From an optimization exercise on the open Yosys and OpenROAD flow, aimed at small area; shortcuts taken in it are not production practice.
Where RTL was checked, it was by simulation tests only, not by an equivalence proof against the original.
Some runs may be left out. An edit can pass the tests and still lose a function that they never use.
Only the layout flow was run in runs 2 and 5; the RTL was not checked for function there.

[design/flow/run.sh]
#!/bin/bash
# synth_recipe.tcl (not shown) runs the flow's synth.tcl, then flattens the netlist and writes it again
# the make line also repeats each setting of config.mk as NAME=value (left out here)
make -C /OpenROAD-flow-scripts/flow DESIGN_CONFIG=/design/flow/config.mk WORK_HOME=/design/flow/orfs CLKGATE_MAP_FILE= SYNTH_SCRIPT=/design/flow/synth_recipe.tcl finish
[design/flow/config.mk]
export PLATFORM = sky130hd
export DESIGN_NAME = Lorenz3D
export DESIGN_NICKNAME = Lorenz3D
export VERILOG_FILES = /design/flow/design.v
export SDC_FILE = /design/flow/constraint.sdc
export NUM_CORES = 4
export LEC_CHECK = 0
export CAP_MARGIN = 20
export CORE_MARGIN = 2
export CORE_UTILIZATION = 40
export SLEW_MARGIN = 20
[design/flow/constraint.sdc]
create_clock -name core_clock -period 18.0 [get_ports {clk}]
set_input_delay 3.6000 -clock core_clock [delete_from_list [all_inputs] [get_ports {clk}]]
set_output_delay 3.6000 -clock core_clock [all_outputs]
set_load 0.01 [all_outputs]
[design/flow/design.v]
`timescale 1ns / 1ps
module signed_mult(a, b, c, cin, out);
    input  wire [23:0] a;
    input  wire [31:0] b;
    input  wire [31:0] c;
    input  wire        cin;
    output wire [31:0] out;
    function [56:0] kconst;
        input dummy;
        integer k;
        begin
            kconst = 57'd0;
            for (k = 0; k < 12; k = k + 1)
                kconst = kconst - (57'd1 << (32 + 2 * k));
        end
    endfunction
    localparam [56:0] K = kconst(1'b0);
    wire [32:0] bx = {b[31], b};
    reg  [56:0] rows [0:11];
    reg  [56:0] negs;
    integer k, j;
    reg one, two, neg, s;
    reg [32:0] e;
    always @* begin
        negs = 57'd0;
        for (k = 0; k < 12; k = k + 1) begin
            neg = a[2*k+1];
            one = a[2*k] ^ ((k == 0) ? 1'b0 : a[2*k-1]);
            two = (a[2*k+1] & ~a[2*k] & ~((k == 0) ? 1'b0 : a[2*k-1])) |
                  (~a[2*k+1] & a[2*k] & ((k == 0) ? 1'b0 : a[2*k-1]));
            for (j = 0; j < 33; j = j + 1)
                e[j] = ((one & bx[j]) | (two & ((j == 0) ? 1'b0 : bx[j-1]))) ^ neg;
            rows[k] = {24'd0, ~e[32], e[31:0]} << (2 * k);
            negs[2*k] = neg;
        end
    end
    wire [56:0] sum = K + rows[0] + rows[1] + rows[2] + rows[3] + rows[4] + rows[5]
                    + rows[6] + rows[7] + rows[8] + rows[9] + rows[10] + rows[11]
                    + negs + {c, 25'd0} + {31'd0, cin, 25'd0};
    assign out = sum[56:25];
endmodule
`timescale 1ns / 1ps
module Slowclock(
    input clk,
    input rst,
    output reg [1:0] phase
    );
    always @(posedge clk)
    begin
        if (rst)
            phase <= 2'd0;
        else
            phase <= phase + 2'd1;
    end
endmodule
`timescale 1ns / 1ps
module Lorenz(clk, rst, phase, x_init, y_init, z_init, x, y, z);
    input wire clk;
    input wire rst;
    input wire [1:0] phase;
    input wire [31:0] x_init;
    input wire [31:0] y_init;
    input wire [31:0] z_init;
    output reg [31:0] x;
    output reg [31:0] y;
    output reg [31:0] z;
    localparam [31:0] RHO  = 32'h3800_0000;
    localparam [31:0] NEGB = 32'hFAAA_AAAB;    
    reg [31:0] t;
    wire [31:0] xs = rst ? x_init : x;
    wire [31:0] w  = RHO - z;
    wire [31:0] ym = y - {{8{y[31]}}, y[31:8]};
    wire [23:0] ma = (!rst && phase == 2'd0) ? z[31:8] : xs[31:8];
    wire [31:0] mb = rst ? y_init : phase[1] ? y : phase[0] ? w : NEGB;
    wire [31:0] mc = rst ? z_init : phase[1] ? z : phase[0] ? ym : t;
    wire        mcin = !rst && phase == 2'd0 && (z[31:8] != 24'd0);
    wire [31:0] mo;
    signed_mult mac (.a(ma), .b(mb), .c(mc), .cin(mcin), .out(mo));
    wire [31:0] d  = y - x;
    wire [31:0] d8 = {{8{d[31]}}, d[31:8]};
    wire [31:0] xn = x + {d8[28:0], 3'b0} + {d8[30:0], 1'b0};
    always @(posedge clk)
    begin
        if (rst || phase == 2'd3 || phase == 2'd0)
            t <= mo;
    end
    always @(posedge clk)
    begin
        if (rst)
        begin
            x <= x_init;
            y <= y_init;
            z <= z_init;
        end
        else if (phase == 2'd1)
        begin
            x <= xn;
            y <= mo;
            z <= t;
        end
    end
endmodule
`timescale 1ns / 1ps
module second_DSM_DAC(
    input clk,
    input rst,
    input wire [15:0] din,
    output reg dout
);
    reg  [17:0] acc1;
    reg  [23:0] acc2;
    wire [17:0] f1 = dout ? 18'h37F00 : 18'h08100;
    wire [17:0] s1 = acc1 + {{2{din[15]}}, din} + f1;
    wire [23:0] s2 = acc2 + {{6{s1[17]}}, s1} + {{6{f1[17]}}, f1};
    always @(posedge clk)
    begin
        if (rst)
        begin
            acc1 <= 18'd0;
            acc2 <= 24'd0;
            dout <= 1'b0;
        end
        else
        begin
            acc1 <= s1;
            acc2 <= s2;
            dout <= s2[23];
        end
    end
endmodule
`timescale 1ns / 1ps
module Lorenz3D(
    clk,
    rst,
    x_init,
    y_init,
    z_init,
    pinX,
    pinY,
    pinZ,
    x,
    y,
    z
    );
   input wire clk;
   input wire rst;
   input wire [31:0] x_init;
   input wire [31:0] y_init;
   input wire [31:0] z_init;
   output wire pinX;
   output wire pinY;
   output wire pinZ;
   output wire [31:0] x;
   output wire [31:0] y;
   output wire [31:0] z;
   wire [1:0] phase;
   Slowclock clock (.clk(clk), .rst(rst), .phase(phase));
   Lorenz L1 (
     .clk(clk),
     .rst(rst),
     .phase(phase),
     .x_init(x_init),
     .y_init(y_init),
     .z_init(z_init),
     .x(x),
     .y(y),
     .z(z)
   );
   second_DSM_DAC DSA11 (.clk(clk), .rst(rst), .din(x[31:16]), .dout(pinX));
   second_DSM_DAC DSA12 (.clk(clk), .rst(rst), .din(y[31:16]), .dout(pinY));
   second_DSM_DAC DSA13 (.clk(clk), .rst(rst), .din(z[31:16]), .dout(pinZ));
endmodule
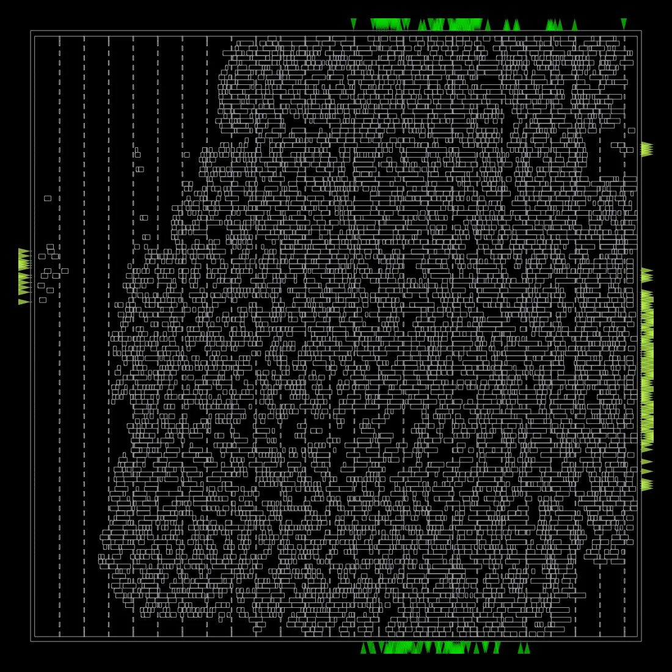
(run_1/placed.png)
FF+latch count: 256
total core area: 114200 um2
tap cells: 1512

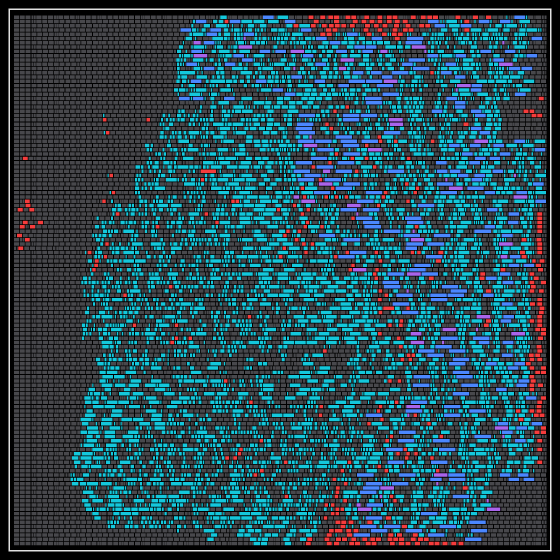
(run_1/class_map.png)
Fill, decap, tap and diode cells in gray.
[blue] registers | cells: 256 | share of their area: 13%
[purple] clock drivers and dummy loads | cells: 58 | share of their area: 2.0%
[red] remaining buffers and delay cells | cells: 355 | share of their area: 6.6%
[cyan] remaining logic cells | cells: 4955 | share of their area: 78%

==> impl_metrics.json, run 1 <==
{
  "post-place-ws_ns": 3.613,
  "min_path_cells": 2,
  "crit_end": "L1.y[31]",
  "synth_top_family_by_area": "adder cells",
  "grt-ovfl-total": 0,
  "max_freq_ghz": 0.07080,
  "nClkBuffers": 48,
  "post_cts_buffers": 0,
  "largestClassByArea": "multi-input gates",
  "io_buffers": 196,
  "endpoint_kind": "register",
  "sh_seq_area_pct": 12.68,
  "ios": 197,
  "grt_use_met2_pct": 47.99,
  "r2r_start": "clock.phase[1]",
  "tritoncts": "yes",
  "layout_common_cells": "625 x a21oi_1, 599 x inv_1, 552 x o21ai_0",
  "nNonClkInverters": 604,
  "top_layer": "met5",
  "nonClkBufAreaFrac_pct": 6.320,
  "grt_max_degree": 139,
  "required_ns": 18.35,
  "reg2regPathDepth": 33,
  "wl_per_cell_um": 27.27,
  "ys.flop_type": "edfxtp_1",
  "insertedDiodeCount": 3,
  "nNonClkBuffers": 355,
  "yosys.area.top_type": "fa_1",
  "setup_violations": 0,
  "final_hold_viol_count": 0,
  "antenna_found_initial": 6,
  "cts.sinks": 256,
  "drt-met1-wl_um": 76710,
  "drv_slew": 0,
  "instances_no_fill": 7139,
  "drc": 0,
  "h-tree-depth": 1,
  "rr_endpoint": "L1.y[31]",
  "grt_use_total_pct": 32.15,
  "fin_crit_sh_pct": 78.47,
  "crit_cells": 28,
  "slew-limit-headroom_pct": 19.65,
  "synth.area.top_cells": "fa_1 19%, ha_1 13%, edfxtp_1 8.4%, a21oi_1 6.8%, o21ai_0 6.0%",
  "ant_nets": 0,
  "path_class": "primary input to register",
  "crit_arrival_ns": 14.47,
  "critPathLaunchType": "primary input",
  "grt_use_met3_pct": 9.630,
  "regArea_um2": 6409,
  "clock_path_buffers": 3,
  "synthCells": 5711,
  "multi_input_comb_area_um2": 35770,
  "synth_seq_cells": 256,
  "drive_gt1_share_pct": 5.957,
  "grt_setup_unrepaired": "no",
  "final_nets": 6592,
  "drt_iter0_drc": 7037,
  "grt-busiest-layer": "met2",
  "r2r_slack_ns": 6.10,
  "die_y_um": 343.2,
  "yosys-top-cells-count": "626 x a21oi_1, 599 x inv_1, 555 x o21ai_0, 469 x ha_1, 440 x clkbuf_1",
  "syn_area_um2": 46020,
  "hpwl_um": 141400,
  "synth_mux_area_share_pct": 1.672,
  "critical_path.max_fanout": 138,
  "synth_compound_area_share_pct": 30.23,
  "insertion_delay_ns": 0.63,
  "min_from": "DSA11.acc2[0]",
  "ys_warn_count": 5,
  "synth_cell_types": 85,
  "row_count": 124,
  "synth_edf_count": 128,
  "die_area_um2": 117800,
  "whs_ns": 0.5641,
  "reg.largest.list": "L1.t (32), L1.y (32), L1.z (32)",
  "stdcell_area_um2": 50530,
  "wl_met3_um": 26320,
  "viasPerCell": 6.509,
  "crit_path_top_delay_cell": "nor4_1",
  "multi_input_gates": 4351,
  "final_common_cell": "a21oi_1",
  "drtPass1Iterations": 11,
  "synth.most_common_cell": "a21oi_1",
  "hold_end": "DSA11.acc2[0]",
  "setup_ws_ns": 3.875,
  "yosysSeqAreaShare_pct": 13.92,
  "path_clk_slew_ns": 0.06,
  "synth-simple-area-share_pct": 9.130,
  "period_needed_ns": 14.12,
  "critical_path.most_common_cell": "fa_1",
  "die_w_um": 343.2,
  "status": "no timing/DRC/antenna violations",
  "grt_pass1_wl_um": 287200,
  "synth_xor_area_share_pct": 4.701,
  "grt_util_met1_pct": 42.88,
  "worstMarginPinSlew_ns": 1.193,
  "postCtsHoldBufs": 0
}
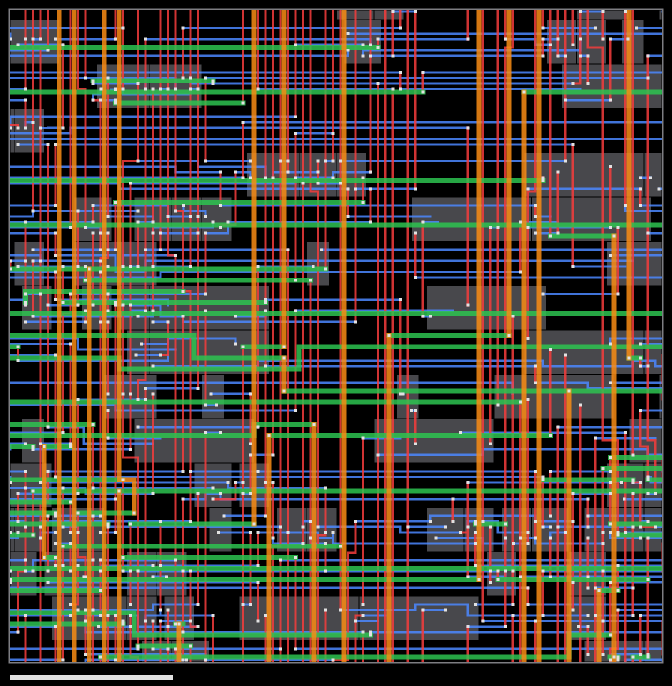
(run_1/closeup.png)
Bar = 10 um. Window x 152 to 192, y 83 to 123 um. Cells in gray, sequential cells in the stronger gray; small squares are vias.
[blue] M1
[orange] M4
[red] M2
[green] M3
most frequent: a21oi_1 (18), fa_1 (13), o22ai_1 (12)
cells with their middle in the window: 70
sequential cells in the window: 0

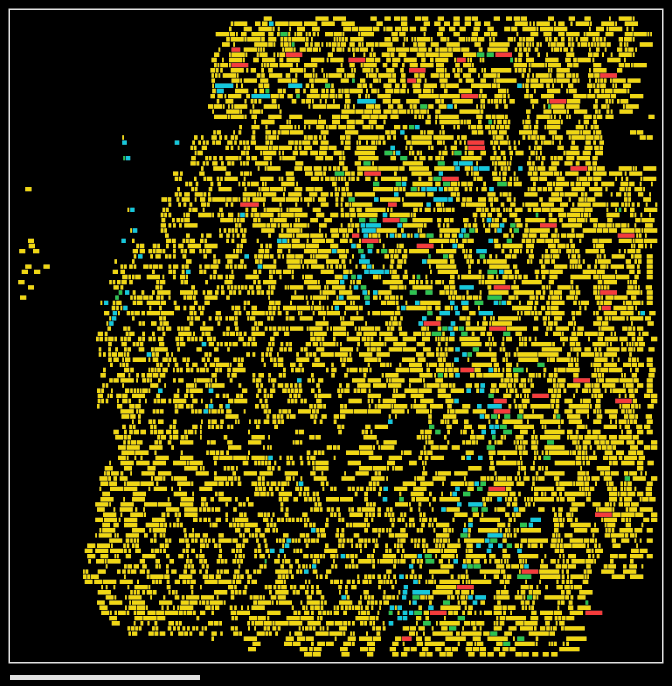
(run_1/sizing.png)
Bar = 100 um.
[green] x2 | cells: 109 | share: 1.9% | most used: mux2_2
[red] x6 and larger | cells: 42 | share: 0.75% | most used: clkbuf_16
[yellow] x1 and smaller | cells: 5289 | share: 94% | most used: a21oi_1
[cyan] x3 and x4 | cells: 184 | share: 3.3% | most used: buf_4

==> run_1/m1.png <==
Bar = 100 um. Supply wires on this layer in gray.
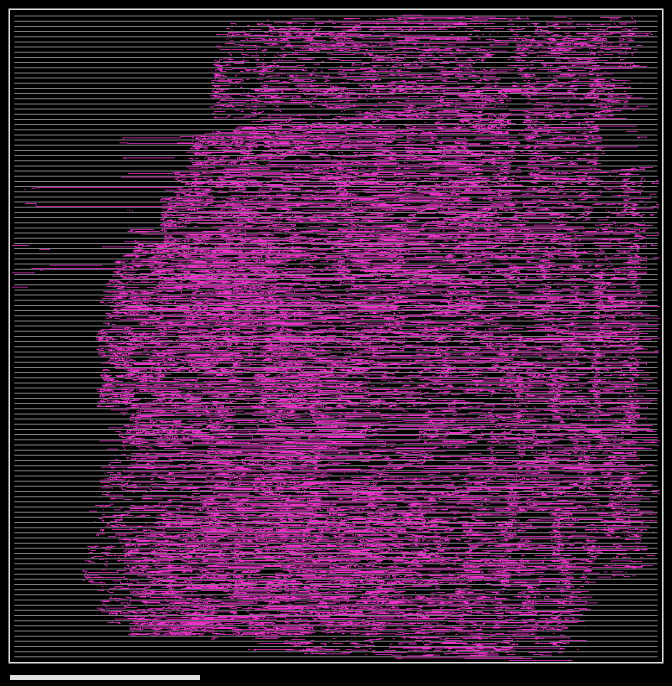

==> run 2: a larger rewrite; changed files in full <==
==> design/flow/design.v <==
`timescale 1ns / 1ps
module signed_mult(a , b , out);
    output [31:0] out;
    input signed [31:0] a;
    input signed [31:0] b;
    wire signed [63:0] mult_out;
    assign mult_out = a*b;
    assign out  = {mult_out[63] , mult_out[55:25]};
endmodule
`timescale 1ns / 1ps
module Slowclock(
    input clk,
    input rst,
    output slowclock,
    output tick
    );
    reg [25:0] counter;
    reg clockout;
    always@(posedge clk)
    begin
        if (rst)
        begin
            counter <= 0;
            clockout <= 0;
        end
        else if( counter == 1)
        begin
            clockout <= !clockout;        
            counter <= 0;
        end
        else
            counter <= counter + 1;
    end
    assign slowclock = clockout;
    assign tick = (counter == 1) && !clockout;
endmodule
`timescale 1ns / 1ps
module Lorenz(clk , rst , en , x_init , y_init , z_init , x , y , z);
    wire signed [31:0] sigma = {7'b0001010 , 25'b0};  
    wire signed [31:0] beta = {7'b0000010 , 25'b1010101010101010101010101};  
    wire signed [31:0] rho = {7'b0011100 , 25'b0};  
    wire signed [31:0] dt = {7'b0 , 20'b00000001000000000000};
    input wire clk;
    input wire rst;
    input wire en;
    input wire signed [31:0] x_init;
    input wire signed [31:0] y_init;
    input wire signed [31:0] z_init;
    output reg signed [31:0] x;
    output reg signed [31:0] y;
    output reg signed [31:0] z;
    reg signed [26:0] dx;
    reg signed [26:0] dy;
    reg signed [26:0] dz;
    wire signed [31:0] m1 , m2 , m3 , m4 , m5 , m6 , m7 , m8 , m9;
    wire signed [31:0] xn , yn , zn;
    wire signed [31:0] scale = {7'b0000010 , 25'b0};
    signed_mult sm1 (.a(m1) , .b(sigma) , .out(m2));
    signed_mult sm2 (.a(m3) , .b(m4) , .out(m5));
    signed_mult sm3 (.a(m3) , .b(y) , .out(m6));
    signed_mult sm4 (.a(m7) , .b(beta) , .out(m8));
    assign m1 = (y - x) >>> 8;
    assign m3 = x >>> 8;
    assign m4 = rho - z;
    assign m7 = z >>> 8;
    assign m9 = (y >>> 8);
    always@(posedge clk)
    begin
        if (rst)
        begin
            x <= x_init;
            y <= y_init;
            z <= z_init;
        end
        else if (en)
        begin
            x <= x + m2;
            y <= y + m5 - m9;
            z <= z + m6 - m8;
        end
    end
    signed_mult sm5 (.a(x) , .b(scale) , .out(xn));
    signed_mult sm6 (.a(y) , .b(scale) , .out(yn));
    signed_mult sm7 (.a(z) , .b(scale) , .out(zn));
endmodule
`timescale 1ns / 1ps
module second_DSM_DAC#(
    parameter dac_bw = 16,
    parameter osr    = 6
)
(
    input clk,
    input rst,
    input wire [15:0] din,
    output wire dout
);
    localparam  mid_val = (1 << (dac_bw - 1)) + (1 << (osr + 2));
    localparam  bw_extra = 2;
    localparam  bw_total = dac_bw + bw_extra;
    reg  dout_r;
    reg  dac_dout;
    reg signed [bw_total - 1 : 0] DAC_ACC1;
    wire signed [bw_total - 1 : 0] max_val = mid_val;
    wire signed [bw_total - 1 : 0] min_val = -mid_val;
    wire signed [bw_total - 1 : 0] dac_val = (!dout_r) ? max_val : min_val;
    wire signed [bw_total - 1 : 0] in_ext = {{bw_extra{din[dac_bw - 1]}} , din};
    wire signed [bw_total - 1 : 0] delta_s0_c0 = in_ext + dac_val;
    wire signed [bw_total - 1 : 0] delta_s0_c1 = DAC_ACC1 + delta_s0_c0;
    always@(posedge clk)
    begin
        if (rst)
            DAC_ACC1 <= 0;
        else
            DAC_ACC1 <= delta_s0_c1;
    end
    localparam  bw_total2 = bw_total + osr;
    reg signed  [bw_total2 - 1 : 0] DAC_ACC2;
    wire signed [bw_total2 - 1 : 0] max_val2 = mid_val;
    wire signed [bw_total2 - 1 : 0] min_val2 = -mid_val;
    wire signed [bw_total2 - 1 : 0] dac_val2 = (!dout_r) ? max_val2 : min_val2;
    wire signed [bw_total2 - 1 : 0] in_ext2 = {{osr{delta_s0_c1[bw_total - 1]}} , delta_s0_c1};
    wire signed [bw_total2 - 1 : 0] delta_s1_c0 = in_ext2 + dac_val2;
    wire signed [bw_total2 - 1 : 0] delta_s1_c1 = DAC_ACC2 + delta_s1_c0;
    always@(posedge clk)
    begin
        if (rst)
            DAC_ACC2 <= 0;
        else
            DAC_ACC2 <= delta_s1_c1;
    end
    always@(posedge clk)
    begin
        if (rst)
        begin
            dout_r   <= 1'b0;
            dac_dout <= 1'b0;
        end
        else
        begin
            dout_r   <= delta_s1_c1[bw_total2 - 1];
            dac_dout <= ~dout_r;
        end
    end
    assign dout = dout_r;
endmodule
`timescale 1ns / 1ps
module Lorenz3D(
    clk,
    rst,
    x_init,
    y_init,
    z_init,
    pinX,
    pinY,
    pinZ,
    x,
    y,
    z
    );
   input wire clk;
   input wire rst;
   input wire [31:0] x_init;
   input wire [31:0] y_init;
   input wire [31:0] z_init;
   output wire pinX;
   output wire pinY;
   output wire pinZ;
   output wire [31:0] x;
   output wire [31:0] y;
   output wire [31:0] z;
	 wire signed [31:0] xm , ym , zm;
	 wire signed [31:0] scale1 = {7'b0000011 , 25'b11100001000000000000};
	 wire signed [7:0] xs , ys , zs;
	reg [31:0] key; 
	 wire slowclock;
	 wire tick;
	 Slowclock clock ( .clk(clk), .rst(rst), .slowclock(slowclock), .tick(tick));
     Lorenz  L1(
     .clk(clk),
     .rst(rst),
     .en(tick),
     .x_init(x_init),
     .y_init(y_init),
     .z_init(z_init),
     .x(x),
     .y(y),
     .z(z)
    );
	second_DSM_DAC #(16 , 6) DSA11 (.clk(clk) , .rst(rst) , .din(x[31:16]) , .dout(pinX));
	second_DSM_DAC #(16 , 6) DSA12 (.clk(clk) , .rst(rst) , .din(y[31:16]) , .dout(pinY));
	second_DSM_DAC #(16 , 6) DSA13 (.clk(clk) , .rst(rst) , .din(z[31:16]) , .dout(pinZ));
	signed_mult sm1 (.a(x) , .b(scale1) , .out(xm));
	signed_mult sm2 (.a(y) , .b(scale1) , .out(ym));
	signed_mult sm3 (.a(z) , .b(scale1) , .out(zm));
endmodule
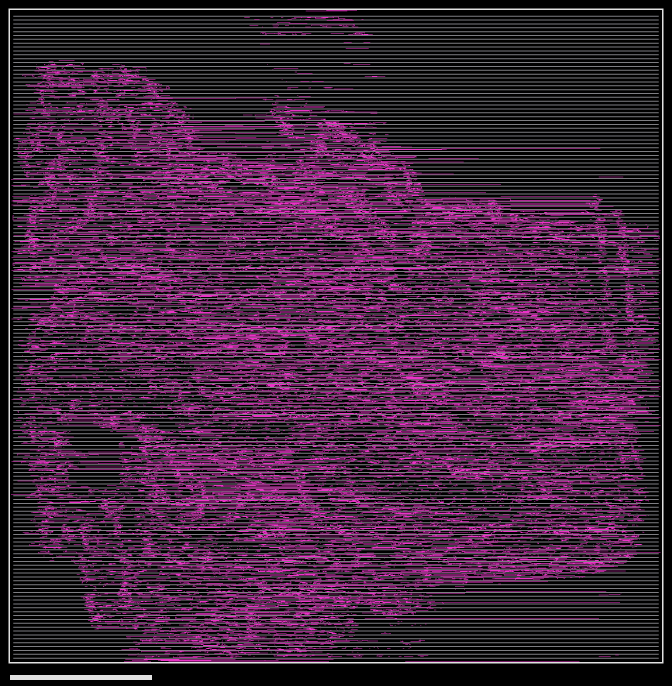
(run_2/m1.png)
Bar = 100 um. Supply wires on this layer in gray.
nets with wire on the layer: 10911
wire length on this layer: 106 mm

==> impl_metrics.json, run 2 <==
{
  "synth_top_family_by_area": "adder cells",
  "core_um2": 205000,
  "area_delta_synth_final_pct": 8.402,
  "slowest_delay_ns": 0.89,
  "cts.repair.resized": 0,
  "critical_path.max_fanout": 24,
  "ys.flop_type": "dfxtp_1",
  "start_util_pct": 40.32,
  "antenna_found_initial": 14,
  "max_cap_violations": 0,
  "synth_mux_area_share_pct": 0.1045,
  "cts.sinks": 249,
  "endpoint_kind": "register",
  "synth_seq_cells": 249,
  "instances_no_fill": 11820,
  "clockNetworkAreaShare_pct": 1.503,
  "postCtsHoldBufs": 0,
  "wl_met2_um": 120700,
  "drt-met1-wl_um": 106500,
  "io_buffers": 196,
  "path_clk_slew_ns": 0.06,
  "post-place-ws_ns": 2.889,
  "required_ns": 18.34,
  "whs_ns": 0.4885,
  "crit_path_top_delay_cell": "nor4_1",
  "regArea_um2": 5946,
  "ios": 197,
  "rr_endpoint": "L1.y[31]",
  "crit_family": "simple AND/OR/NAND/NOR gates",
  "synth.most_common_cell": "inv_1",
  "synth-simple-area-share_pct": 13.77,
  "nClkBuffers": 54,
  "grt-busiest-layer": "met2",
  "sh_seq_area_pct": 6.636,
  "r2r_start": "L1.z[9]",
  "stdcell_area_um2": 89600,
  "synth_cell_types": 83,
  "synth_xor_area_share_pct": 4.049,
  "multi_input_gates": 6368,
  "layout_common_cells": "2067 x inv_1, 1844 x fa_1, 1035 x nand2_1",
  "numSequentialCells": 249,
  "tritoncts": "yes",
  "crit_end": "L1.y[31]",
  "nNonClkInverters": 2096,
  "dp_cells": 11740,
  "path_class": "register to register",
  "drv_slew": 0,
  "path_buf_inv": 5,
  "cts_buffers": 40,
  "tapcell.inserted": 2688,
  "routed_wl_um": 262400,
  "crit_cells": 42,
  "setup_violations": 0,
  "synthAdderAreaFrac_pct": 57.38,
  "synth_top_area_share_pct": 44.66,
  "row_count": 166,
  "grt_use_met2_pct": 41.60,
  "grt_setup_unrepaired": "no",
  "min_from": "clock.counter[0]",
  "reg.largest.list": "L1.x (32), L1.y (32), L1.z (32)",
  "slew-limit-headroom_pct": 21.86,
  "hold_path_class": "register to register",
  "grt_pass1_wl_um": 408700,
  "worstMarginPinSlew_ns": 1.160,
  "synth.area.top_cells": "fa_1 45%, ha_1 13%, inv_1 9.4%, nand2_1 4.7%, dfxtp_1 3.7%",
  "nonClkBufAreaFrac_pct": 3.435,
  "grt-ovfl-total": 0,
  "clock_path_buffers": 3,
  "drt_iter0_drc": 4324,
  "multi_input_comb_area_um2": 67990,
  "grt_use_total_pct": 25.63,
  "grt_max_degree": 96,
  "async_flop_share_pct": 0,
  "min_path_cells": 1,
  "drive_gt1_share_pct": 3.210,
  "hpwl_um": 206400,
  "multi_input_area_share_pct": 75.88,
  "drtPass1Iterations": 6,
  "die_w_um": 458.6,
  "crit_arrival_ns": 15.14,
  "r2r_slack_ns": 3.20,
  "grt_use_met3_pct": 5.391,
  "wl_per_cell_um": 22.21,
  "hold_end": "clock.counter[0]",
  "worst_clock_skew_ns": 0.02989,
  "yosys.area.top_type": "fa_1",
  "ant_nets": 0,
  "utilization_pct": 43.71,
  "insertion_delay_ns": 0.64,
  "place.gp.congestion": 0.9628,
  "status": "no timing/DRC/antenna violations",
  "synth_compound_area_share_pct": 6.503,
  "max_freq_ghz": 0.06757,
  "insertedDiodeCount": 3,
  "final_nets": 11880,
  "final_hold_viol_count": 0,
  "nNonClkBuffers": 341,
  "largestClassByArea": "multi-input gates",
  "grt_pass1_vias": 67710,
  "synth_edf_count": 96,
  "drc": 0,
  "final_common_cell": "inv_1",
  "h-tree-depth": 2,
  "vias": 62440,
  "grt_util_met1_pct": 32.93,
  "wl_met3_um": 21070,
  "reg2regPathDepth": 42,
  "fin_crit_sh_pct": 82.22,
  "place_area_um2": 88220,
  "die_y_um": 458.6,
  "ys_warn_count": 3,
  "synthCells": 9033,
  "die_area_um2": 210300,
  "critical_path.most_common_cell": "fa_1",
  "yosysSeqAreaShare_pct": 7.194,
  "viasPerCell": 5.283,
  "critPathLaunchType": "register",
  "yosys-top-cells-count": "2068 x inv_1, 1844 x fa_1, 1035 x nand2_1, 840 x ha_1, 520 x nor2_1",
  "post_cts_buffers": 0,
  "postSynthAreaPerCell_um2": 9.150,
  "fill_cells": 19930,
  "finalSetupTns_ns": 0,
  "period_needed_ns": 14.80,
  "crit_path_start": "L1.z[9]",
  "root_buffer": "clkbuf_16",
  "setup_ws_ns": 3.201,
  "syn_area_um2": 82650,
  "top_layer": "met5"
}
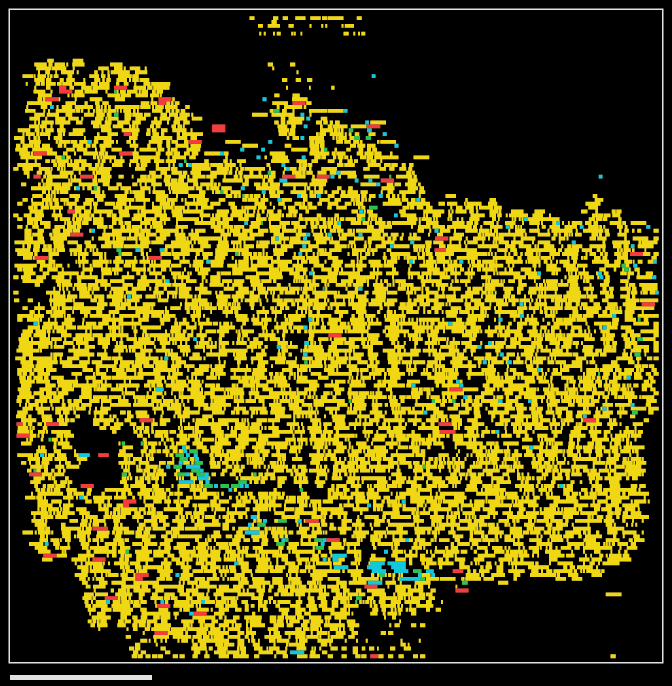
(run_2/sizing.png)
Bar = 100 um.
[green] x2 | cells: 65 | share: 0.71% | most used: xnor2_2
[yellow] x1 and smaller | cells: 8834 | share: 97% | most used: inv_1
[red] x6 and larger | cells: 56 | share: 0.61% | most used: clkbuf_16
[cyan] x3 and x4 | cells: 172 | share: 1.9% | most used: buf_4

==> run_2/closeup.png <==
Bar = 10 um. Window x 209 to 249, y 118 to 158 um. Cells in gray, sequential cells in the stronger gray; small squares are vias.
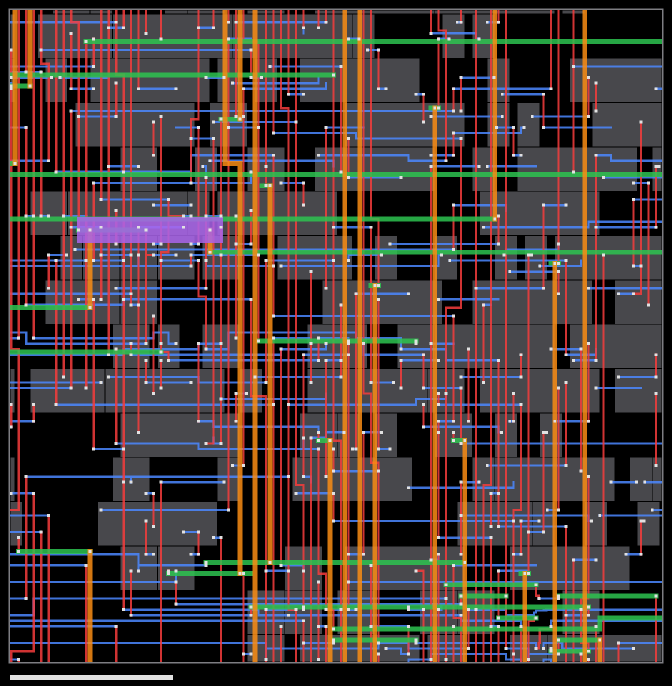

==> run 3: too many edits to list; what changed since run 2 <==
design/flow/design.v: 195 -> 1135 lines; modules unchanged: 0
  signed_mult: edited, 8 -> 754 lines
  dsm_add: new, 86 lines
  lz_xstep: new, 110 lines
  mac_brow: new, 10 lines
  mac_benc: new, 7 lines
  mac_bsel: new, 5 lines
  mac_bsel0: new, 5 lines
  mac_fa: new, 6 lines
  mac_ha: new, 6 lines
  mac_maj: new, 5 lines
  Slowclock: edited, 26 -> 13 lines
  Lorenz: edited, 48 -> 50 lines
  lz_next: new, 6 lines
  second_DSM_DAC: edited, 59 -> 26 lines
  Lorenz3D: edited, 49 -> 41 lines
==> module lz_next as of run 3 <==
module lz_next(init, nw, q, si, sn, sh, d);
    input  wire [31:0] init, nw, q;
    input  wire si, sn, sh;
    output wire [31:0] d;
    assign d = ({32{si}} & init) | ({32{sn}} & nw) | ({32{sh}} & q);
endmodule
==> module lz_xstep as of run 3 <==
module lz_xstep(x, y, xn);
    input  wire [31:0] x;
    input  wire [31:0] y;
    output wire [31:0] xn;
    wire [23:0] dd;    
    wire d0s, d0c, d1s, d1c, d2s, d2c, d3s, d3c, d4s, d4c, d5s, d5c, d6s, d6c, d7s, d7c;
    wire d8c, d9c, d10c, d11c, d12c, d13c, d14c, d15c, d16c, d17c, d18c, d19c, d20c, d21c, d22c, d23c;
    wire d24c, d25c, d26c, d27c, d28c, d29c, d30c, x0c, x1c, x2s, x2c, x3c, x4s, x4c, x5c, x6s;
    wire x6c, x7c, x8s, x8c, x9c, x10s, x10c, x11c, x12s, x12c, x13c, x14s, x14c, x15c, x16s, x16c;
    wire x17c, x18s, x18c, x19c, x20s, x20c, x21c, x22s, x22c, x23c, x24s, x24c, x25c, x26s, x26c, x27c;
    wire x28s, x28c, x29c, x30s, x30c, x31c, x32s, x32c, x33c, x34s, x34c, x35c, x36s, x36c, x37c, x38s;
    wire x38c, x39c, x40s, x40c, x41c, x42s, x42c, x43c, x44s, x44c, x45s, x45c, x46c, x47s, x47c, x48s;
    wire x48c, x49c, x50s, x50c, x51c, x52s, x52c, x53c, x54s, x54c, x55c, x56s, x56c, x57c, x58s, x58c;
    wire x59c, x60x;
    mac_maj du0 (.a(y[0]), .b(~x[0]), .c(1'b1), .y(d0c));
    mac_maj du1 (.a(y[1]), .b(~x[1]), .c(d0c), .y(d1c));
    mac_maj du2 (.a(y[2]), .b(~x[2]), .c(d1c), .y(d2c));
    mac_maj du3 (.a(y[3]), .b(~x[3]), .c(d2c), .y(d3c));
    mac_maj du4 (.a(y[4]), .b(~x[4]), .c(d3c), .y(d4c));
    mac_maj du5 (.a(y[5]), .b(~x[5]), .c(d4c), .y(d5c));
    mac_maj du6 (.a(y[6]), .b(~x[6]), .c(d5c), .y(d6c));
    mac_maj du7 (.a(y[7]), .b(~x[7]), .c(d6c), .y(d7c));
    mac_fa du8 (.a(y[8]), .b(~x[8]), .c(d7c), .s(dd[0]), .co(d8c));
    mac_fa du9 (.a(y[9]), .b(~x[9]), .c(d8c), .s(dd[1]), .co(d9c));
    mac_fa du10 (.a(y[10]), .b(~x[10]), .c(d9c), .s(dd[2]), .co(d10c));
    mac_fa du11 (.a(y[11]), .b(~x[11]), .c(d10c), .s(dd[3]), .co(d11c));
    mac_fa du12 (.a(y[12]), .b(~x[12]), .c(d11c), .s(dd[4]), .co(d12c));
    mac_fa du13 (.a(y[13]), .b(~x[13]), .c(d12c), .s(dd[5]), .co(d13c));
    mac_fa du14 (.a(y[14]), .b(~x[14]), .c(d13c), .s(dd[6]), .co(d14c));
    mac_fa du15 (.a(y[15]), .b(~x[15]), .c(d14c), .s(dd[7]), .co(d15c));
    mac_fa du16 (.a(y[16]), .b(~x[16]), .c(d15c), .s(dd[8]), .co(d16c));
    mac_fa du17 (.a(y[17]), .b(~x[17]), .c(d16c), .s(dd[9]), .co(d17c));
    mac_fa du18 (.a(y[18]), .b(~x[18]), .c(d17c), .s(dd[10]), .co(d18c));
    mac_fa du19 (.a(y[19]), .b(~x[19]), .c(d18c), .s(dd[11]), .co(d19c));
    mac_fa du20 (.a(y[20]), .b(~x[20]), .c(d19c), .s(dd[12]), .co(d20c));
    mac_fa du21 (.a(y[21]), .b(~x[21]), .c(d20c), .s(dd[13]), .co(d21c));
    mac_fa du22 (.a(y[22]), .b(~x[22]), .c(d21c), .s(dd[14]), .co(d22c));
    mac_fa du23 (.a(y[23]), .b(~x[23]), .c(d22c), .s(dd[15]), .co(d23c));
    mac_fa du24 (.a(y[24]), .b(~x[24]), .c(d23c), .s(dd[16]), .co(d24c));
    mac_fa du25 (.a(y[25]), .b(~x[25]), .c(d24c), .s(dd[17]), .co(d25c));
    mac_fa du26 (.a(y[26]), .b(~x[26]), .c(d25c), .s(dd[18]), .co(d26c));
    mac_fa du27 (.a(y[27]), .b(~x[27]), .c(d26c), .s(dd[19]), .co(d27c));
    mac_fa du28 (.a(y[28]), .b(~x[28]), .c(d27c), .s(dd[20]), .co(d28c));
    mac_fa du29 (.a(y[29]), .b(~x[29]), .c(d28c), .s(dd[21]), .co(d29c));
    mac_fa du30 (.a(y[30]), .b(~x[30]), .c(d29c), .s(dd[22]), .co(d30c));
    assign dd[23] = y[31] ^ ~x[31] ^ d30c;
    assign xn[0] = x[0];
    mac_ha xu0 (.a(x[1]), .b(dd[0]), .s(xn[1]), .co(x0c));
    mac_fa xu1 (.a(x[2]), .b(dd[1]), .c(x0c), .s(xn[2]), .co(x1c));
    mac_fa xu2 (.a(x[3]), .b(dd[0]), .c(dd[2]), .s(x2s), .co(x2c));
    mac_ha xu3 (.a(x1c), .b(x2s), .s(xn[3]), .co(x3c));
    mac_fa xu4 (.a(x[4]), .b(dd[1]), .c(dd[3]), .s(x4s), .co(x4c));
    mac_fa xu5 (.a(x2c), .b(x3c), .c(x4s), .s(xn[4]), .co(x5c));
    mac_fa xu6 (.a(x[5]), .b(dd[2]), .c(dd[4]), .s(x6s), .co(x6c));
    mac_fa xu7 (.a(x4c), .b(x5c), .c(x6s), .s(xn[5]), .co(x7c));
    mac_fa xu8 (.a(x[6]), .b(dd[3]), .c(dd[5]), .s(x8s), .co(x8c));
    mac_fa xu9 (.a(x6c), .b(x7c), .c(x8s), .s(xn[6]), .co(x9c));
    mac_fa xu10 (.a(x[7]), .b(dd[4]), .c(dd[6]), .s(x10s), .co(x10c));
    mac_fa xu11 (.a(x8c), .b(x9c), .c(x10s), .s(xn[7]), .co(x11c));
    mac_fa xu12 (.a(x[8]), .b(dd[5]), .c(dd[7]), .s(x12s), .co(x12c));
    mac_fa xu13 (.a(x10c), .b(x11c), .c(x12s), .s(xn[8]), .co(x13c));
    mac_fa xu14 (.a(x[9]), .b(dd[6]), .c(dd[8]), .s(x14s), .co(x14c));
    mac_fa xu15 (.a(x12c), .b(x13c), .c(x14s), .s(xn[9]), .co(x15c));
    mac_fa xu16 (.a(x[10]), .b(dd[7]), .c(dd[9]), .s(x16s), .co(x16c));
    mac_fa xu17 (.a(x14c), .b(x15c), .c(x16s), .s(xn[10]), .co(x17c));
    mac_fa xu18 (.a(x[11]), .b(dd[8]), .c(dd[10]), .s(x18s), .co(x18c));
    mac_fa xu19 (.a(x16c), .b(x17c), .c(x18s), .s(xn[11]), .co(x19c));
    mac_fa xu20 (.a(x[12]), .b(dd[9]), .c(dd[11]), .s(x20s), .co(x20c));
    mac_fa xu21 (.a(x18c), .b(x19c), .c(x20s), .s(xn[12]), .co(x21c));
    mac_fa xu22 (.a(x[13]), .b(dd[10]), .c(dd[12]), .s(x22s), .co(x22c));
    mac_fa xu23 (.a(x20c), .b(x21c), .c(x22s), .s(xn[13]), .co(x23c));
    mac_fa xu24 (.a(x[14]), .b(dd[11]), .c(dd[13]), .s(x24s), .co(x24c));
    mac_fa xu25 (.a(x22c), .b(x23c), .c(x24s), .s(xn[14]), .co(x25c));
    mac_fa xu26 (.a(x[15]), .b(dd[12]), .c(dd[14]), .s(x26s), .co(x26c));
    mac_fa xu27 (.a(x24c), .b(x25c), .c(x26s), .s(xn[15]), .co(x27c));
    mac_fa xu28 (.a(x[16]), .b(dd[13]), .c(dd[15]), .s(x28s), .co(x28c));
    mac_fa xu29 (.a(x26c), .b(x27c), .c(x28s), .s(xn[16]), .co(x29c));
    mac_fa xu30 (.a(x[17]), .b(dd[14]), .c(dd[16]), .s(x30s), .co(x30c));
    mac_fa xu31 (.a(x28c), .b(x29c), .c(x30s), .s(xn[17]), .co(x31c));
    mac_fa xu32 (.a(x[18]), .b(dd[15]), .c(dd[17]), .s(x32s), .co(x32c));
    mac_fa xu33 (.a(x30c), .b(x31c), .c(x32s), .s(xn[18]), .co(x33c));
    mac_fa xu34 (.a(x[19]), .b(dd[16]), .c(dd[18]), .s(x34s), .co(x34c));
    mac_fa xu35 (.a(x32c), .b(x33c), .c(x34s), .s(xn[19]), .co(x35c));
    mac_fa xu36 (.a(x[20]), .b(dd[17]), .c(dd[19]), .s(x36s), .co(x36c));
    mac_fa xu37 (.a(x34c), .b(x35c), .c(x36s), .s(xn[20]), .co(x37c));
    mac_fa xu38 (.a(x[21]), .b(dd[18]), .c(dd[20]), .s(x38s), .co(x38c));
    mac_fa xu39 (.a(x36c), .b(x37c), .c(x38s), .s(xn[21]), .co(x39c));
    mac_fa xu40 (.a(x[22]), .b(dd[19]), .c(dd[21]), .s(x40s), .co(x40c));
    mac_fa xu41 (.a(x38c), .b(x39c), .c(x40s), .s(xn[22]), .co(x41c));
    mac_fa xu42 (.a(x[23]), .b(dd[20]), .c(dd[22]), .s(x42s), .co(x42c));
    mac_fa xu43 (.a(x40c), .b(x41c), .c(x42s), .s(xn[23]), .co(x43c));
    mac_fa xu44 (.a(x[24]), .b(dd[21]), .c(~dd[23]), .s(x44s), .co(x44c));
    mac_fa xu45 (.a(1'b1), .b(x42c), .c(x43c), .s(x45s), .co(x45c));
    mac_ha xu46 (.a(x44s), .b(x45s), .s(xn[24]), .co(x46c));
    mac_fa xu47 (.a(x[25]), .b(dd[22]), .c(1'b1), .s(x47s), .co(x47c));
    mac_fa xu48 (.a(x44c), .b(x45c), .c(x46c), .s(x48s), .co(x48c));
    mac_ha xu49 (.a(x47s), .b(x48s), .s(xn[25]), .co(x49c));
    mac_fa xu50 (.a(x[26]), .b(~dd[23]), .c(x47c), .s(x50s), .co(x50c));
    mac_fa xu51 (.a(x48c), .b(x49c), .c(x50s), .s(xn[26]), .co(x51c));
    mac_fa xu52 (.a(x[27]), .b(1'b1), .c(x50c), .s(x52s), .co(x52c));
    mac_ha xu53 (.a(x51c), .b(x52s), .s(xn[27]), .co(x53c));
    mac_fa xu54 (.a(x[28]), .b(1'b1), .c(x52c), .s(x54s), .co(x54c));
    mac_ha xu55 (.a(x53c), .b(x54s), .s(xn[28]), .co(x55c));
    mac_fa xu56 (.a(x[29]), .b(1'b1), .c(x54c), .s(x56s), .co(x56c));
    mac_ha xu57 (.a(x55c), .b(x56s), .s(xn[29]), .co(x57c));
    mac_fa xu58 (.a(x[30]), .b(1'b1), .c(x56c), .s(x58s), .co(x58c));
    mac_ha xu59 (.a(x57c), .b(x58s), .s(xn[30]), .co(x59c));
    assign x60x = x[31] ^ 1'b1 ^ x58c;
    assign xn[31] = x59c ^ x60x;
endmodule
==> module mac_brow as of run 3 <==
module mac_brow(b, one, two, neg, e);
    input  wire [31:0] b;
    input  wire one, two, neg;
    output wire [32:0] e;
    mac_bsel0 s0 (.b0(b[0]), .one(one), .neg(neg), .e(e[0]));
    genvar j;
    generate for (j = 1; j < 33; j = j + 1) begin : s
        mac_bsel sj (.b1(b[(j < 32) ? j : 31]), .b0(b[j-1]), .one(one), .two(two), .neg(neg), .e(e[j]));
    end endgenerate
endmodule
==> module mac_maj as of run 3 <==
module mac_maj(a, b, c, y);
    input  wire a, b, c;
    output wire y;
    assign y = (a & b) | (a & c) | (b & c);
endmodule
==> module mac_bsel as of run 3 <==
module mac_bsel(b1, b0, one, two, neg, e);
    input  wire b1, b0, one, two, neg;
    output wire e;
    assign e = ((one & b1) | (two & b0)) ^ neg;
endmodule
==> module mac_fa as of run 3 <==
module mac_fa(a, b, c, s, co);
    input  wire a, b, c;
    output wire s, co;
    assign s  = a ^ b ^ c;
    assign co = (a & b) | (a & c) | (b & c);
endmodule
==> module Lorenz3D as of run 3 <==
module Lorenz3D(
    clk,
    rst,
    x_init,
    y_init,
    z_init,
    pinX,
    pinY,
    pinZ,
    x,
    y,
    z
    );
   input wire clk;
   input wire rst;
   input wire [31:0] x_init;
   input wire [31:0] y_init;
   input wire [31:0] z_init;
   output wire pinX;
   output wire pinY;
   output wire pinZ;
   output wire [31:0] x;
   output wire [31:0] y;
   output wire [31:0] z;
   wire [1:0] phase;
   Slowclock clock (.clk(clk), .rst(rst), .phase(phase));
   Lorenz L1 (
     .clk(clk),
     .rst(rst),
     .phase(phase),
     .x_init(x_init),
     .y_init(y_init),
     .z_init(z_init),
     .x(x),
     .y(y),
     .z(z)
   );
   second_DSM_DAC DSA11 (.clk(clk), .rst(rst), .din(x[31:16]), .dout(pinX));
   second_DSM_DAC DSA12 (.clk(clk), .rst(rst), .din(y[31:16]), .dout(pinY));
   second_DSM_DAC DSA13 (.clk(clk), .rst(rst), .din(z[31:16]), .dout(pinZ));
endmodule
==> module Lorenz as of run 3 <==
module Lorenz(clk, rst, phase, x_init, y_init, z_init, x, y, z);
    input wire clk;
    input wire rst;
    input wire [1:0] phase;
    input wire [31:0] x_init;
    input wire [31:0] y_init;
    input wire [31:0] z_init;
    output reg [31:0] x;
    output reg [31:0] y;
    output reg [31:0] z;
    localparam [31:0] NEGB = 32'hFAAA_AAAB;    
    reg [31:0] t;
    wire sa = rst || phase == 2'd3;
    wire sb = !rst && phase == 2'd0;
    wire sc = !rst && phase == 2'd1;
    wire [26:0] zor;
    assign zor[0] = 1'b0;
    genvar i;
    generate for (i = 1; i < 27; i = i + 1) begin : zo
        assign zor[i] = zor[i-1] | z[i-1];
    end endgenerate
    wire [31:0] w;
    assign w[26:0] = z[26:0] ^ zor;
    assign w[31:27] = ~z[31:27] + 5'b00111 + {4'b0, ~(zor[26] | z[26])};
    wire [23:0] ma = rst ? z_init[31:8] : phase[1] ? z[31:8] : x[31:8];
    wire [31:0] mb = (rst || phase[1]) ? NEGB : phase[0] ? w : y;
    wire [31:0] mc = ({32{sb}} & t) | ({32{sc}} & y);
    wire [31:0] mr = ({32{sb}} & z) | ({32{sc}} & ~{{8{y[31]}}, y[31:8]});
    wire        mcin = sc || (sa && (ma != 24'd0));
    wire [31:0] mo;
    signed_mult mac (.a(ma), .b(mb), .c(mc), .r(mr), .cin(mcin), .out(mo));
    wire [31:0] xn;
    lz_xstep xs (.x(x), .y(y), .xn(xn));
    always @(posedge clk)
    begin
        if (sa || sb)
            t <= mo;
    end
    wire sh = !rst && phase != 2'd1;
    wire [31:0] xd, yd, zd;
    lz_next nx (.init(x_init), .nw(xn), .q(x), .si(rst), .sn(sc), .sh(sh), .d(xd));
    lz_next ny (.init(y_init), .nw(mo), .q(y), .si(rst), .sn(sc), .sh(sh), .d(yd));
    lz_next nz (.init(z_init), .nw(t),  .q(z), .si(rst), .sn(sc), .sh(sh), .d(zd));
    always @(posedge clk)
    begin
        x <= xd;
        y <= yd;
        z <= zd;
    end
endmodule
==> module mac_bsel0 as of run 3 <==
module mac_bsel0(b0, one, neg, e);
    input  wire b0, one, neg;
    output wire e;
    assign e = (one & b0) ^ neg;
endmodule
==> module Slowclock as of run 3 <==
module Slowclock(
    input clk,
    input rst,
    output reg [1:0] phase
    );
    always @(posedge clk)
    begin
        if (rst)
            phase <= 2'd0;
        else
            phase <= phase + 2'd1;
    end
endmodule
==> module second_DSM_DAC as of run 3 <==
module second_DSM_DAC(
    input clk,
    input rst,
    input wire [15:0] din,
    output wire dout
);
    reg  [17:0] acc1;
    reg  [23:0] acc2;
    wire [17:0] s1;
    wire [23:0] s2;
    assign dout = acc2[23];
    dsm_add add (.acc1(acc1), .acc2(acc2), .d(din), .o(acc2[23]), .s1(s1), .s2(s2));
    always @(posedge clk)
    begin
        if (rst)
        begin
            acc1 <= 18'd0;
            acc2 <= 24'd0;
        end
        else
        begin
            acc1 <= s1;
            acc2 <= s2;
        end
    end
endmodule
==> module mac_ha as of run 3 <==
module mac_ha(a, b, s, co);
    input  wire a, b;
    output wire s, co;
    assign s  = a ^ b;
    assign co = a & b;
endmodule
==> module mac_benc as of run 3 <==
module mac_benc(a2, a1, a0, one, two, neg);
    input  wire a2, a1, a0;
    output wire one, two, neg;
    assign neg = a2;
    assign one = a1 ^ a0;
    assign two = (a2 & ~a1 & ~a0) | (~a2 & a1 & a0);
endmodule
--- a/design/flow/config.mk
+++ b/design/flow/config.mk
@@ -10,2 +10,3 @@
 export CORE_UTILIZATION = 40
 export SLEW_MARGIN = 20
+export SYNTH_HIERARCHICAL = 1
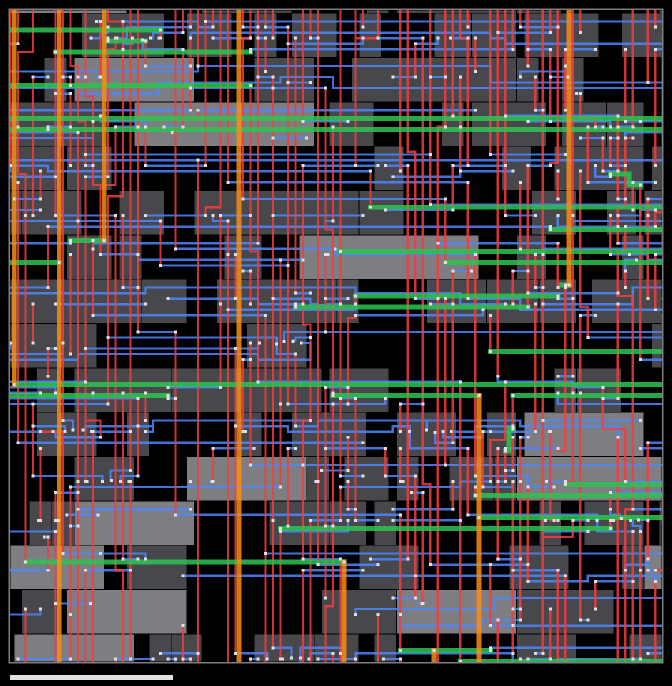
(run_3/closeup.png)
Bar = 10 um. Window x 129 to 169, y 69 to 109 um. Cells in gray, sequential cells in the stronger gray; small squares are vias.
[blue] M1
[red] M2
[green] M3
[orange] M4
cells with their middle in the window: 98
most frequent: buf_4 (13), inv_1 (11), nand2_1 (10)
netlist names of flops here include: L1.z (4), L1.t (3), L1.y (2)
sequential cells in the window: 11

==> impl_metrics.json, run 3 <==
{
  "fill_cells": 7823,
  "max_freq_ghz": 0.05899,
  "grt_util_met1_pct": 34.59,
  "worstMarginPinSlew_ns": 1.163,
  "synthAdderAreaFrac_pct": 41.43,
  "insertedDiodeCount": 0,
  "final_hold_viol_count": 0,
  "crit_arrival_ns": 17.38,
  "sh_seq_area_pct": 13.72,
  "cts.sinks": 256,
  "post-place-ws_ns": 0.9868,
  "fin_crit_sh_pct": 94.17,
  "grt_use_total_pct": 26.23,
  "setup_violations": 0,
  "period_needed_ns": 16.95,
  "grt_pass1_vias": 28190,
  "hold_end": "L1.z[9]",
  "top_layer": "met5",
  "synth_top_family_by_area": "adder cells",
  "tritoncts": "yes",
  "yosys.area.top_type": "fa_1",
  "synth_edf_count": 32,
  "drt-met1-wl_um": 45860,
  "critical_path.most_common_cell": "fa_1",
  "syn_area_um2": 34440,
  "r2r_start": "L1.x[0]",
  "synth_mux_area_share_pct": 2.470,
  "place_area_um2": 38670,
  "synth_cell_types": 61,
  "max_cap_violations": 0,
  "wl_met2_um": 55400,
  "grt-busiest-layer": "met2",
  "async_flop_share_pct": 0,
  "whs_ns": 0.5016,
  "synth-simple-area-share_pct": 5.228,
  "post_cts_buffers": 0,
  "clock_path_buffers": 3,
  "worst_clock_skew_ns": 0.02600,
  "synth_compound_area_share_pct": 19.89,
  "drive_gt1_share_pct": 19.22,
  "path_class": "register to register",
  "slew-limit-headroom_pct": 21.96,
  "dp_cells": 4222,
  "ant_nets": 0,
  "viasPerCell": 5.887,
  "final_nets": 3978,
  "synth_top_area_share_pct": 35.57,
  "clockNetworkAreaShare_pct": 2.686,
  "grt_use_met2_pct": 43.34,
  "setup_ws_ns": 1.049,
  "row_count": 107,
  "finalSetupTns_ns": 0,
  "cts.repair.resized": 0,
  "vias": 25210,
  "ios": 197,
  "grt_setup_unrepaired": "no",
  "crit_path_top_delay_cell": "fa_1",
  "crit_cells": 46,
  "yosysSeqAreaShare_pct": 15.81,
  "multi_input_comb_area_um2": 28470,
  "tapcell.inserted": 1144,
  "cts_buffers": 34,
  "grt_max_degree": 87,
  "rr_endpoint": "L1.x[31]",
  "nonClkBufAreaFrac_pct": 6.631,
  "reg2regPathDepth": 46,
  "wl_per_cell_um": 26.79,
  "yosys-top-cells-count": "612 x fa_1, 422 x xnor2_1, 384 x a22oi_2, 224 x dfxtp_1, 181 x inv_1",
  "synth.area.top_cells": "fa_1 36%, a22oi_2 14%, dfxtp_1 13%, xnor2_1 11%, ha_1 5.6%",
  "nNonClkInverters": 181,
  "start_util_pct": 40.38,
  "grt_use_met3_pct": 4.550,
  "routed_wl_um": 114700,
  "io_buffers": 196,
  "min_from": "L1.t[9]",
  "endpoint_kind": "register",
  "nClkBuffers": 48,
  "crit_family": "adder cells",
  "status": "no timing/DRC/antenna violations",
  "drv_slew": 0,
  "critPathLaunchType": "register",
  "core_um2": 85280
}
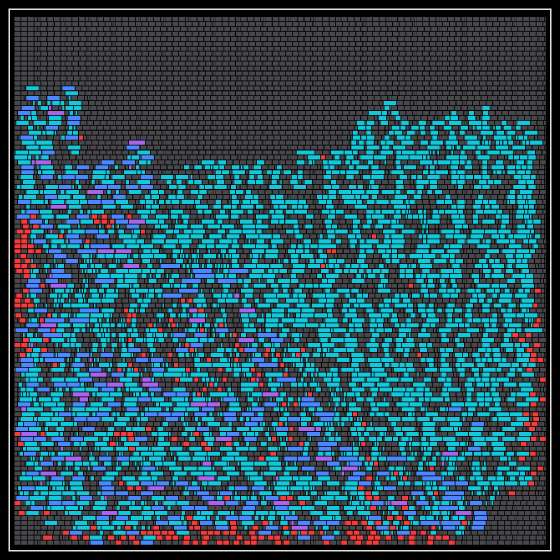
(run_3/class_map.png)
Fill, decap, tap and diode cells in gray.
[red] remaining buffers and delay cells | cells: 285 | share of their area: 6.9%
[cyan] remaining logic cells | cells: 2537 | share of their area: 76%
[purple] clock drivers and dummy loads | cells: 60 | share of their area: 2.8%
[blue] registers | cells: 256 | share of their area: 14%

==> run_3/m1.png <==
Bar = 100 um. Supply wires on this layer in gray.
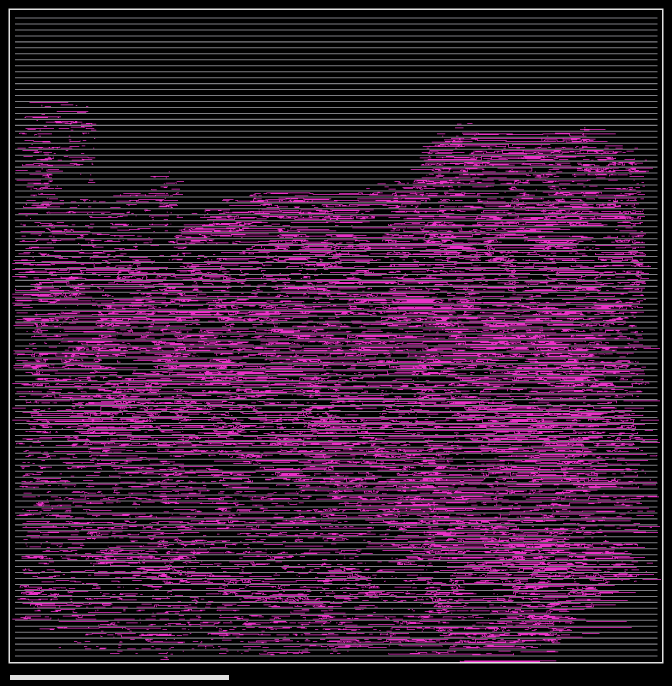

## Run 4: what changed since run 3
==> design/flow/flow/run.sh (new file) <==
#!/bin/bash
# Layout flow: the standard synthesis and layout, with one extra step
# between them: combinational cells that synthesis sized up but that drive
# few loads are set back to their smallest drive strength (registers are
# left as synthesis made them); the layout's own timing repair sizes up
# again wherever timing needs it.  Port buffers use the smallest buffer.
set -euo pipefail
bash standard.sh synth > synth.log 2>&1
RESULTS=orfs/results/$FLOW_PLATFORM/Lorenz3D/base \
  openroad -no_init -exit flow/downsize.tcl > downsize.log 2>&1
BUFFER_PORTS_ARGS="-buffer_cell sky130_fd_sc_hd__buf_1" \
  bash standard.sh > layout.log 2>&1
==> design/flow/flow/downsize.tcl (new file) <==
set odb $::env(RESULTS)/1_synth.odb
read_db $odb
set db [ord::get_db]
set block [ord::get_db_block]
set n 0
set saved 0.0
foreach inst [$block getInsts] {
  set master [$inst getMaster]
  set name [$master getName]
  if {[$master isSequential]} { continue }
  if {![regexp {^(sky130_fd_sc_hd__([a-z0-9]+))_([0-9]+)$} $name -> base func size]} { continue }
  if {[regexp {^(df|edf|sdf|dl|buf|clk|conb|tap|fill|decap|diode|fa$|ha$)} $func]} { continue }
  set fanout 0
  foreach it [$inst getITerms] {
    if {[$it isOutputSignal]} {
      set net [$it getNet]
      if {$net ne "NULL"} {
        incr fanout [expr {[llength [$net getITerms]] + [llength [$net getBTerms]] - 1}]
      }
    }
  }
  if {$fanout > 4} { continue }
  foreach s {0 1} {
    if {$s >= $size} { break }
    set m [$db findMaster ${base}_$s]
    if {$m ne "NULL"} {
      set saved [expr {$saved + ([$master getWidth] - [$m getWidth]) * [$master getHeight] / 1e6}]
      $inst swapMaster $m
      incr n
      break
    }
  }
}
puts "downsized $n instances, [format %.1f $saved] um^2"
write_db $odb
==> design/flow/standard.sh (new file) <==
#!/bin/bash
# synth_recipe.tcl (not shown) runs the flow's synth.tcl, then flattens the netlist and writes it again
# the make line also repeats each setting of config.mk as NAME=value (left out here)
make -C /OpenROAD-flow-scripts/flow DESIGN_CONFIG=/design/flow/config.mk WORK_HOME=/design/flow/orfs CLKGATE_MAP_FILE= SYNTH_SCRIPT=/design/flow/synth_recipe.tcl "${@:-finish}"
--- a/design/flow/config.mk
+++ b/design/flow/config.mk
@@ -10,2 +10,3 @@
 export CORE_UTILIZATION = 40
+export CTS_BUF_LIST = sky130_fd_sc_hd__clkbuf_4
 export SLEW_MARGIN = 20
removed: design/flow/run.sh
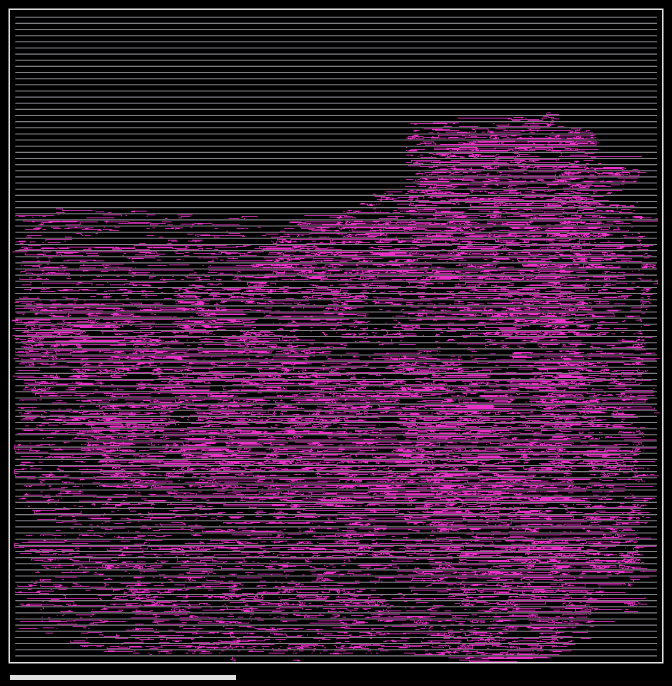
(run_4/m1.png)
Bar = 100 um. Supply wires on this layer in gray.
nets with wire on the layer: 3511
main direction: horizontal
share of all routed wire: 39%
longest straight run: 79.1 um

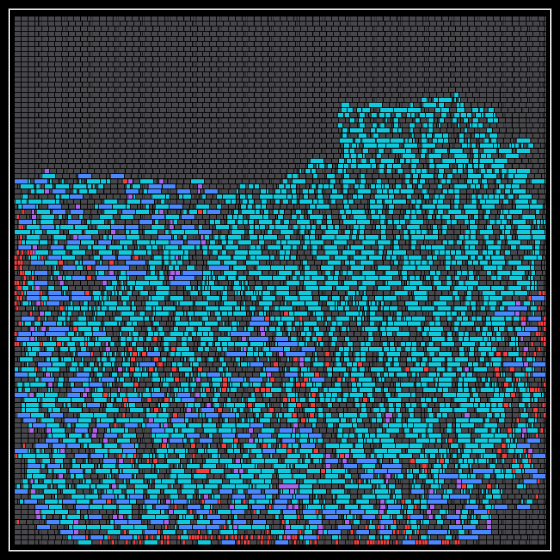
(run_4/class_map.png)
Fill, decap, tap and diode cells in gray.
[cyan] remaining logic cells | cells: 2537 | share of their area: 77%
[purple] clock drivers and dummy loads | cells: 129 | share of their area: 2.7%
[blue] registers | cells: 256 | share of their area: 16%
[red] remaining buffers and delay cells | cells: 296 | share of their area: 4.3%

==> impl_metrics.json, run 4 <==
{
  "postCtsHoldBufs": 0,
  "slew-limit-headroom_pct": 26.24,
  "max_cap_violations": 0,
  "reg2regPathDepth": 46,
  "start_util_pct": 40.35,
  "grt_use_met2_pct": 41.53,
  "row_count": 104,
  "wl_per_cell_um": 26.09,
  "post-place-ws_ns": 0.7096,
  "place_area_um2": 35180,
  "path_clk_slew_ns": 0.08,
  "slowest_delay_ns": 0.57,
  "max_freq_ghz": 0.05811,
  "final_nets": 4029,
  "crit_end": "L1.x[31]",
  "core_um2": 80420,
  "die_y_um": 288.8,
  "h-tree-depth": 3,
  "io_buffers": 196,
  "hold_end": "L1.z[29]",
  "setup_ws_ns": 0.7906,
  "period_needed_ns": 17.21,
  "root_buffer": "clkbuf_4",
  "grt_pass1_vias": 26670,
  "drtPass1Iterations": 9,
  "antenna_found_initial": 5,
  "numSequentialCells": 256,
  "area_delta_synth_final_pct": 11.36,
  "instances_no_fill": 4282,
  "grt_use_total_pct": 27.22,
  "grt-busiest-layer": "met2",
  "r2r_start": "L1.x[0]",
  "crit_path_start": "L1.x[0]",
  "multi_input_comb_area_um2": 26220,
  "final_hold_viol_count": 0,
  "finalSetupTns_ns": 0,
  "top_layer": "met4",
  "final_common_cell": "fa_1",
  "nonClkBufAreaFrac_pct": 4.158,
  "worst_clock_skew_ns": 0.08644,
  "grt_setup_unrepaired": "no",
  "required_ns": 18.70,
  "cts.repair.resized": 0,
  "drc": 0,
  "endpoint_kind": "register",
  "grt_util_met1_pct": 36.22,
  "drt-met1-wl_um": 43710,
  "crit_cells": 46,
  "grt_pass1_wl_um": 170100,
  "post_cts_buffers": 0,
  "min_from": "L1.t[29]",
  "largestClassByArea": "multi-input gates",
  "critical_path.max_fanout": 4,
  "status": "no timing/DRC/antenna violations",
  "stdcell_area_um2": 36140,
  "viasPerCell": 5.943,
  "tapcell.inserted": 1060,
  "grt-ovfl-total": 0,
  "sh_seq_area_pct": 15.08,
  "syn_area_um2": 32450,
  "fin_crit_sh_pct": 95.61,
  "wl_met3_um": 13050
}
==> run_4/sizing.png <==
Bar = 100 um.
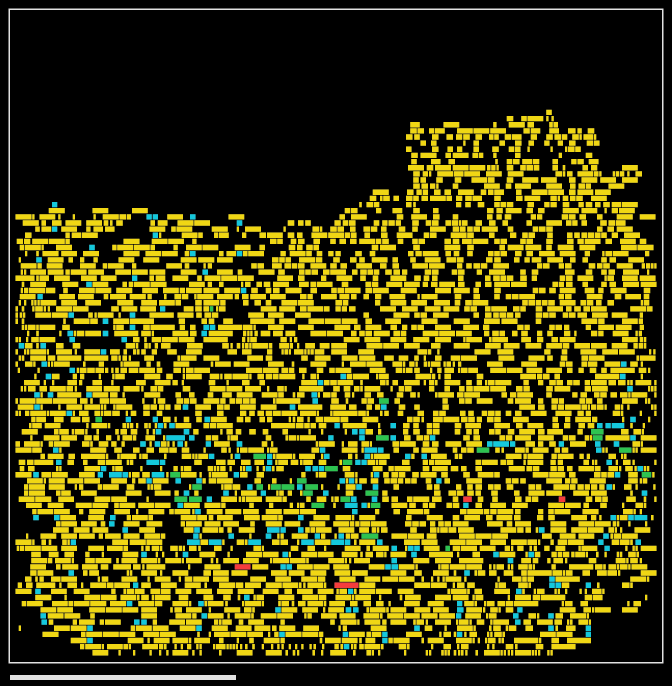

==> run 5: too many edits to list; what changed since run 4 <==
design/flow/design.v: 1135 -> 1127 lines; modules unchanged: 13
  signed_mult: edited, 754 -> 746 lines
  Lorenz: edited, 50 -> 50 lines
==> module Lorenz as of run 5 <==
module Lorenz(clk, rst, phase, x_init, y_init, z_init, x, y, z);
    input wire clk;
    input wire rst;
    input wire [1:0] phase;
    input wire [31:0] x_init;
    input wire [31:0] y_init;
    input wire [31:0] z_init;
    output reg [31:0] x;
    output reg [31:0] y;
    output reg [31:0] z;
    localparam [31:0] NEGB = 32'hFAAA_AAAB;    
    reg [31:0] t;
    wire sa = rst || phase == 2'd3;
    wire sb = !rst && phase == 2'd0;
    wire sc = !rst && phase == 2'd1;
    wire [26:0] zor;
    assign zor[0] = 1'b0;
    genvar i;
    generate for (i = 1; i < 27; i = i + 1) begin : zo
        assign zor[i] = zor[i-1] | z[i-1];
    end endgenerate
    wire [31:0] w;
    assign w[26:0] = z[26:0] ^ zor;
    assign w[31:27] = ~z[31:27] + 5'b00111 + {4'b0, ~(zor[26] | z[26])};
    wire [31:0] xd, yd, zd;
    wire [23:0] ma = sa ? zd[31:8] : x[31:8];
    wire [31:0] mb = (rst || phase[1]) ? NEGB : phase[0] ? w : y;
    wire [31:0] mc = sa ? zd : sb ? t : y;
    wire [23:0] mr = {24{sc}} & ~y[31:8];
    wire        mcin = sc || (sa && (ma != 24'd0));
    wire [31:0] mo;
    signed_mult mac (.a(ma), .b(mb), .c(mc), .r(mr), .cin(mcin), .out(mo));
    wire [31:0] xn;
    lz_xstep xs (.x(x), .y(y), .xn(xn));
    always @(posedge clk)
    begin
        if (sa || sb)
            t <= mo;
    end
    wire sh = !rst && phase != 2'd1;
    lz_next nx (.init(x_init), .nw(xn), .q(x), .si(rst), .sn(sc), .sh(sh), .d(xd));
    lz_next ny (.init(y_init), .nw(mo), .q(y), .si(rst), .sn(sc), .sh(sh), .d(yd));
    lz_next nz (.init(z_init), .nw(t),  .q(z), .si(rst), .sn(sc), .sh(sh), .d(zd));
    always @(posedge clk)
    begin
        x <= xd;
        y <= yd;
        z <= zd;
    end
endmodule
==> design/flow/config.mk (replaced) <==
export PLATFORM = sky130hd
export DESIGN_NAME = Lorenz3D
export DESIGN_NICKNAME = Lorenz3D
export VERILOG_FILES = /design/flow/design.v
export SDC_FILE = /design/flow/constraint.sdc
export NUM_CORES = 4
export LEC_CHECK = 0
export CAP_MARGIN = 0
export CORE_MARGIN = 2
export CORE_UTILIZATION = 60
export CTS_BUF_LIST = sky130_fd_sc_hd__clkbuf_8
export CTS_CLUSTER_DIAMETER = 50
export CTS_CLUSTER_SIZE = 12
export SLEW_MARGIN = 0
export SYNTH_HIERARCHICAL = 1
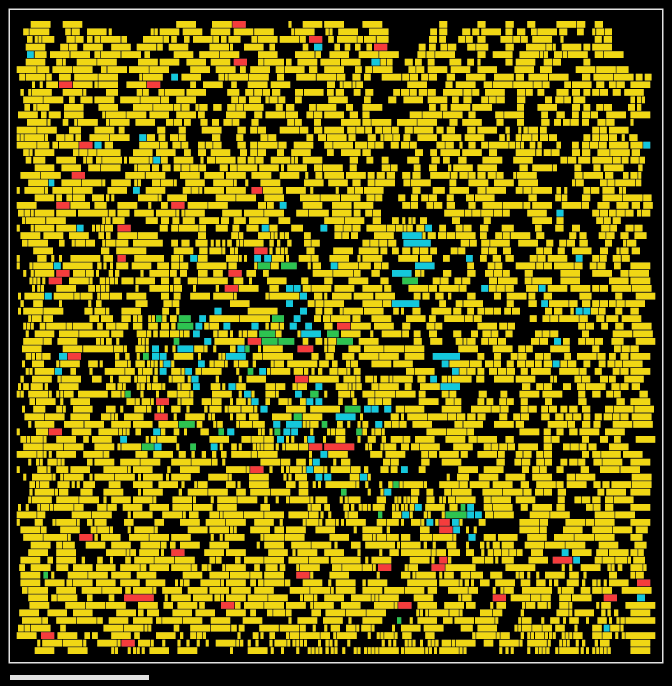
(run_5/sizing.png)
Bar = 50 um.
[yellow] x1 and smaller | cells: 2928 | share: 94% | most used: fa_1
[red] x6 and larger | cells: 46 | share: 1.5% | most used: clkbuf_8
[green] x2 | cells: 34 | share: 1.1% | most used: nand2_2
[cyan] x3 and x4 | cells: 117 | share: 3.7% | most used: buf_4

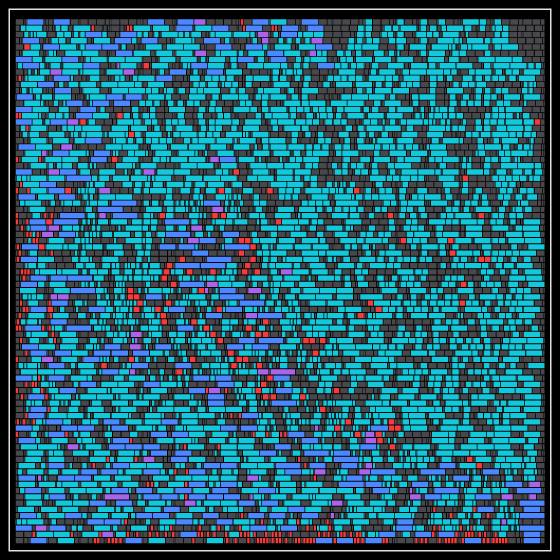
(run_5/class_map.png)
Fill, decap, tap and diode cells in gray.
[cyan] remaining logic cells | cells: 2516 | share of their area: 78%
[purple] clock drivers and dummy loads | cells: 60 | share of their area: 2.1%
[blue] registers | cells: 256 | share of their area: 16%
[red] remaining buffers and delay cells | cells: 293 | share of their area: 4.3%

==> impl_metrics.json, run 5 <==
{
  "status": "no timing/DRC/antenna violations",
  "grt_max_degree": 84,
  "final_common_cell": "fa_1",
  "multi_input_comb_area_um2": 25810,
  "largestClassByArea": "multi-input gates",
  "crit_arrival_ns": 17.84,
  "max_cap_violations": 0,
  "period_needed_ns": 17.33,
  "fill_cells": 4165,
  "syn_area_um2": 32020,
  "hold_end": "L1.x[0]",
  "setup_violations": 0,
  "finalSetupTns_ns": 0,
  "antenna_found_initial": 4,
  "grt_util_met1_pct": 49.96,
  "vias": 25380,
  "core_um2": 52660,
  "grt_setup_unrepaired": "no",
  "crit_cells": 46,
  "instances_no_fill": 3816,
  "fin_crit_sh_pct": 96.29,
  "endpoint_kind": "register",
  "grt-busiest-layer": "met2",
  "stdcell_area_um2": 35000,
  "regArea_um2": 5446,
  "root_buffer": "clkbuf_8",
  "post_cts_buffers": 0,
  "crit_path_start": "L1.x[0]",
  "rr_endpoint": "L1.x[31]",
  "worstMarginPinSlew_ns": 1.112,
  "grt_use_met2_pct": 63.02,
  "worst_clock_skew_ns": 0.05411,
  "numSequentialCells": 256,
  "multi_input_gates": 2335,
  "postCtsHoldBufs": 0,
  "wl_per_cell_um": 27.37,
  "slowest_delay_ns": 0.58,
  "tritoncts": "yes",
  "h-tree-depth": 2,
  "drc": 0,
  "die_y_um": 235.0,
  "crit_end": "L1.x[31]",
  "grt_pass1_wl_um": 164400,
  "drive_gt1_share_pct": 6.304,
  "io_buffers": 196,
  "path_class": "register to register",
  "whs_ns": 0.5201,
  "nNonClkBuffers": 293,
  "layout_common_cells": "605 x fa_1, 422 x xnor2_1, 385 x a22oi_1",
  "place_area_um2": 34260,
  "grt-ovfl-total": 0,
  "final_nets": 3958,
  "area_delta_synth_final_pct": 9.295,
  "viasPerCell": 6.651,
  "path_buf_inv": 2,
  "ant_nets": 0,
  "r2r_slack_ns": 0.67,
  "wl_met3_um": 10090,
  "top_layer": "met5",
  "synthCells": 2802,
  "min_from": "L1.x[0]",
  "place.gp.congestion": 0.9252,
  "drtPass1Iterations": 8,
  "critical_path.most_common_cell": "fa_1",
  "post-place-ws_ns": 0.6195,
  "critPathLaunchType": "register",
  "max_freq_ghz": 0.05770,
  "crit_family": "adder cells",
  "hold_path_class": "register to register",
  "ys_warn_count": 9,
  "setup_ws_ns": 0.6683,
  "ios": 197,
  "r2r_start": "L1.x[0]",
  "min_path_cells": 2,
  "drt_iter0_drc": 3357,
  "multi_input_area_share_pct": 73.74,
  "row_count": 84,
  "required_ns": 18.51
}
==> run_5/m1.png <==
Bar = 50 um. Supply wires on this layer in gray.
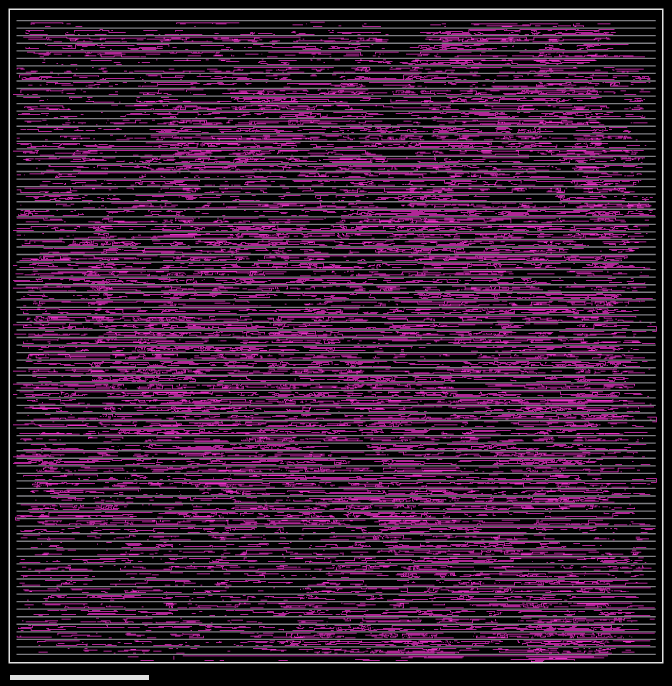

## Run 6: what changed since run 5
--- a/design/flow/design.v
+++ b/design/flow/design.v
@@ -1014,4 +1014,3 @@
     reg [31:0] t;
-    wire sa = rst || phase == 2'd3;
-    wire sb = !rst && phase == 2'd0;
+    wire sa = rst || phase[1];
     wire sc = !rst && phase == 2'd1;
@@ -1028,4 +1027,4 @@
     wire [23:0] ma = sa ? zd[31:8] : x[31:8];
-    wire [31:0] mb = (rst || phase[1]) ? NEGB : phase[0] ? w : y;
-    wire [31:0] mc = sa ? zd : sb ? t : y;
+    wire [31:0] mb = sa ? NEGB : phase[0] ? w : y;
+    wire [31:0] mc = sa ? zd : phase[0] ? y : t;
     wire [23:0] mr = {24{sc}} & ~y[31:8];
@@ -1037,6 +1036,3 @@
     always @(posedge clk)
-    begin
-        if (sa || sb)
-            t <= mo;
-    end
+        t <= mo;
     wire sh = !rst && phase != 2'd1;
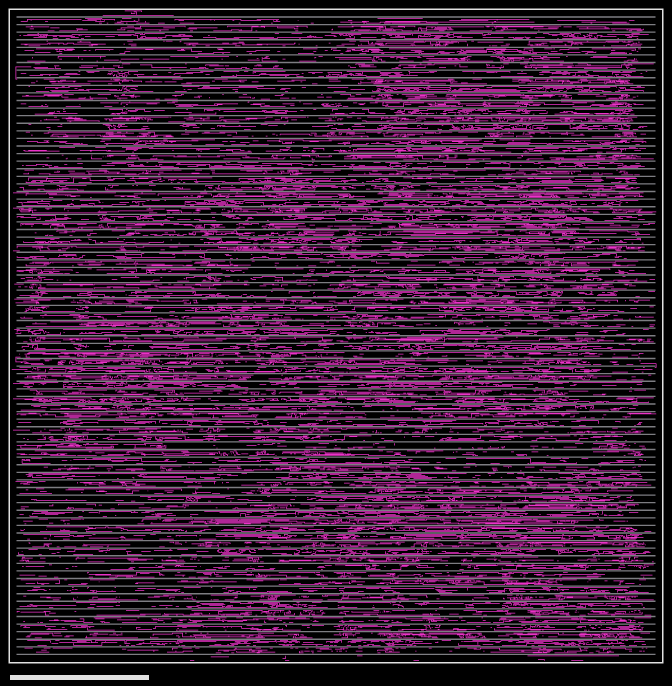
(run_6/m1.png)
Bar = 50 um. Supply wires on this layer in gray.
main direction: horizontal
nets with wire on the layer: 3517

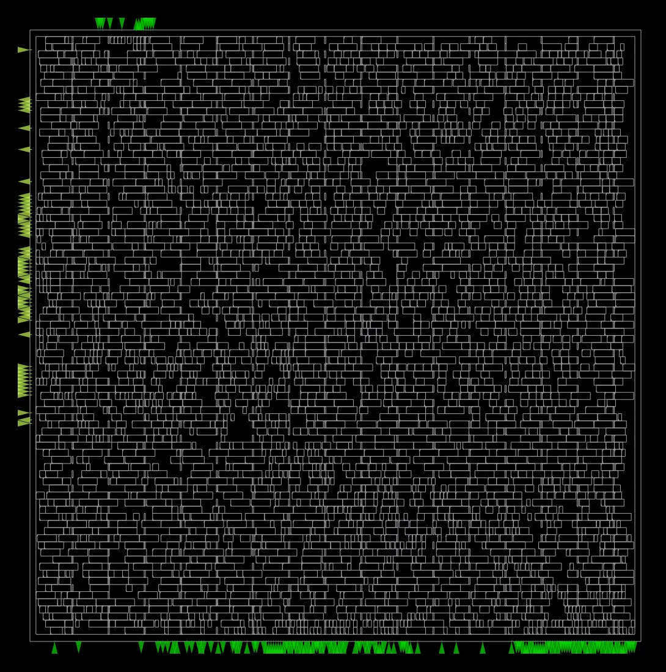
(run_6/placed.png)
tap cells: 688
Seq area share: 14.90%
total core area: 52340 um2

==> impl_metrics.json, run 6 <==
{
  "worst_clock_skew_ns": 0.06447,
  "dp_cells": 3732,
  "grt_setup_unrepaired": "no",
  "largestClassByArea": "multi-input gates",
  "place.gp.congestion": 0.8978,
  "cts_buffers": 31,
  "wl_met3_um": 9185,
  "hold_end": "L1.z[21]",
  "grt_use_met2_pct": 60.71,
  "worstMarginPinSlew_ns": 1.218,
  "die_area_um2": 54620,
  "nClkBuffers": 34,
  "grt-ovfl-total": 0,
  "start_util_pct": 60.49,
  "endpoint_kind": "register",
  "fill_cells": 4275,
  "ant_nets": 0,
  "routed_wl_um": 99450,
  "stdcell_area_um2": 34420,
  "path_class": "register to register",
  "grt_pass1_vias": 26370,
  "drv_slew": 0,
  "die_y_um": 233.7,
  "period_needed_ns": 17.29,
  "instances_no_fill": 3786,
  "reg2regPathDepth": 46,
  "slowest_delay_ns": 0.58,
  "post_cts_buffers": 0,
  "cts.repair.resized": 0,
  "nonClkBufAreaFrac_pct": 4.046,
  "postSynthAreaPerCell_um2": 11.34,
  "min_path_cells": 2,
  "grt-busiest-layer": "met2",
  "vias": 24600,
  "synthCells": 2791,
  "post-place-ws_ns": 0.6081,
  "clock_path_buffers": 3,
  "multi_input_gates": 2323,
  "crit_end": "L1.x[31]",
  "numSequentialCells": 256,
  "crit_cells": 46,
  "top_layer": "met4",
  "regArea_um2": 5129,
  "setup_ws_ns": 0.7113,
  "slew-limit-headroom_pct": 18.82,
  "rr_endpoint": "L1.x[31]",
  "ys_warn_count": 9,
  "grt_max_degree": 86,
  "critPathLaunchType": "register",
  "grt_use_total_pct": 37.44,
  "postCtsHoldBufs": 0,
  "ios": 197,
  "whs_ns": 0.4952,
  "nNonClkBuffers": 283,
  "final_nets": 3934,
  "nNonClkInverters": 182,
  "status": "no timing/DRC/antenna violations",
  "insertedDiodeCount": 2,
  "drt_iter0_drc": 2676
}
==> run_6/closeup.png <==
Bar = 10 um. Window x 97 to 137, y 50 to 90 um. Cells in gray, sequential cells in the stronger gray; small squares are vias.
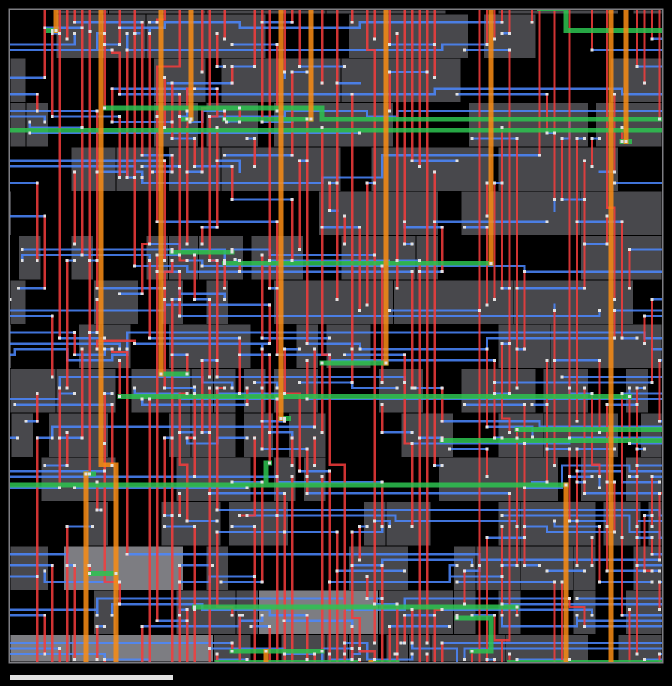

## Run 7: what changed since run 6
--- a/design/flow/flow/run.sh
+++ b/design/flow/flow/run.sh
@@ -10,3 +10,3 @@
   openroad -no_init -exit flow/downsize.tcl > downsize.log 2>&1
-BUFFER_PORTS_ARGS="-buffer_cell sky130_fd_sc_hd__buf_1" \
+RECOVER_POWER=100 BUFFER_PORTS_ARGS="-buffer_cell sky130_fd_sc_hd__buf_1" \
   bash standard.sh > layout.log 2>&1
--- a/design/flow/config.mk
+++ b/design/flow/config.mk
@@ -10,5 +10,5 @@
 export CORE_UTILIZATION = 60
-export CTS_BUF_LIST = sky130_fd_sc_hd__clkbuf_8
-export CTS_CLUSTER_DIAMETER = 50
-export CTS_CLUSTER_SIZE = 12
+export CTS_BUF_LIST = sky130_fd_sc_hd__clkbuf_16
+export CTS_CLUSTER_DIAMETER = 60
+export CTS_CLUSTER_SIZE = 20
 export SLEW_MARGIN = 0
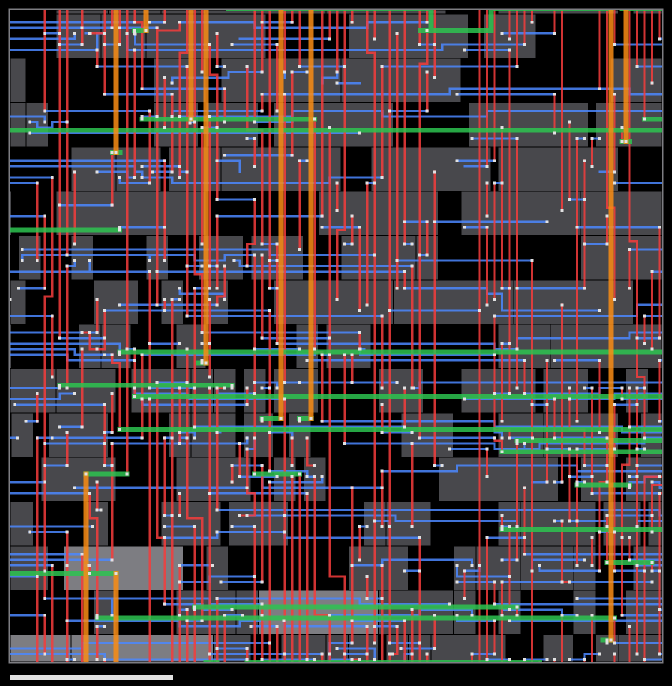
(run_7/closeup.png)
Bar = 10 um. Window x 97 to 137, y 50 to 90 um. Cells in gray, sequential cells in the stronger gray; small squares are vias.
[orange] M4
[green] M3
[blue] M1
[red] M2
netlist names of flops here include: L1.z (2)
most frequent: fa_1 (19), nor2_1 (14), nand2_1 (13)
sequential cells in the window: 4
cells with their middle in the window: 110

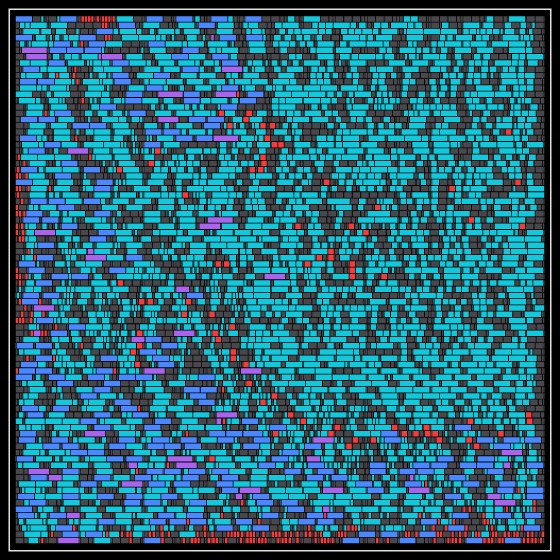
(run_7/class_map.png)
Fill, decap, tap and diode cells in gray.
[cyan] remaining logic cells | cells: 2505 | share of their area: 78%
[purple] clock drivers and dummy loads | cells: 47 | share of their area: 2.9%
[blue] registers | cells: 256 | share of their area: 15%
[red] remaining buffers and delay cells | cells: 283 | share of their area: 4.0%

==> impl_metrics.json, run 7 <==
{
  "instances_no_fill": 3780,
  "status": "finished with violations",
  "path_buf_inv": 6,
  "tritoncts": "yes",
  "antenna_found_initial": 1,
  "failed_checks": "capacitance limit, slew limit",
  "core_um2": 52340,
  "worst_clock_skew_ns": 0.04242,
  "layout_common_cells": "602 x fa_1, 422 x xnor2_1, 385 x a22oi_1",
  "postSynthAreaPerCell_um2": 11.34,
  "critPathLaunchType": "primary input",
  "ys_warn_count": 9,
  "insertion_delay_ns": 0.59,
  "sh_seq_area_pct": 14.78,
  "drc": 0,
  "hpwl_um": 71680,
  "required_ns": 18.44,
  "clock_path_buffers": 3,
  "fin_crit_sh_pct": 96.80,
  "reg2regPathDepth": 46,
  "crit_arrival_ns": 17.86,
  "tapcell.inserted": 688,
  "r2r_slack_ns": 0.74,
  "max_freq_ghz": 0.05739,
  "synthCells": 2791,
  "worstMarginPinSlew_ns": 3.610,
  "dp_cells": 3732,
  "cts_buffers": 26,
  "cts.sinks": 256,
  "final_nets": 3929,
  "nClkBuffers": 26,
  "path_clk_slew_ns": 0.08,
  "grt_max_degree": 86,
  "setup_ws_ns": 0.5766,
  "drt-met1-wl_um": 37430,
  "clockNetworkAreaShare_pct": 2.798,
  "whs_ns": 0.5225,
  "crit_family": "buffers and inverters",
  "endpoint_kind": "register",
  "crit_path_start": "rst",
  "post_cts_buffers": 0,
  "rr_endpoint": "L1.x[31]",
  "min_path_cells": 2,
  "die_w_um": 233.7,
  "die_area_um2": 54620,
  "crit_cells": 35,
  "place.gp.congestion": 0.8978,
  "drtPass1Iterations": 10,
  "post-place-ws_ns": 0.6081,
  "r2r_start": "L1.x[0]",
  "postCtsHoldBufs": 0,
  "ios": 197,
  "final_hold_viol_count": 0,
  "wl_met3_um": 9048,
  "ant_nets": 0,
  "nNonClkBuffers": 283,
  "critical_path.most_common_cell": "fa_1",
  "place_area_um2": 33760,
  "utilization_pct": 66.30,
  "die_y_um": 233.7,
  "grt_setup_unrepaired": "no",
  "io_buffers": 196,
  "largestClassByArea": "multi-input gates",
  "max_cap_violations": 4,
  "stdcell_area_um2": 34700,
  "grt-ovfl-total": 0,
  "grt_pass1_wl_um": 154800,
  "row_count": 84,
  "grt_util_met1_pct": 49.60,
  "multi_input_area_share_pct": 74.06,
  "slew-limit-headroom_pct": -140.7,
  "viasPerCell": 6.485,
  "hold_end": "L1.z[21]",
  "nonClkBufAreaFrac_pct": 3.905,
  "slowest_delay_ns": 1.63,
  "wl_met2_um": 48160,
  "syn_area_um2": 31660,
  "h-tree-depth": 1,
  "top_layer": "met4",
  "setup_violations": 0,
  "grt-busiest-layer": "met2",
  "vias": 24520,
  "grt_use_met3_pct": 6.116,
  "grt_use_total_pct": 37.54,
  "drt_iter0_drc": 2713,
  "min_from": "L1.t[21]",
  "final_common_cell": "fa_1",
  "grt_pass1_vias": 26300,
  "wl_per_cell_um": 26.40,
  "multi_input_comb_area_um2": 25700,
  "nNonClkInverters": 182,
  "crit_path_top_delay_cell": "clkinvlp_2",
  "numSequentialCells": 256,
  "area_delta_synth_final_pct": 9.611,
  "regArea_um2": 5129,
  "insertedDiodeCount": 1,
  "root_buffer": "clkbuf_16",
  "multi_input_gates": 2323,
  "start_util_pct": 60.49,
  "hold_path_class": "register to register",
  "period_needed_ns": 17.42,
  "drive_gt1_share_pct": 5.467,
  "finalSetupTns_ns": 0,
  "path_class": "primary input to register",
  "fill_cells": 4249,
  "critical_path.max_fanout": 49,
  "drv_slew": 213,
  "cts.repair.resized": 0,
  "grt_use_met2_pct": 61.09,
  "routed_wl_um": 99780,
  "crit_end": "L1.y[26]"
}
==> run_7/m1.png <==
Bar = 50 um. Supply wires on this layer in gray.
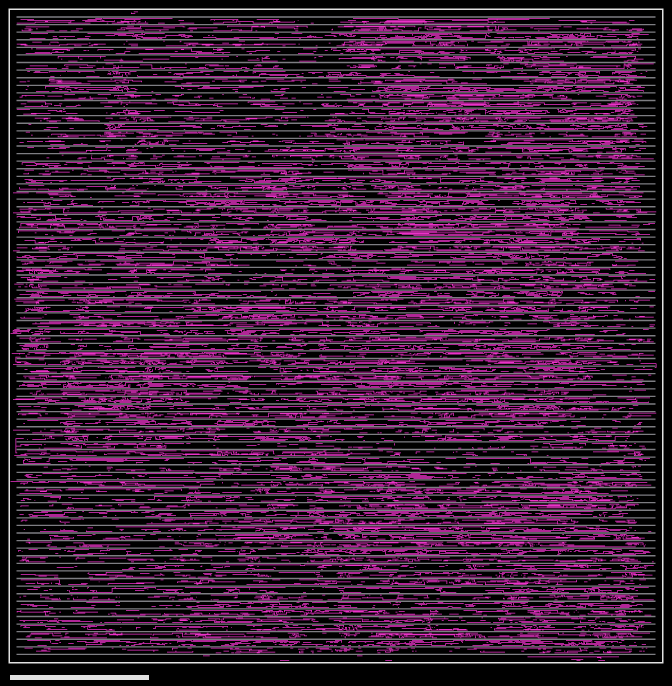

## Run 8: what changed since run 7
--- a/design/flow/design.v
+++ b/design/flow/design.v
@@ -1,4 +1,5 @@
 `timescale 1ns / 1ps
-module signed_mult(a, b, c, r, cin, out);
+module signed_mult(a, na, b, c, r, cin, out);
     input  wire [23:0] a;
+    input  wire        na;
     input  wire [31:0] b;
@@ -12,3 +13,3 @@
     generate for (k = 0; k < 12; k = k + 1) begin : enc
-        mac_benc be (.a2(ax[2*k+2]), .a1(ax[2*k+1]), .a0(ax[2*k]),
+        mac_benc be (.a2(ax[2*k+2]), .a1(ax[2*k+1]), .a0(ax[2*k]), .inv(na),
                      .one(one[k]), .two(two[k]), .neg(neg[k]));
@@ -953,6 +954,6 @@
 endmodule
-module mac_benc(a2, a1, a0, one, two, neg);
-    input  wire a2, a1, a0;
+module mac_benc(a2, a1, a0, inv, one, two, neg);
+    input  wire a2, a1, a0, inv;
     output wire one, two, neg;
-    assign neg = a2;
+    assign neg = a2 ^ inv;
     assign one = a1 ^ a0;
@@ -1016,14 +1017,7 @@
     wire sc = !rst && phase == 2'd1;
-    wire [26:0] zor;
-    assign zor[0] = 1'b0;
-    genvar i;
-    generate for (i = 1; i < 27; i = i + 1) begin : zo
-        assign zor[i] = zor[i-1] | z[i-1];
-    end endgenerate
-    wire [31:0] w;
-    assign w[26:0] = z[26:0] ^ zor;
-    assign w[31:27] = ~z[31:27] + 5'b00111 + {4'b0, ~(zor[26] | z[26])};
+    wire [31:0] v = {z[31:27] - 5'b00111, z[26:0]};
+    wire        vn = sc && (z != 32'hB800_0000);
     wire [31:0] xd, yd, zd;
     wire [23:0] ma = sa ? zd[31:8] : x[31:8];
-    wire [31:0] mb = sa ? NEGB : phase[0] ? w : y;
+    wire [31:0] mb = sa ? NEGB : phase[0] ? v : y;
     wire [31:0] mc = sa ? zd : phase[0] ? y : t;
@@ -1032,3 +1026,3 @@
     wire [31:0] mo;
-    signed_mult mac (.a(ma), .b(mb), .c(mc), .r(mr), .cin(mcin), .out(mo));
+    signed_mult mac (.a(ma), .na(vn), .b(mb), .c(mc), .r(mr), .cin(mcin), .out(mo));
     wire [31:0] xn;
--- a/design/flow/flow/run.sh
+++ b/design/flow/flow/run.sh
@@ -10,3 +10,3 @@
   openroad -no_init -exit flow/downsize.tcl > downsize.log 2>&1
-RECOVER_POWER=100 BUFFER_PORTS_ARGS="-buffer_cell sky130_fd_sc_hd__buf_1" \
+BUFFER_PORTS_ARGS="-buffer_cell sky130_fd_sc_hd__buf_1" \
   bash standard.sh > layout.log 2>&1
--- a/design/flow/config.mk
+++ b/design/flow/config.mk
@@ -10,5 +10,5 @@
 export CORE_UTILIZATION = 60
-export CTS_BUF_LIST = sky130_fd_sc_hd__clkbuf_16
-export CTS_CLUSTER_DIAMETER = 60
-export CTS_CLUSTER_SIZE = 20
+export CTS_BUF_LIST = sky130_fd_sc_hd__clkbuf_8
+export CTS_CLUSTER_DIAMETER = 50
+export CTS_CLUSTER_SIZE = 12
 export SLEW_MARGIN = 0
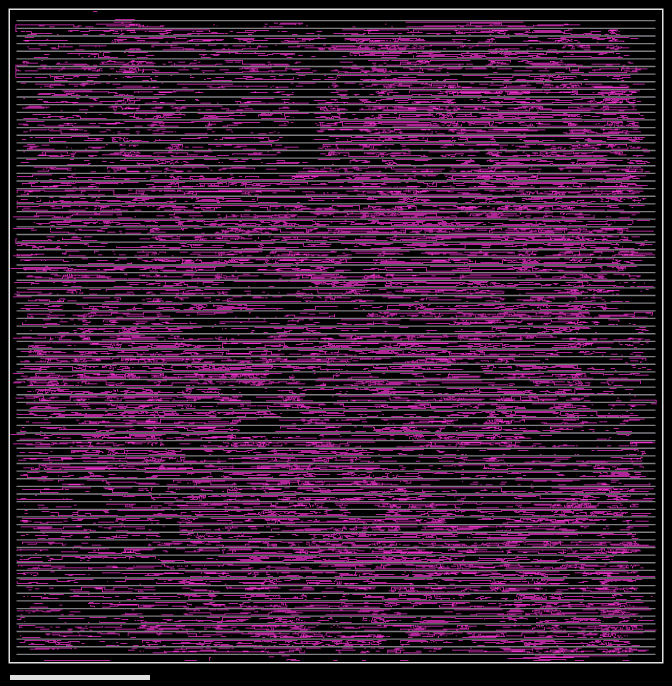
(run_8/m1.png)
Bar = 50 um. Supply wires on this layer in gray.
share of all routed wire: 37%
nets with wire on the layer: 3482
main direction: horizontal
longest straight run: 55.7 um
wire length on this layer: 37.3 mm

==> impl_metrics.json, run 8 <==
{
  "top_layer": "met4",
  "setup_violations": 0,
  "stdcell_area_um2": 34550,
  "crit_end": "L1.x[31]",
  "multi_input_area_share_pct": 74.57,
  "grt_util_met1_pct": 49.93,
  "utilization_pct": 67.21,
  "max_freq_ghz": 0.05742,
  "instances_no_fill": 3755,
  "grt_use_total_pct": 38.49,
  "final_nets": 3882,
  "start_util_pct": 60.83,
  "crit_cells": 46,
  "critical_path.max_fanout": 4,
  "routed_wl_um": 100900,
  "syn_area_um2": 31270,
  "die_y_um": 232.3,
  "die_area_um2": 53960,
  "crit_family": "adder cells",
  "ant_nets": 0,
  "grt_setup_unrepaired": "no",
  "r2r_slack_ns": 0.59,
  "synthCells": 2746,
  "final_common_cell": "fa_1",
  "post_cts_buffers": 0,
  "place_area_um2": 33740,
  "die_w_um": 232.3,
  "status": "no timing/DRC/antenna violations",
  "post-place-ws_ns": 0.4425,
  "area_delta_synth_final_pct": 10.48,
  "layout_common_cells": "603 x fa_1, 423 x xnor2_1, 385 x a22oi_1",
  "r2r_start": "L1.x[0]",
  "drv_slew": 0,
  "drtPass1Iterations": 13,
  "nonClkBufAreaFrac_pct": 4.118,
  "crit_path_start": "L1.x[0]",
  "wl_per_cell_um": 26.86,
  "grt_max_degree": 99,
  "endpoint_kind": "register",
  "period_needed_ns": 17.41,
  "ios": 197,
  "crit_arrival_ns": 17.92,
  "grt_pass1_vias": 26730,
  "ys_warn_count": 9,
  "grt_use_met2_pct": 62.11,
  "setup_ws_ns": 0.5857,
  "worst_clock_skew_ns": 0.04440,
  "cts.repair.resized": 0,
  "slew-limit-headroom_pct": 27.92,
  "place.gp.congestion": 0.9075,
  "min_path_cells": 2,
  "critPathLaunchType": "register",
  "nNonClkBuffers": 287,
  "wl_met2_um": 48180,
  "grt-ovfl-total": 0,
  "path_class": "register to register",
  "rr_endpoint": "L1.x[31]",
  "regArea_um2": 5129,
  "nNonClkInverters": 154,
  "drc": 0,
  "min_from": "L1.t[4]",
  "insertion_delay_ns": 0.62,
  "drt_iter0_drc": 3181,
  "insertedDiodeCount": 0,
  "worstMarginPinSlew_ns": 1.080,
  "drt-met1-wl_um": 37330,
  "cts_buffers": 35,
  "tritoncts": "yes",
  "multi_input_gates": 2318,
  "drive_gt1_share_pct": 6.309,
  "grt_pass1_wl_um": 157100,
  "postCtsHoldBufs": 0,
  "largestClassByArea": "multi-input gates",
  "dp_cells": 3695,
  "final_hold_viol_count": 0,
  "critical_path.most_common_cell": "fa_1",
  "fill_cells": 4107,
  "slowest_delay_ns": 0.59,
  "crit_path_top_delay_cell": "fa_2",
  "grt_use_met3_pct": 7.613,
  "clock_path_buffers": 3,
  "io_buffers": 196,
  "path_clk_slew_ns": 0.08,
  "wl_met3_um": 9701,
  "max_cap_violations": 0,
  "hold_path_class": "register to register",
  "grt-busiest-layer": "met2",
  "antenna_found_initial": 0,
  "cts.sinks": 256,
  "h-tree-depth": 2,
  "reg2regPathDepth": 46,
  "core_um2": 51410,
  "row_count": 83,
  "postSynthAreaPerCell_um2": 11.39,
  "sh_seq_area_pct": 14.85,
  "whs_ns": 0.5197,
  "tapcell.inserted": 680,
  "hpwl_um": 73150,
  "hold_end": "L1.z[4]",
  "path_buf_inv": 2,
  "fin_crit_sh_pct": 96.75,
  "vias": 24780,
  "multi_input_comb_area_um2": 25760,
  "root_buffer": "clkbuf_8"
}
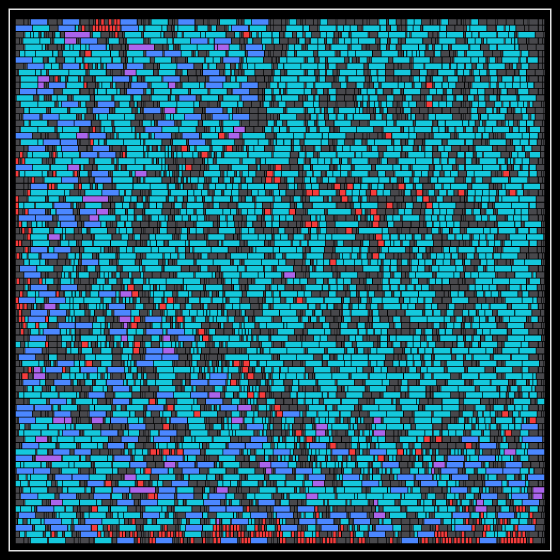
(run_8/class_map.png)
Fill, decap, tap and diode cells in gray.
[cyan] remaining logic cells | cells: 2472 | share of their area: 78%
[purple] clock drivers and dummy loads | cells: 60 | share of their area: 2.4%
[red] remaining buffers and delay cells | cells: 287 | share of their area: 4.2%
[blue] registers | cells: 256 | share of their area: 15%

==> run_8/sizing.png <==
Bar = 50 um.
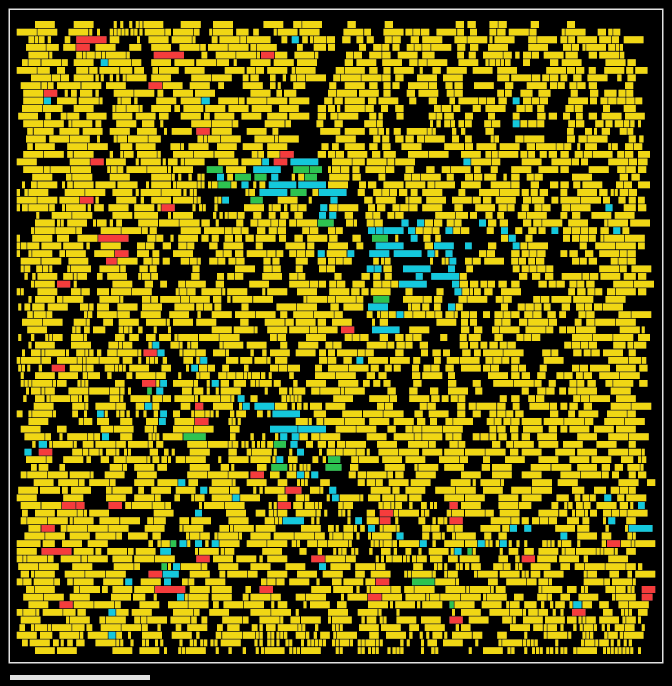

## Run 9: large edit since run 8, in outline
design/flow/design.v: 1117 -> 1102 lines; modules unchanged: 12
  signed_mult: edited, 747 -> 743 lines
  dsm_add: edited, 86 -> 75 lines
  lz_xstep: edited, 110 -> 110 lines
==> module dsm_add as of run 9 <==
module dsm_add(acc1, acc2, d, o, s1, s2);
    input  wire [17:0] acc1;
    input  wire [23:0] acc2;
    input  wire [15:0] d;
    input  wire        o;
    output wire [17:0] s1;
    output wire [23:0] s2;
    wire on = ~o;
    wire y0s, y0c, y1s, y1c, y2s, y2c, y3s, y3c, y4s, y4c, y5s, y5c, y6s, y6c, y7s, y7c;
    wire y8s, y8c, p0c, p1c, p2c, p3c, p4c, p5c, p6c, p7c, p8c, p9c, p10c, p11c, p12c, p13c;
    wire p14c, p15c, p16c, p17c, x0s, x0c, x1s, x1c, x2s, x2c, x3s, x3c, x4s, x4c, x5s, x5c;
    wire x6s, x6c, x7s, x7c, x8s, x8c, x9s, x9c, q0c, q1c, q2c, q3c, q4c, q5c, q6c, q7c;
    wire q8c, q9c, q10c, q11c, q12c, q13c, q14c, q15c, q16c, q17c, q18c, q19c, q20c, q21c, q22c, q23c;
    mac_fa yu0 (.a(d[9]), .b(o), .c(d[8]), .s(y0s), .co(y0c));
    mac_fa yu1 (.a(d[10]), .b(o), .c(y0c), .s(y1s), .co(y1c));
    mac_fa yu2 (.a(d[11]), .b(o), .c(y1c), .s(y2s), .co(y2c));
    mac_fa yu3 (.a(d[12]), .b(o), .c(y2c), .s(y3s), .co(y3c));
    mac_fa yu4 (.a(d[13]), .b(o), .c(y3c), .s(y4s), .co(y4c));
    mac_fa yu5 (.a(d[14]), .b(o), .c(y4c), .s(y5s), .co(y5c));
    mac_fa yu6 (.a(d[15]), .b(on), .c(y5c), .s(y6s), .co(y6c));
    mac_fa yu7 (.a(d[15]), .b(o), .c(y6c), .s(y7s), .co(y7c));
    mac_fa yu8 (.a(d[15]), .b(o), .c(y7c), .s(y8s), .co(y8c));
    mac_ha pu0 (.a(acc1[0]), .b(d[0]), .s(s1[0]), .co(p0c));
    mac_fa pu1 (.a(acc1[1]), .b(d[1]), .c(p0c), .s(s1[1]), .co(p1c));
    mac_fa pu2 (.a(acc1[2]), .b(d[2]), .c(p1c), .s(s1[2]), .co(p2c));
    mac_fa pu3 (.a(acc1[3]), .b(d[3]), .c(p2c), .s(s1[3]), .co(p3c));
    mac_fa pu4 (.a(acc1[4]), .b(d[4]), .c(p3c), .s(s1[4]), .co(p4c));
    mac_fa pu5 (.a(acc1[5]), .b(d[5]), .c(p4c), .s(s1[5]), .co(p5c));
    mac_fa pu6 (.a(acc1[6]), .b(d[6]), .c(p5c), .s(s1[6]), .co(p6c));
    mac_fa pu7 (.a(acc1[7]), .b(d[7]), .c(p6c), .s(s1[7]), .co(p7c));
    mac_fa pu8 (.a(acc1[8]), .b(~d[8]), .c(p7c), .s(s1[8]), .co(p8c));
    mac_fa pu9 (.a(acc1[9]), .b(y0s), .c(p8c), .s(s1[9]), .co(p9c));
    mac_fa pu10 (.a(acc1[10]), .b(y1s), .c(p9c), .s(s1[10]), .co(p10c));
    mac_fa pu11 (.a(acc1[11]), .b(y2s), .c(p10c), .s(s1[11]), .co(p11c));
    mac_fa pu12 (.a(acc1[12]), .b(y3s), .c(p11c), .s(s1[12]), .co(p12c));
    mac_fa pu13 (.a(acc1[13]), .b(y4s), .c(p12c), .s(s1[13]), .co(p13c));
    mac_fa pu14 (.a(acc1[14]), .b(y5s), .c(p13c), .s(s1[14]), .co(p14c));
    mac_fa pu15 (.a(acc1[15]), .b(y6s), .c(p14c), .s(s1[15]), .co(p15c));
    mac_fa pu16 (.a(acc1[16]), .b(y7s), .c(p15c), .s(s1[16]), .co(p16c));
    mac_fa pu17 (.a(acc1[17]), .b(y8s), .c(p16c), .s(s1[17]), .co(p17c));
    mac_fa xu0 (.a(s1[9]), .b(o), .c(s1[8]), .s(x0s), .co(x0c));
    mac_fa xu1 (.a(s1[10]), .b(o), .c(x0c), .s(x1s), .co(x1c));
    mac_fa xu2 (.a(s1[11]), .b(o), .c(x1c), .s(x2s), .co(x2c));
    mac_fa xu3 (.a(s1[12]), .b(o), .c(x2c), .s(x3s), .co(x3c));
    mac_fa xu4 (.a(s1[13]), .b(o), .c(x3c), .s(x4s), .co(x4c));
    mac_fa xu5 (.a(s1[14]), .b(o), .c(x4c), .s(x5s), .co(x5c));
    mac_fa xu6 (.a(s1[15]), .b(on), .c(x5c), .s(x6s), .co(x6c));
    mac_fa xu7 (.a(s1[16]), .b(o), .c(x6c), .s(x7s), .co(x7c));
    mac_fa xu8 (.a(s1[17]), .b(o), .c(x7c), .s(x8s), .co(x8c));
    mac_fa xu9 (.a(s1[17]), .b(o), .c(x8c), .s(x9s), .co(x9c));
    mac_ha qu0 (.a(acc2[0]), .b(s1[0]), .s(s2[0]), .co(q0c));
    mac_fa qu1 (.a(acc2[1]), .b(s1[1]), .c(q0c), .s(s2[1]), .co(q1c));
    mac_fa qu2 (.a(acc2[2]), .b(s1[2]), .c(q1c), .s(s2[2]), .co(q2c));
    mac_fa qu3 (.a(acc2[3]), .b(s1[3]), .c(q2c), .s(s2[3]), .co(q3c));
    mac_fa qu4 (.a(acc2[4]), .b(s1[4]), .c(q3c), .s(s2[4]), .co(q4c));
    mac_fa qu5 (.a(acc2[5]), .b(s1[5]), .c(q4c), .s(s2[5]), .co(q5c));
    mac_fa qu6 (.a(acc2[6]), .b(s1[6]), .c(q5c), .s(s2[6]), .co(q6c));
    mac_fa qu7 (.a(acc2[7]), .b(s1[7]), .c(q6c), .s(s2[7]), .co(q7c));
    mac_fa qu8 (.a(acc2[8]), .b(~s1[8]), .c(q7c), .s(s2[8]), .co(q8c));
    mac_fa qu9 (.a(acc2[9]), .b(x0s), .c(q8c), .s(s2[9]), .co(q9c));
    mac_fa qu10 (.a(acc2[10]), .b(x1s), .c(q9c), .s(s2[10]), .co(q10c));
    mac_fa qu11 (.a(acc2[11]), .b(x2s), .c(q10c), .s(s2[11]), .co(q11c));
    mac_fa qu12 (.a(acc2[12]), .b(x3s), .c(q11c), .s(s2[12]), .co(q12c));
    mac_fa qu13 (.a(acc2[13]), .b(x4s), .c(q12c), .s(s2[13]), .co(q13c));
    mac_fa qu14 (.a(acc2[14]), .b(x5s), .c(q13c), .s(s2[14]), .co(q14c));
    mac_fa qu15 (.a(acc2[15]), .b(x6s), .c(q14c), .s(s2[15]), .co(q15c));
    mac_fa qu16 (.a(acc2[16]), .b(x7s), .c(q15c), .s(s2[16]), .co(q16c));
    mac_fa qu17 (.a(acc2[17]), .b(x8s), .c(q16c), .s(s2[17]), .co(q17c));
    mac_fa qu18 (.a(acc2[18]), .b(x9s), .c(q17c), .s(s2[18]), .co(q18c));
    mac_fa qu19 (.a(acc2[19]), .b(x9s), .c(q18c), .s(s2[19]), .co(q19c));
    mac_fa qu20 (.a(acc2[20]), .b(x9s), .c(q19c), .s(s2[20]), .co(q20c));
    mac_fa qu21 (.a(acc2[21]), .b(x9s), .c(q20c), .s(s2[21]), .co(q21c));
    mac_fa qu22 (.a(acc2[22]), .b(x9s), .c(q21c), .s(s2[22]), .co(q22c));
    mac_fa qu23 (.a(acc2[23]), .b(x9s), .c(q22c), .s(s2[23]), .co(q23c));
endmodule
--- a/design/flow/config.mk
+++ b/design/flow/config.mk
@@ -8,8 +8,8 @@
 export CAP_MARGIN = 0
 export CORE_MARGIN = 2
-export CORE_UTILIZATION = 60
+export CORE_UTILIZATION = 70
 export CTS_BUF_LIST = sky130_fd_sc_hd__clkbuf_8
-export CTS_CLUSTER_DIAMETER = 50
-export CTS_CLUSTER_SIZE = 12
+export CTS_CLUSTER_DIAMETER = 60
+export CTS_CLUSTER_SIZE = 16
 export SLEW_MARGIN = 0
 export SYNTH_HIERARCHICAL = 1
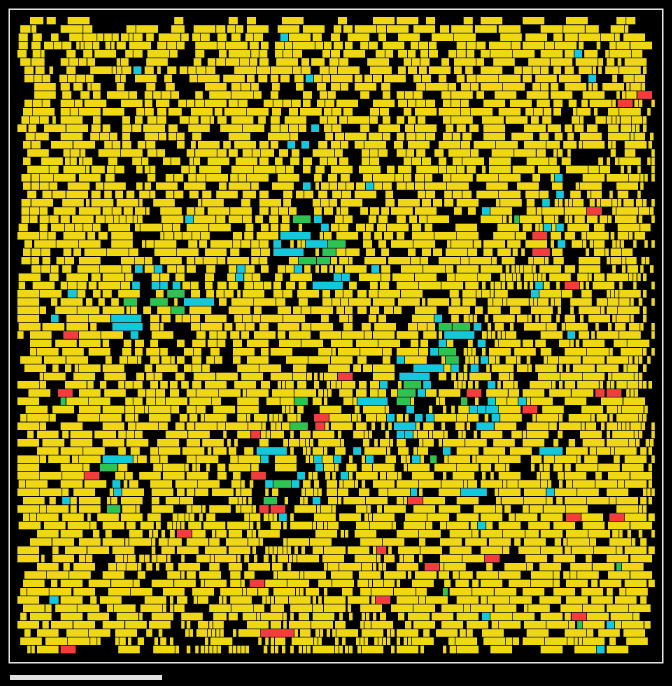
(run_9/sizing.png)
Bar = 50 um.
[yellow] x1 and smaller | cells: 2827 | share: 94% | most used: fa_1
[red] x6 and larger | cells: 32 | share: 1.1% | most used: clkbuf_8
[cyan] x3 and x4 | cells: 105 | share: 3.5% | most used: buf_4
[green] x2 | cells: 29 | share: 0.97% | most used: xor2_2

==> impl_metrics.json, run 9 <==
{
  "status": "no timing/DRC/antenna violations",
  "grt_use_met3_pct": 11.80,
  "wl_met2_um": 43690,
  "layout_common_cells": "619 x fa_1, 414 x xnor2_1, 385 x a22oi_1",
  "place_area_um2": 33100,
  "setup_ws_ns": 0.7410,
  "whs_ns": 0.5236,
  "grt-ovfl-total": 0,
  "nNonClkInverters": 163,
  "r2r_start": "L1.x[0]",
  "io_buffers": 196,
  "dp_cells": 3545,
  "sh_seq_area_pct": 15.27,
  "grt_pass1_wl_um": 153000,
  "area_delta_synth_final_pct": 8.496,
  "final_hold_viol_count": 0,
  "crit_family": "adder cells",
  "r2r_slack_ns": 0.74,
  "hold_path_class": "register to register",
  "cts_buffers": 24,
  "drt-met1-wl_um": 35700,
  "ys_warn_count": 9,
  "min_from": "L1.t[3]",
  "crit_path_top_delay_cell": "fa_1",
  "fin_crit_sh_pct": 95.88,
  "grt_use_met2_pct": 65.76,
  "die_y_um": 214.3,
  "viasPerCell": 6.952,
  "endpoint_kind": "register",
  "slew-limit-headroom_pct": 12.45,
  "drive_gt1_share_pct": 5.546,
  "postSynthAreaPerCell_um2": 11.39,
  "setup_violations": 0,
  "ios": 197,
  "clock_path_buffers": 3,
  "required_ns": 18.49,
  "multi_input_area_share_pct": 75.19,
  "min_path_cells": 2,
  "die_area_um2": 45920,
  "final_nets": 3793,
  "row_count": 77,
  "grt-busiest-layer": "met2",
  "antenna_found_initial": 2,
  "synthCells": 2718,
  "tapcell.inserted": 592,
  "stdcell_area_um2": 33590,
  "place.gp.congestion": 0.9719,
  "h-tree-depth": 1,
  "crit_cells": 46,
  "nClkBuffers": 25,
  "drv_slew": 0,
  "post-place-ws_ns": 0.7277,
  "postCtsHoldBufs": 0,
  "cts.sinks": 256,
  "insertedDiodeCount": 2,
  "drtPass1Iterations": 10,
  "nNonClkBuffers": 279,
  "vias": 24940,
  "top_layer": "met4",
  "worst_clock_skew_ns": 0.04686,
  "routed_wl_um": 97940,
  "core_um2": 43930,
  "drc": 0,
  "worstMarginPinSlew_ns": 1.305,
  "wl_per_cell_um": 27.30,
  "insertion_delay_ns": 0.63,
  "multi_input_gates": 2255,
  "grt_use_total_pct": 43.34,
  "critical_path.most_common_cell": "fa_1",
  "max_freq_ghz": 0.05794,
  "crit_path_start": "L1.x[0]",
  "post_cts_buffers": 0,
  "nonClkBufAreaFrac_pct": 4.057,
  "critical_path.max_fanout": 4,
  "grt_pass1_vias": 26330,
  "regArea_um2": 5129,
  "hpwl_um": 71480,
  "slowest_delay_ns": 0.57,
  "reg2regPathDepth": 46,
  "syn_area_um2": 30960,
  "grt_max_degree": 100,
  "grt_setup_unrepaired": "no",
  "drt_iter0_drc": 3805,
  "start_util_pct": 70.46,
  "cts.repair.resized": 0,
  "clockNetworkAreaShare_pct": 1.434,
  "largestClassByArea": "multi-input gates",
  "die_w_um": 214.3,
  "wl_met3_um": 13620,
  "grt_util_met1_pct": 59.34,
  "path_clk_slew_ns": 0.10
}
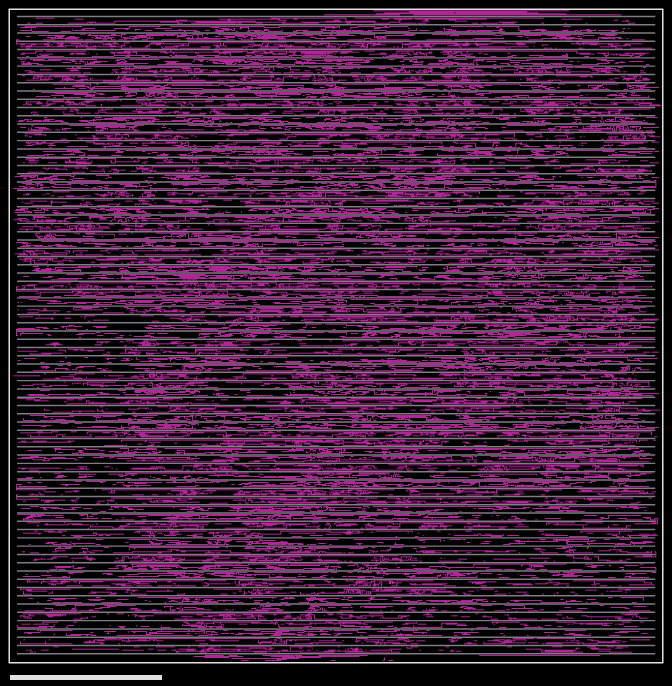
(run_9/m1.png)
Bar = 50 um. Supply wires on this layer in gray.
share of all routed wire: 36%
nets with wire on the layer: 3403
main direction: horizontal

==> run_9/closeup.png <==
Bar = 10 um. Window x 87 to 127, y 44 to 84 um. Cells in gray, sequential cells in the stronger gray; small squares are vias.
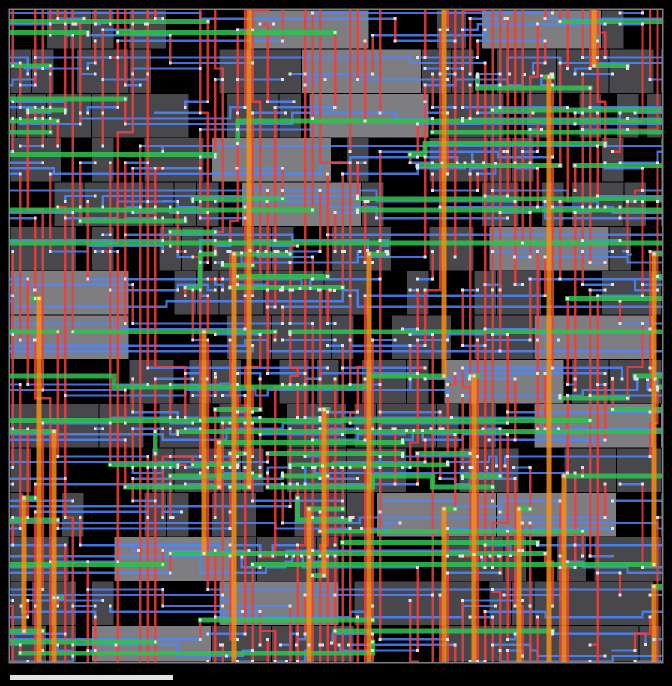

## Run 10: what changed since run 9
--- a/design/flow/config.mk
+++ b/design/flow/config.mk
@@ -9,6 +9,6 @@
 export CORE_MARGIN = 2
-export CORE_UTILIZATION = 70
+export CORE_UTILIZATION = 60
 export CTS_BUF_LIST = sky130_fd_sc_hd__clkbuf_8
-export CTS_CLUSTER_DIAMETER = 60
-export CTS_CLUSTER_SIZE = 16
+export CTS_CLUSTER_DIAMETER = 50
+export CTS_CLUSTER_SIZE = 12
 export SLEW_MARGIN = 0
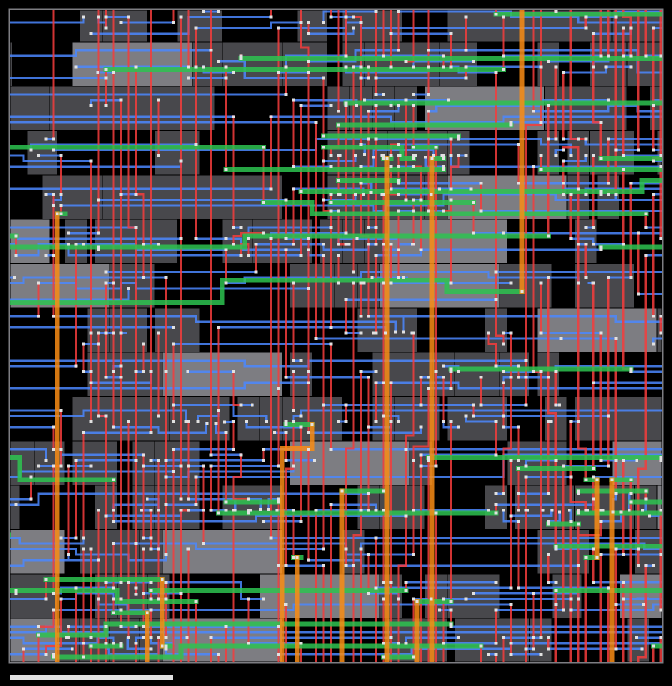
(run_10/closeup.png)
Bar = 10 um. Window x 96 to 136, y 49 to 89 um. Cells in gray, sequential cells in the stronger gray; small squares are vias.
[orange] M4
[green] M3
[blue] M1
[red] M2
cells with their middle in the window: 121
netlist names of flops here include: L1.z (6), L1.t (4), L1.y (2)
most frequent: nand2_1 (28), mux2i_1 (13)
sequential cells in the window: 12

==> impl_metrics.json, run 10 <==
{
  "status": "no timing/DRC/antenna violations",
  "cts.repair.resized": 0,
  "multi_input_comb_area_um2": 25250,
  "area_delta_synth_final_pct": 9.895,
  "cts_buffers": 30,
  "drtPass1Iterations": 11,
  "nClkBuffers": 37,
  "drive_gt1_share_pct": 6.072,
  "h-tree-depth": 1,
  "worstMarginPinSlew_ns": 1.213,
  "grt-ovfl-total": 0,
  "postCtsHoldBufs": 0,
  "path_buf_inv": 2,
  "crit_path_start": "L1.x[0]",
  "crit_end": "L1.x[31]",
  "max_cap_violations": 0,
  "drt-met1-wl_um": 39870,
  "drc": 0,
  "critPathLaunchType": "register",
  "utilization_pct": 66.45,
  "grt-busiest-layer": "met2",
  "ant_nets": 0,
  "path_clk_slew_ns": 0.09,
  "period_needed_ns": 17.24,
  "grt_use_met2_pct": 59.85,
  "whs_ns": 0.4865,
  "worst_clock_skew_ns": 0.05369,
  "wl_met3_um": 12380,
  "min_from": "L1.t[20]",
  "crit_path_top_delay_cell": "fa_1",
  "crit_arrival_ns": 17.75,
  "nNonClkBuffers": 287,
  "largestClassByArea": "multi-input gates",
  "insertedDiodeCount": 0,
  "routed_wl_um": 102200,
  "hpwl_um": 74160,
  "cts.sinks": 256,
  "critical_path.max_fanout": 4,
  "place_area_um2": 33280,
  "r2r_start": "L1.x[0]",
  "tapcell.inserted": 680,
  "syn_area_um2": 30960,
  "setup_violations": 0,
  "multi_input_area_share_pct": 74.24,
  "path_class": "register to register",
  "endpoint_kind": "register",
  "wl_per_cell_um": 27.66,
  "stdcell_area_um2": 34020,
  "viasPerCell": 6.603,
  "ys_warn_count": 9,
  "die_y_um": 231.1,
  "ios": 197,
  "fill_cells": 4100,
  "root_buffer": "clkbuf_8",
  "post-place-ws_ns": 0.7644,
  "grt_max_degree": 104,
  "slew-limit-headroom_pct": 18.96,
  "wl_met2_um": 46170,
  "hold_end": "L1.z[20]",
  "synthCells": 2718,
  "top_layer": "met4",
  "required_ns": 18.51,
  "nNonClkInverters": 163,
  "finalSetupTns_ns": 0,
  "crit_cells": 46,
  "io_buffers": 196,
  "critical_path.most_common_cell": "fa_1",
  "grt_pass1_wl_um": 157900,
  "insertion_delay_ns": 0.66,
  "final_hold_viol_count": 0,
  "postSynthAreaPerCell_um2": 11.39,
  "min_path_cells": 2,
  "grt_setup_unrepaired": "no",
  "multi_input_gates": 2255,
  "core_um2": 51200,
  "clock_path_buffers": 3,
  "max_freq_ghz": 0.05799,
  "hold_path_class": "register to register",
  "antenna_found_initial": 0,
  "post_cts_buffers": 0,
  "die_area_um2": 53430,
  "slowest_delay_ns": 0.57,
  "drv_slew": 0,
  "clockNetworkAreaShare_pct": 2.166,
  "die_w_um": 231.1,
  "grt_util_met1_pct": 53.91,
  "start_util_pct": 60.46,
  "place.gp.congestion": 0.9600,
  "grt_use_total_pct": 39.00,
  "instances_no_fill": 3694,
  "grt_pass1_vias": 26100,
  "regArea_um2": 5129,
  "nonClkBufAreaFrac_pct": 4.219,
  "final_nets": 3807,
  "dp_cells": 3641,
  "r2r_slack_ns": 0.76,
  "rr_endpoint": "L1.x[31]",
  "numSequentialCells": 256,
  "drt_iter0_drc": 3114,
  "fin_crit_sh_pct": 95.80,
  "final_common_cell": "fa_1",
  "vias": 24390,
  "reg2regPathDepth": 46,
  "crit_family": "adder cells",
  "tritoncts": "yes",
  "setup_ws_ns": 0.7554,
  "grt_use_met3_pct": 10.51,
  "layout_common_cells": "619 x fa_1, 414 x xnor2_1, 385 x a22oi_1"
}
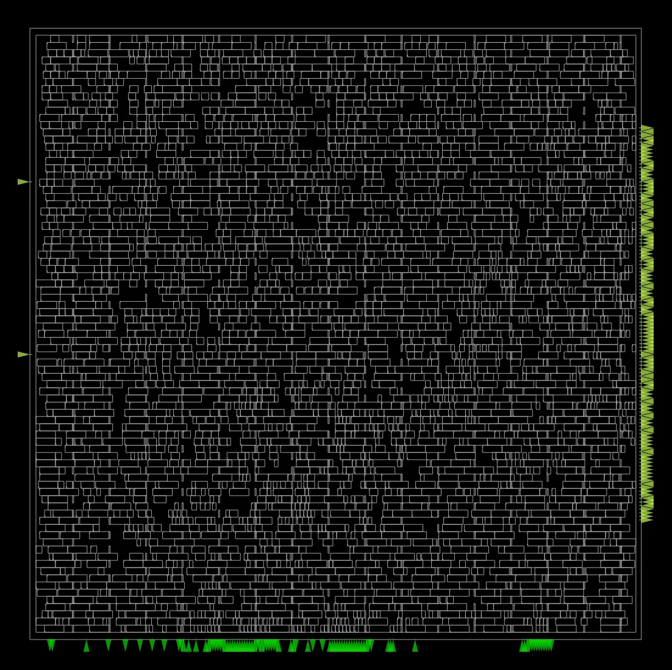
(run_10/placed.png)
Seq area share: 15.08%
# rows: 83

[re-timing with driven ports]
The results above use ideal ports. As a check the final layouts listed here were re-extracted and re-timed, cells and wires unchanged. Step 1 (the two cells are an assumption about what drives the block):
set clk [get_ports {clk}]
set_driving_cell -lib_cell sky130_fd_sc_hd__clkbuf_16 $clk
set_driving_cell -lib_cell sky130_fd_sc_hd__buf_2 [delete_from_list [all_inputs] $clk]
Step 2, shift: input delay + t, output delay - t, t = (earliest + latest rising clock arrival at the registers) / 2. This alone moves slack from input paths to output paths. Three values: ideal ports, drivers, drivers and shift; two values: the first two.
| run | t (ns) | setup WS [ns] | hold slack, ns |
|---|---|---|---|
| run 1 | 0.687 | 3.875 / 3.888 / 3.201 | 0.564 / 0.564 / 0.564 |
| run 2 | 0.711 | 3.201 / 3.201 / 3.201 | 0.489 / 0.489 / 0.489 |
| run 3 | 0.599 | 1.049 / 1.049 / 1.049 | 0.502 / 0.502 / 0.502 |
| run 4 | 0.893 | 0.791 / 0.791 / 0.791 | 0.498 / 0.498 / 0.498 |
| run 5 | 0.666 | 0.668 / 0.668 / 0.668 | 0.520 / 0.520 / 0.520 |
| run 6 | 0.717 | 0.711 / 0.711 / 0.711 | 0.495 / 0.495 / 0.495 |
| run 7 | 0.630 | 0.577 / 0.594 / -0.036 | 0.523 / 0.523 / 0.523 |
| run 8 | 0.655 | 0.586 / 0.586 / 0.586 | 0.520 / 0.520 / 0.520 |
| run 9 | 0.655 | 0.741 / 0.741 / 0.741 | 0.524 / 0.524 / 0.524 |
| run 10 | 0.691 | 0.755 / 0.755 / 0.755 | 0.487 / 0.487 / 0.487 |
For run 1, which loses most, drivers alone change the setup slack by +0.013 ns; drivers and shift together by -0.674 ns.
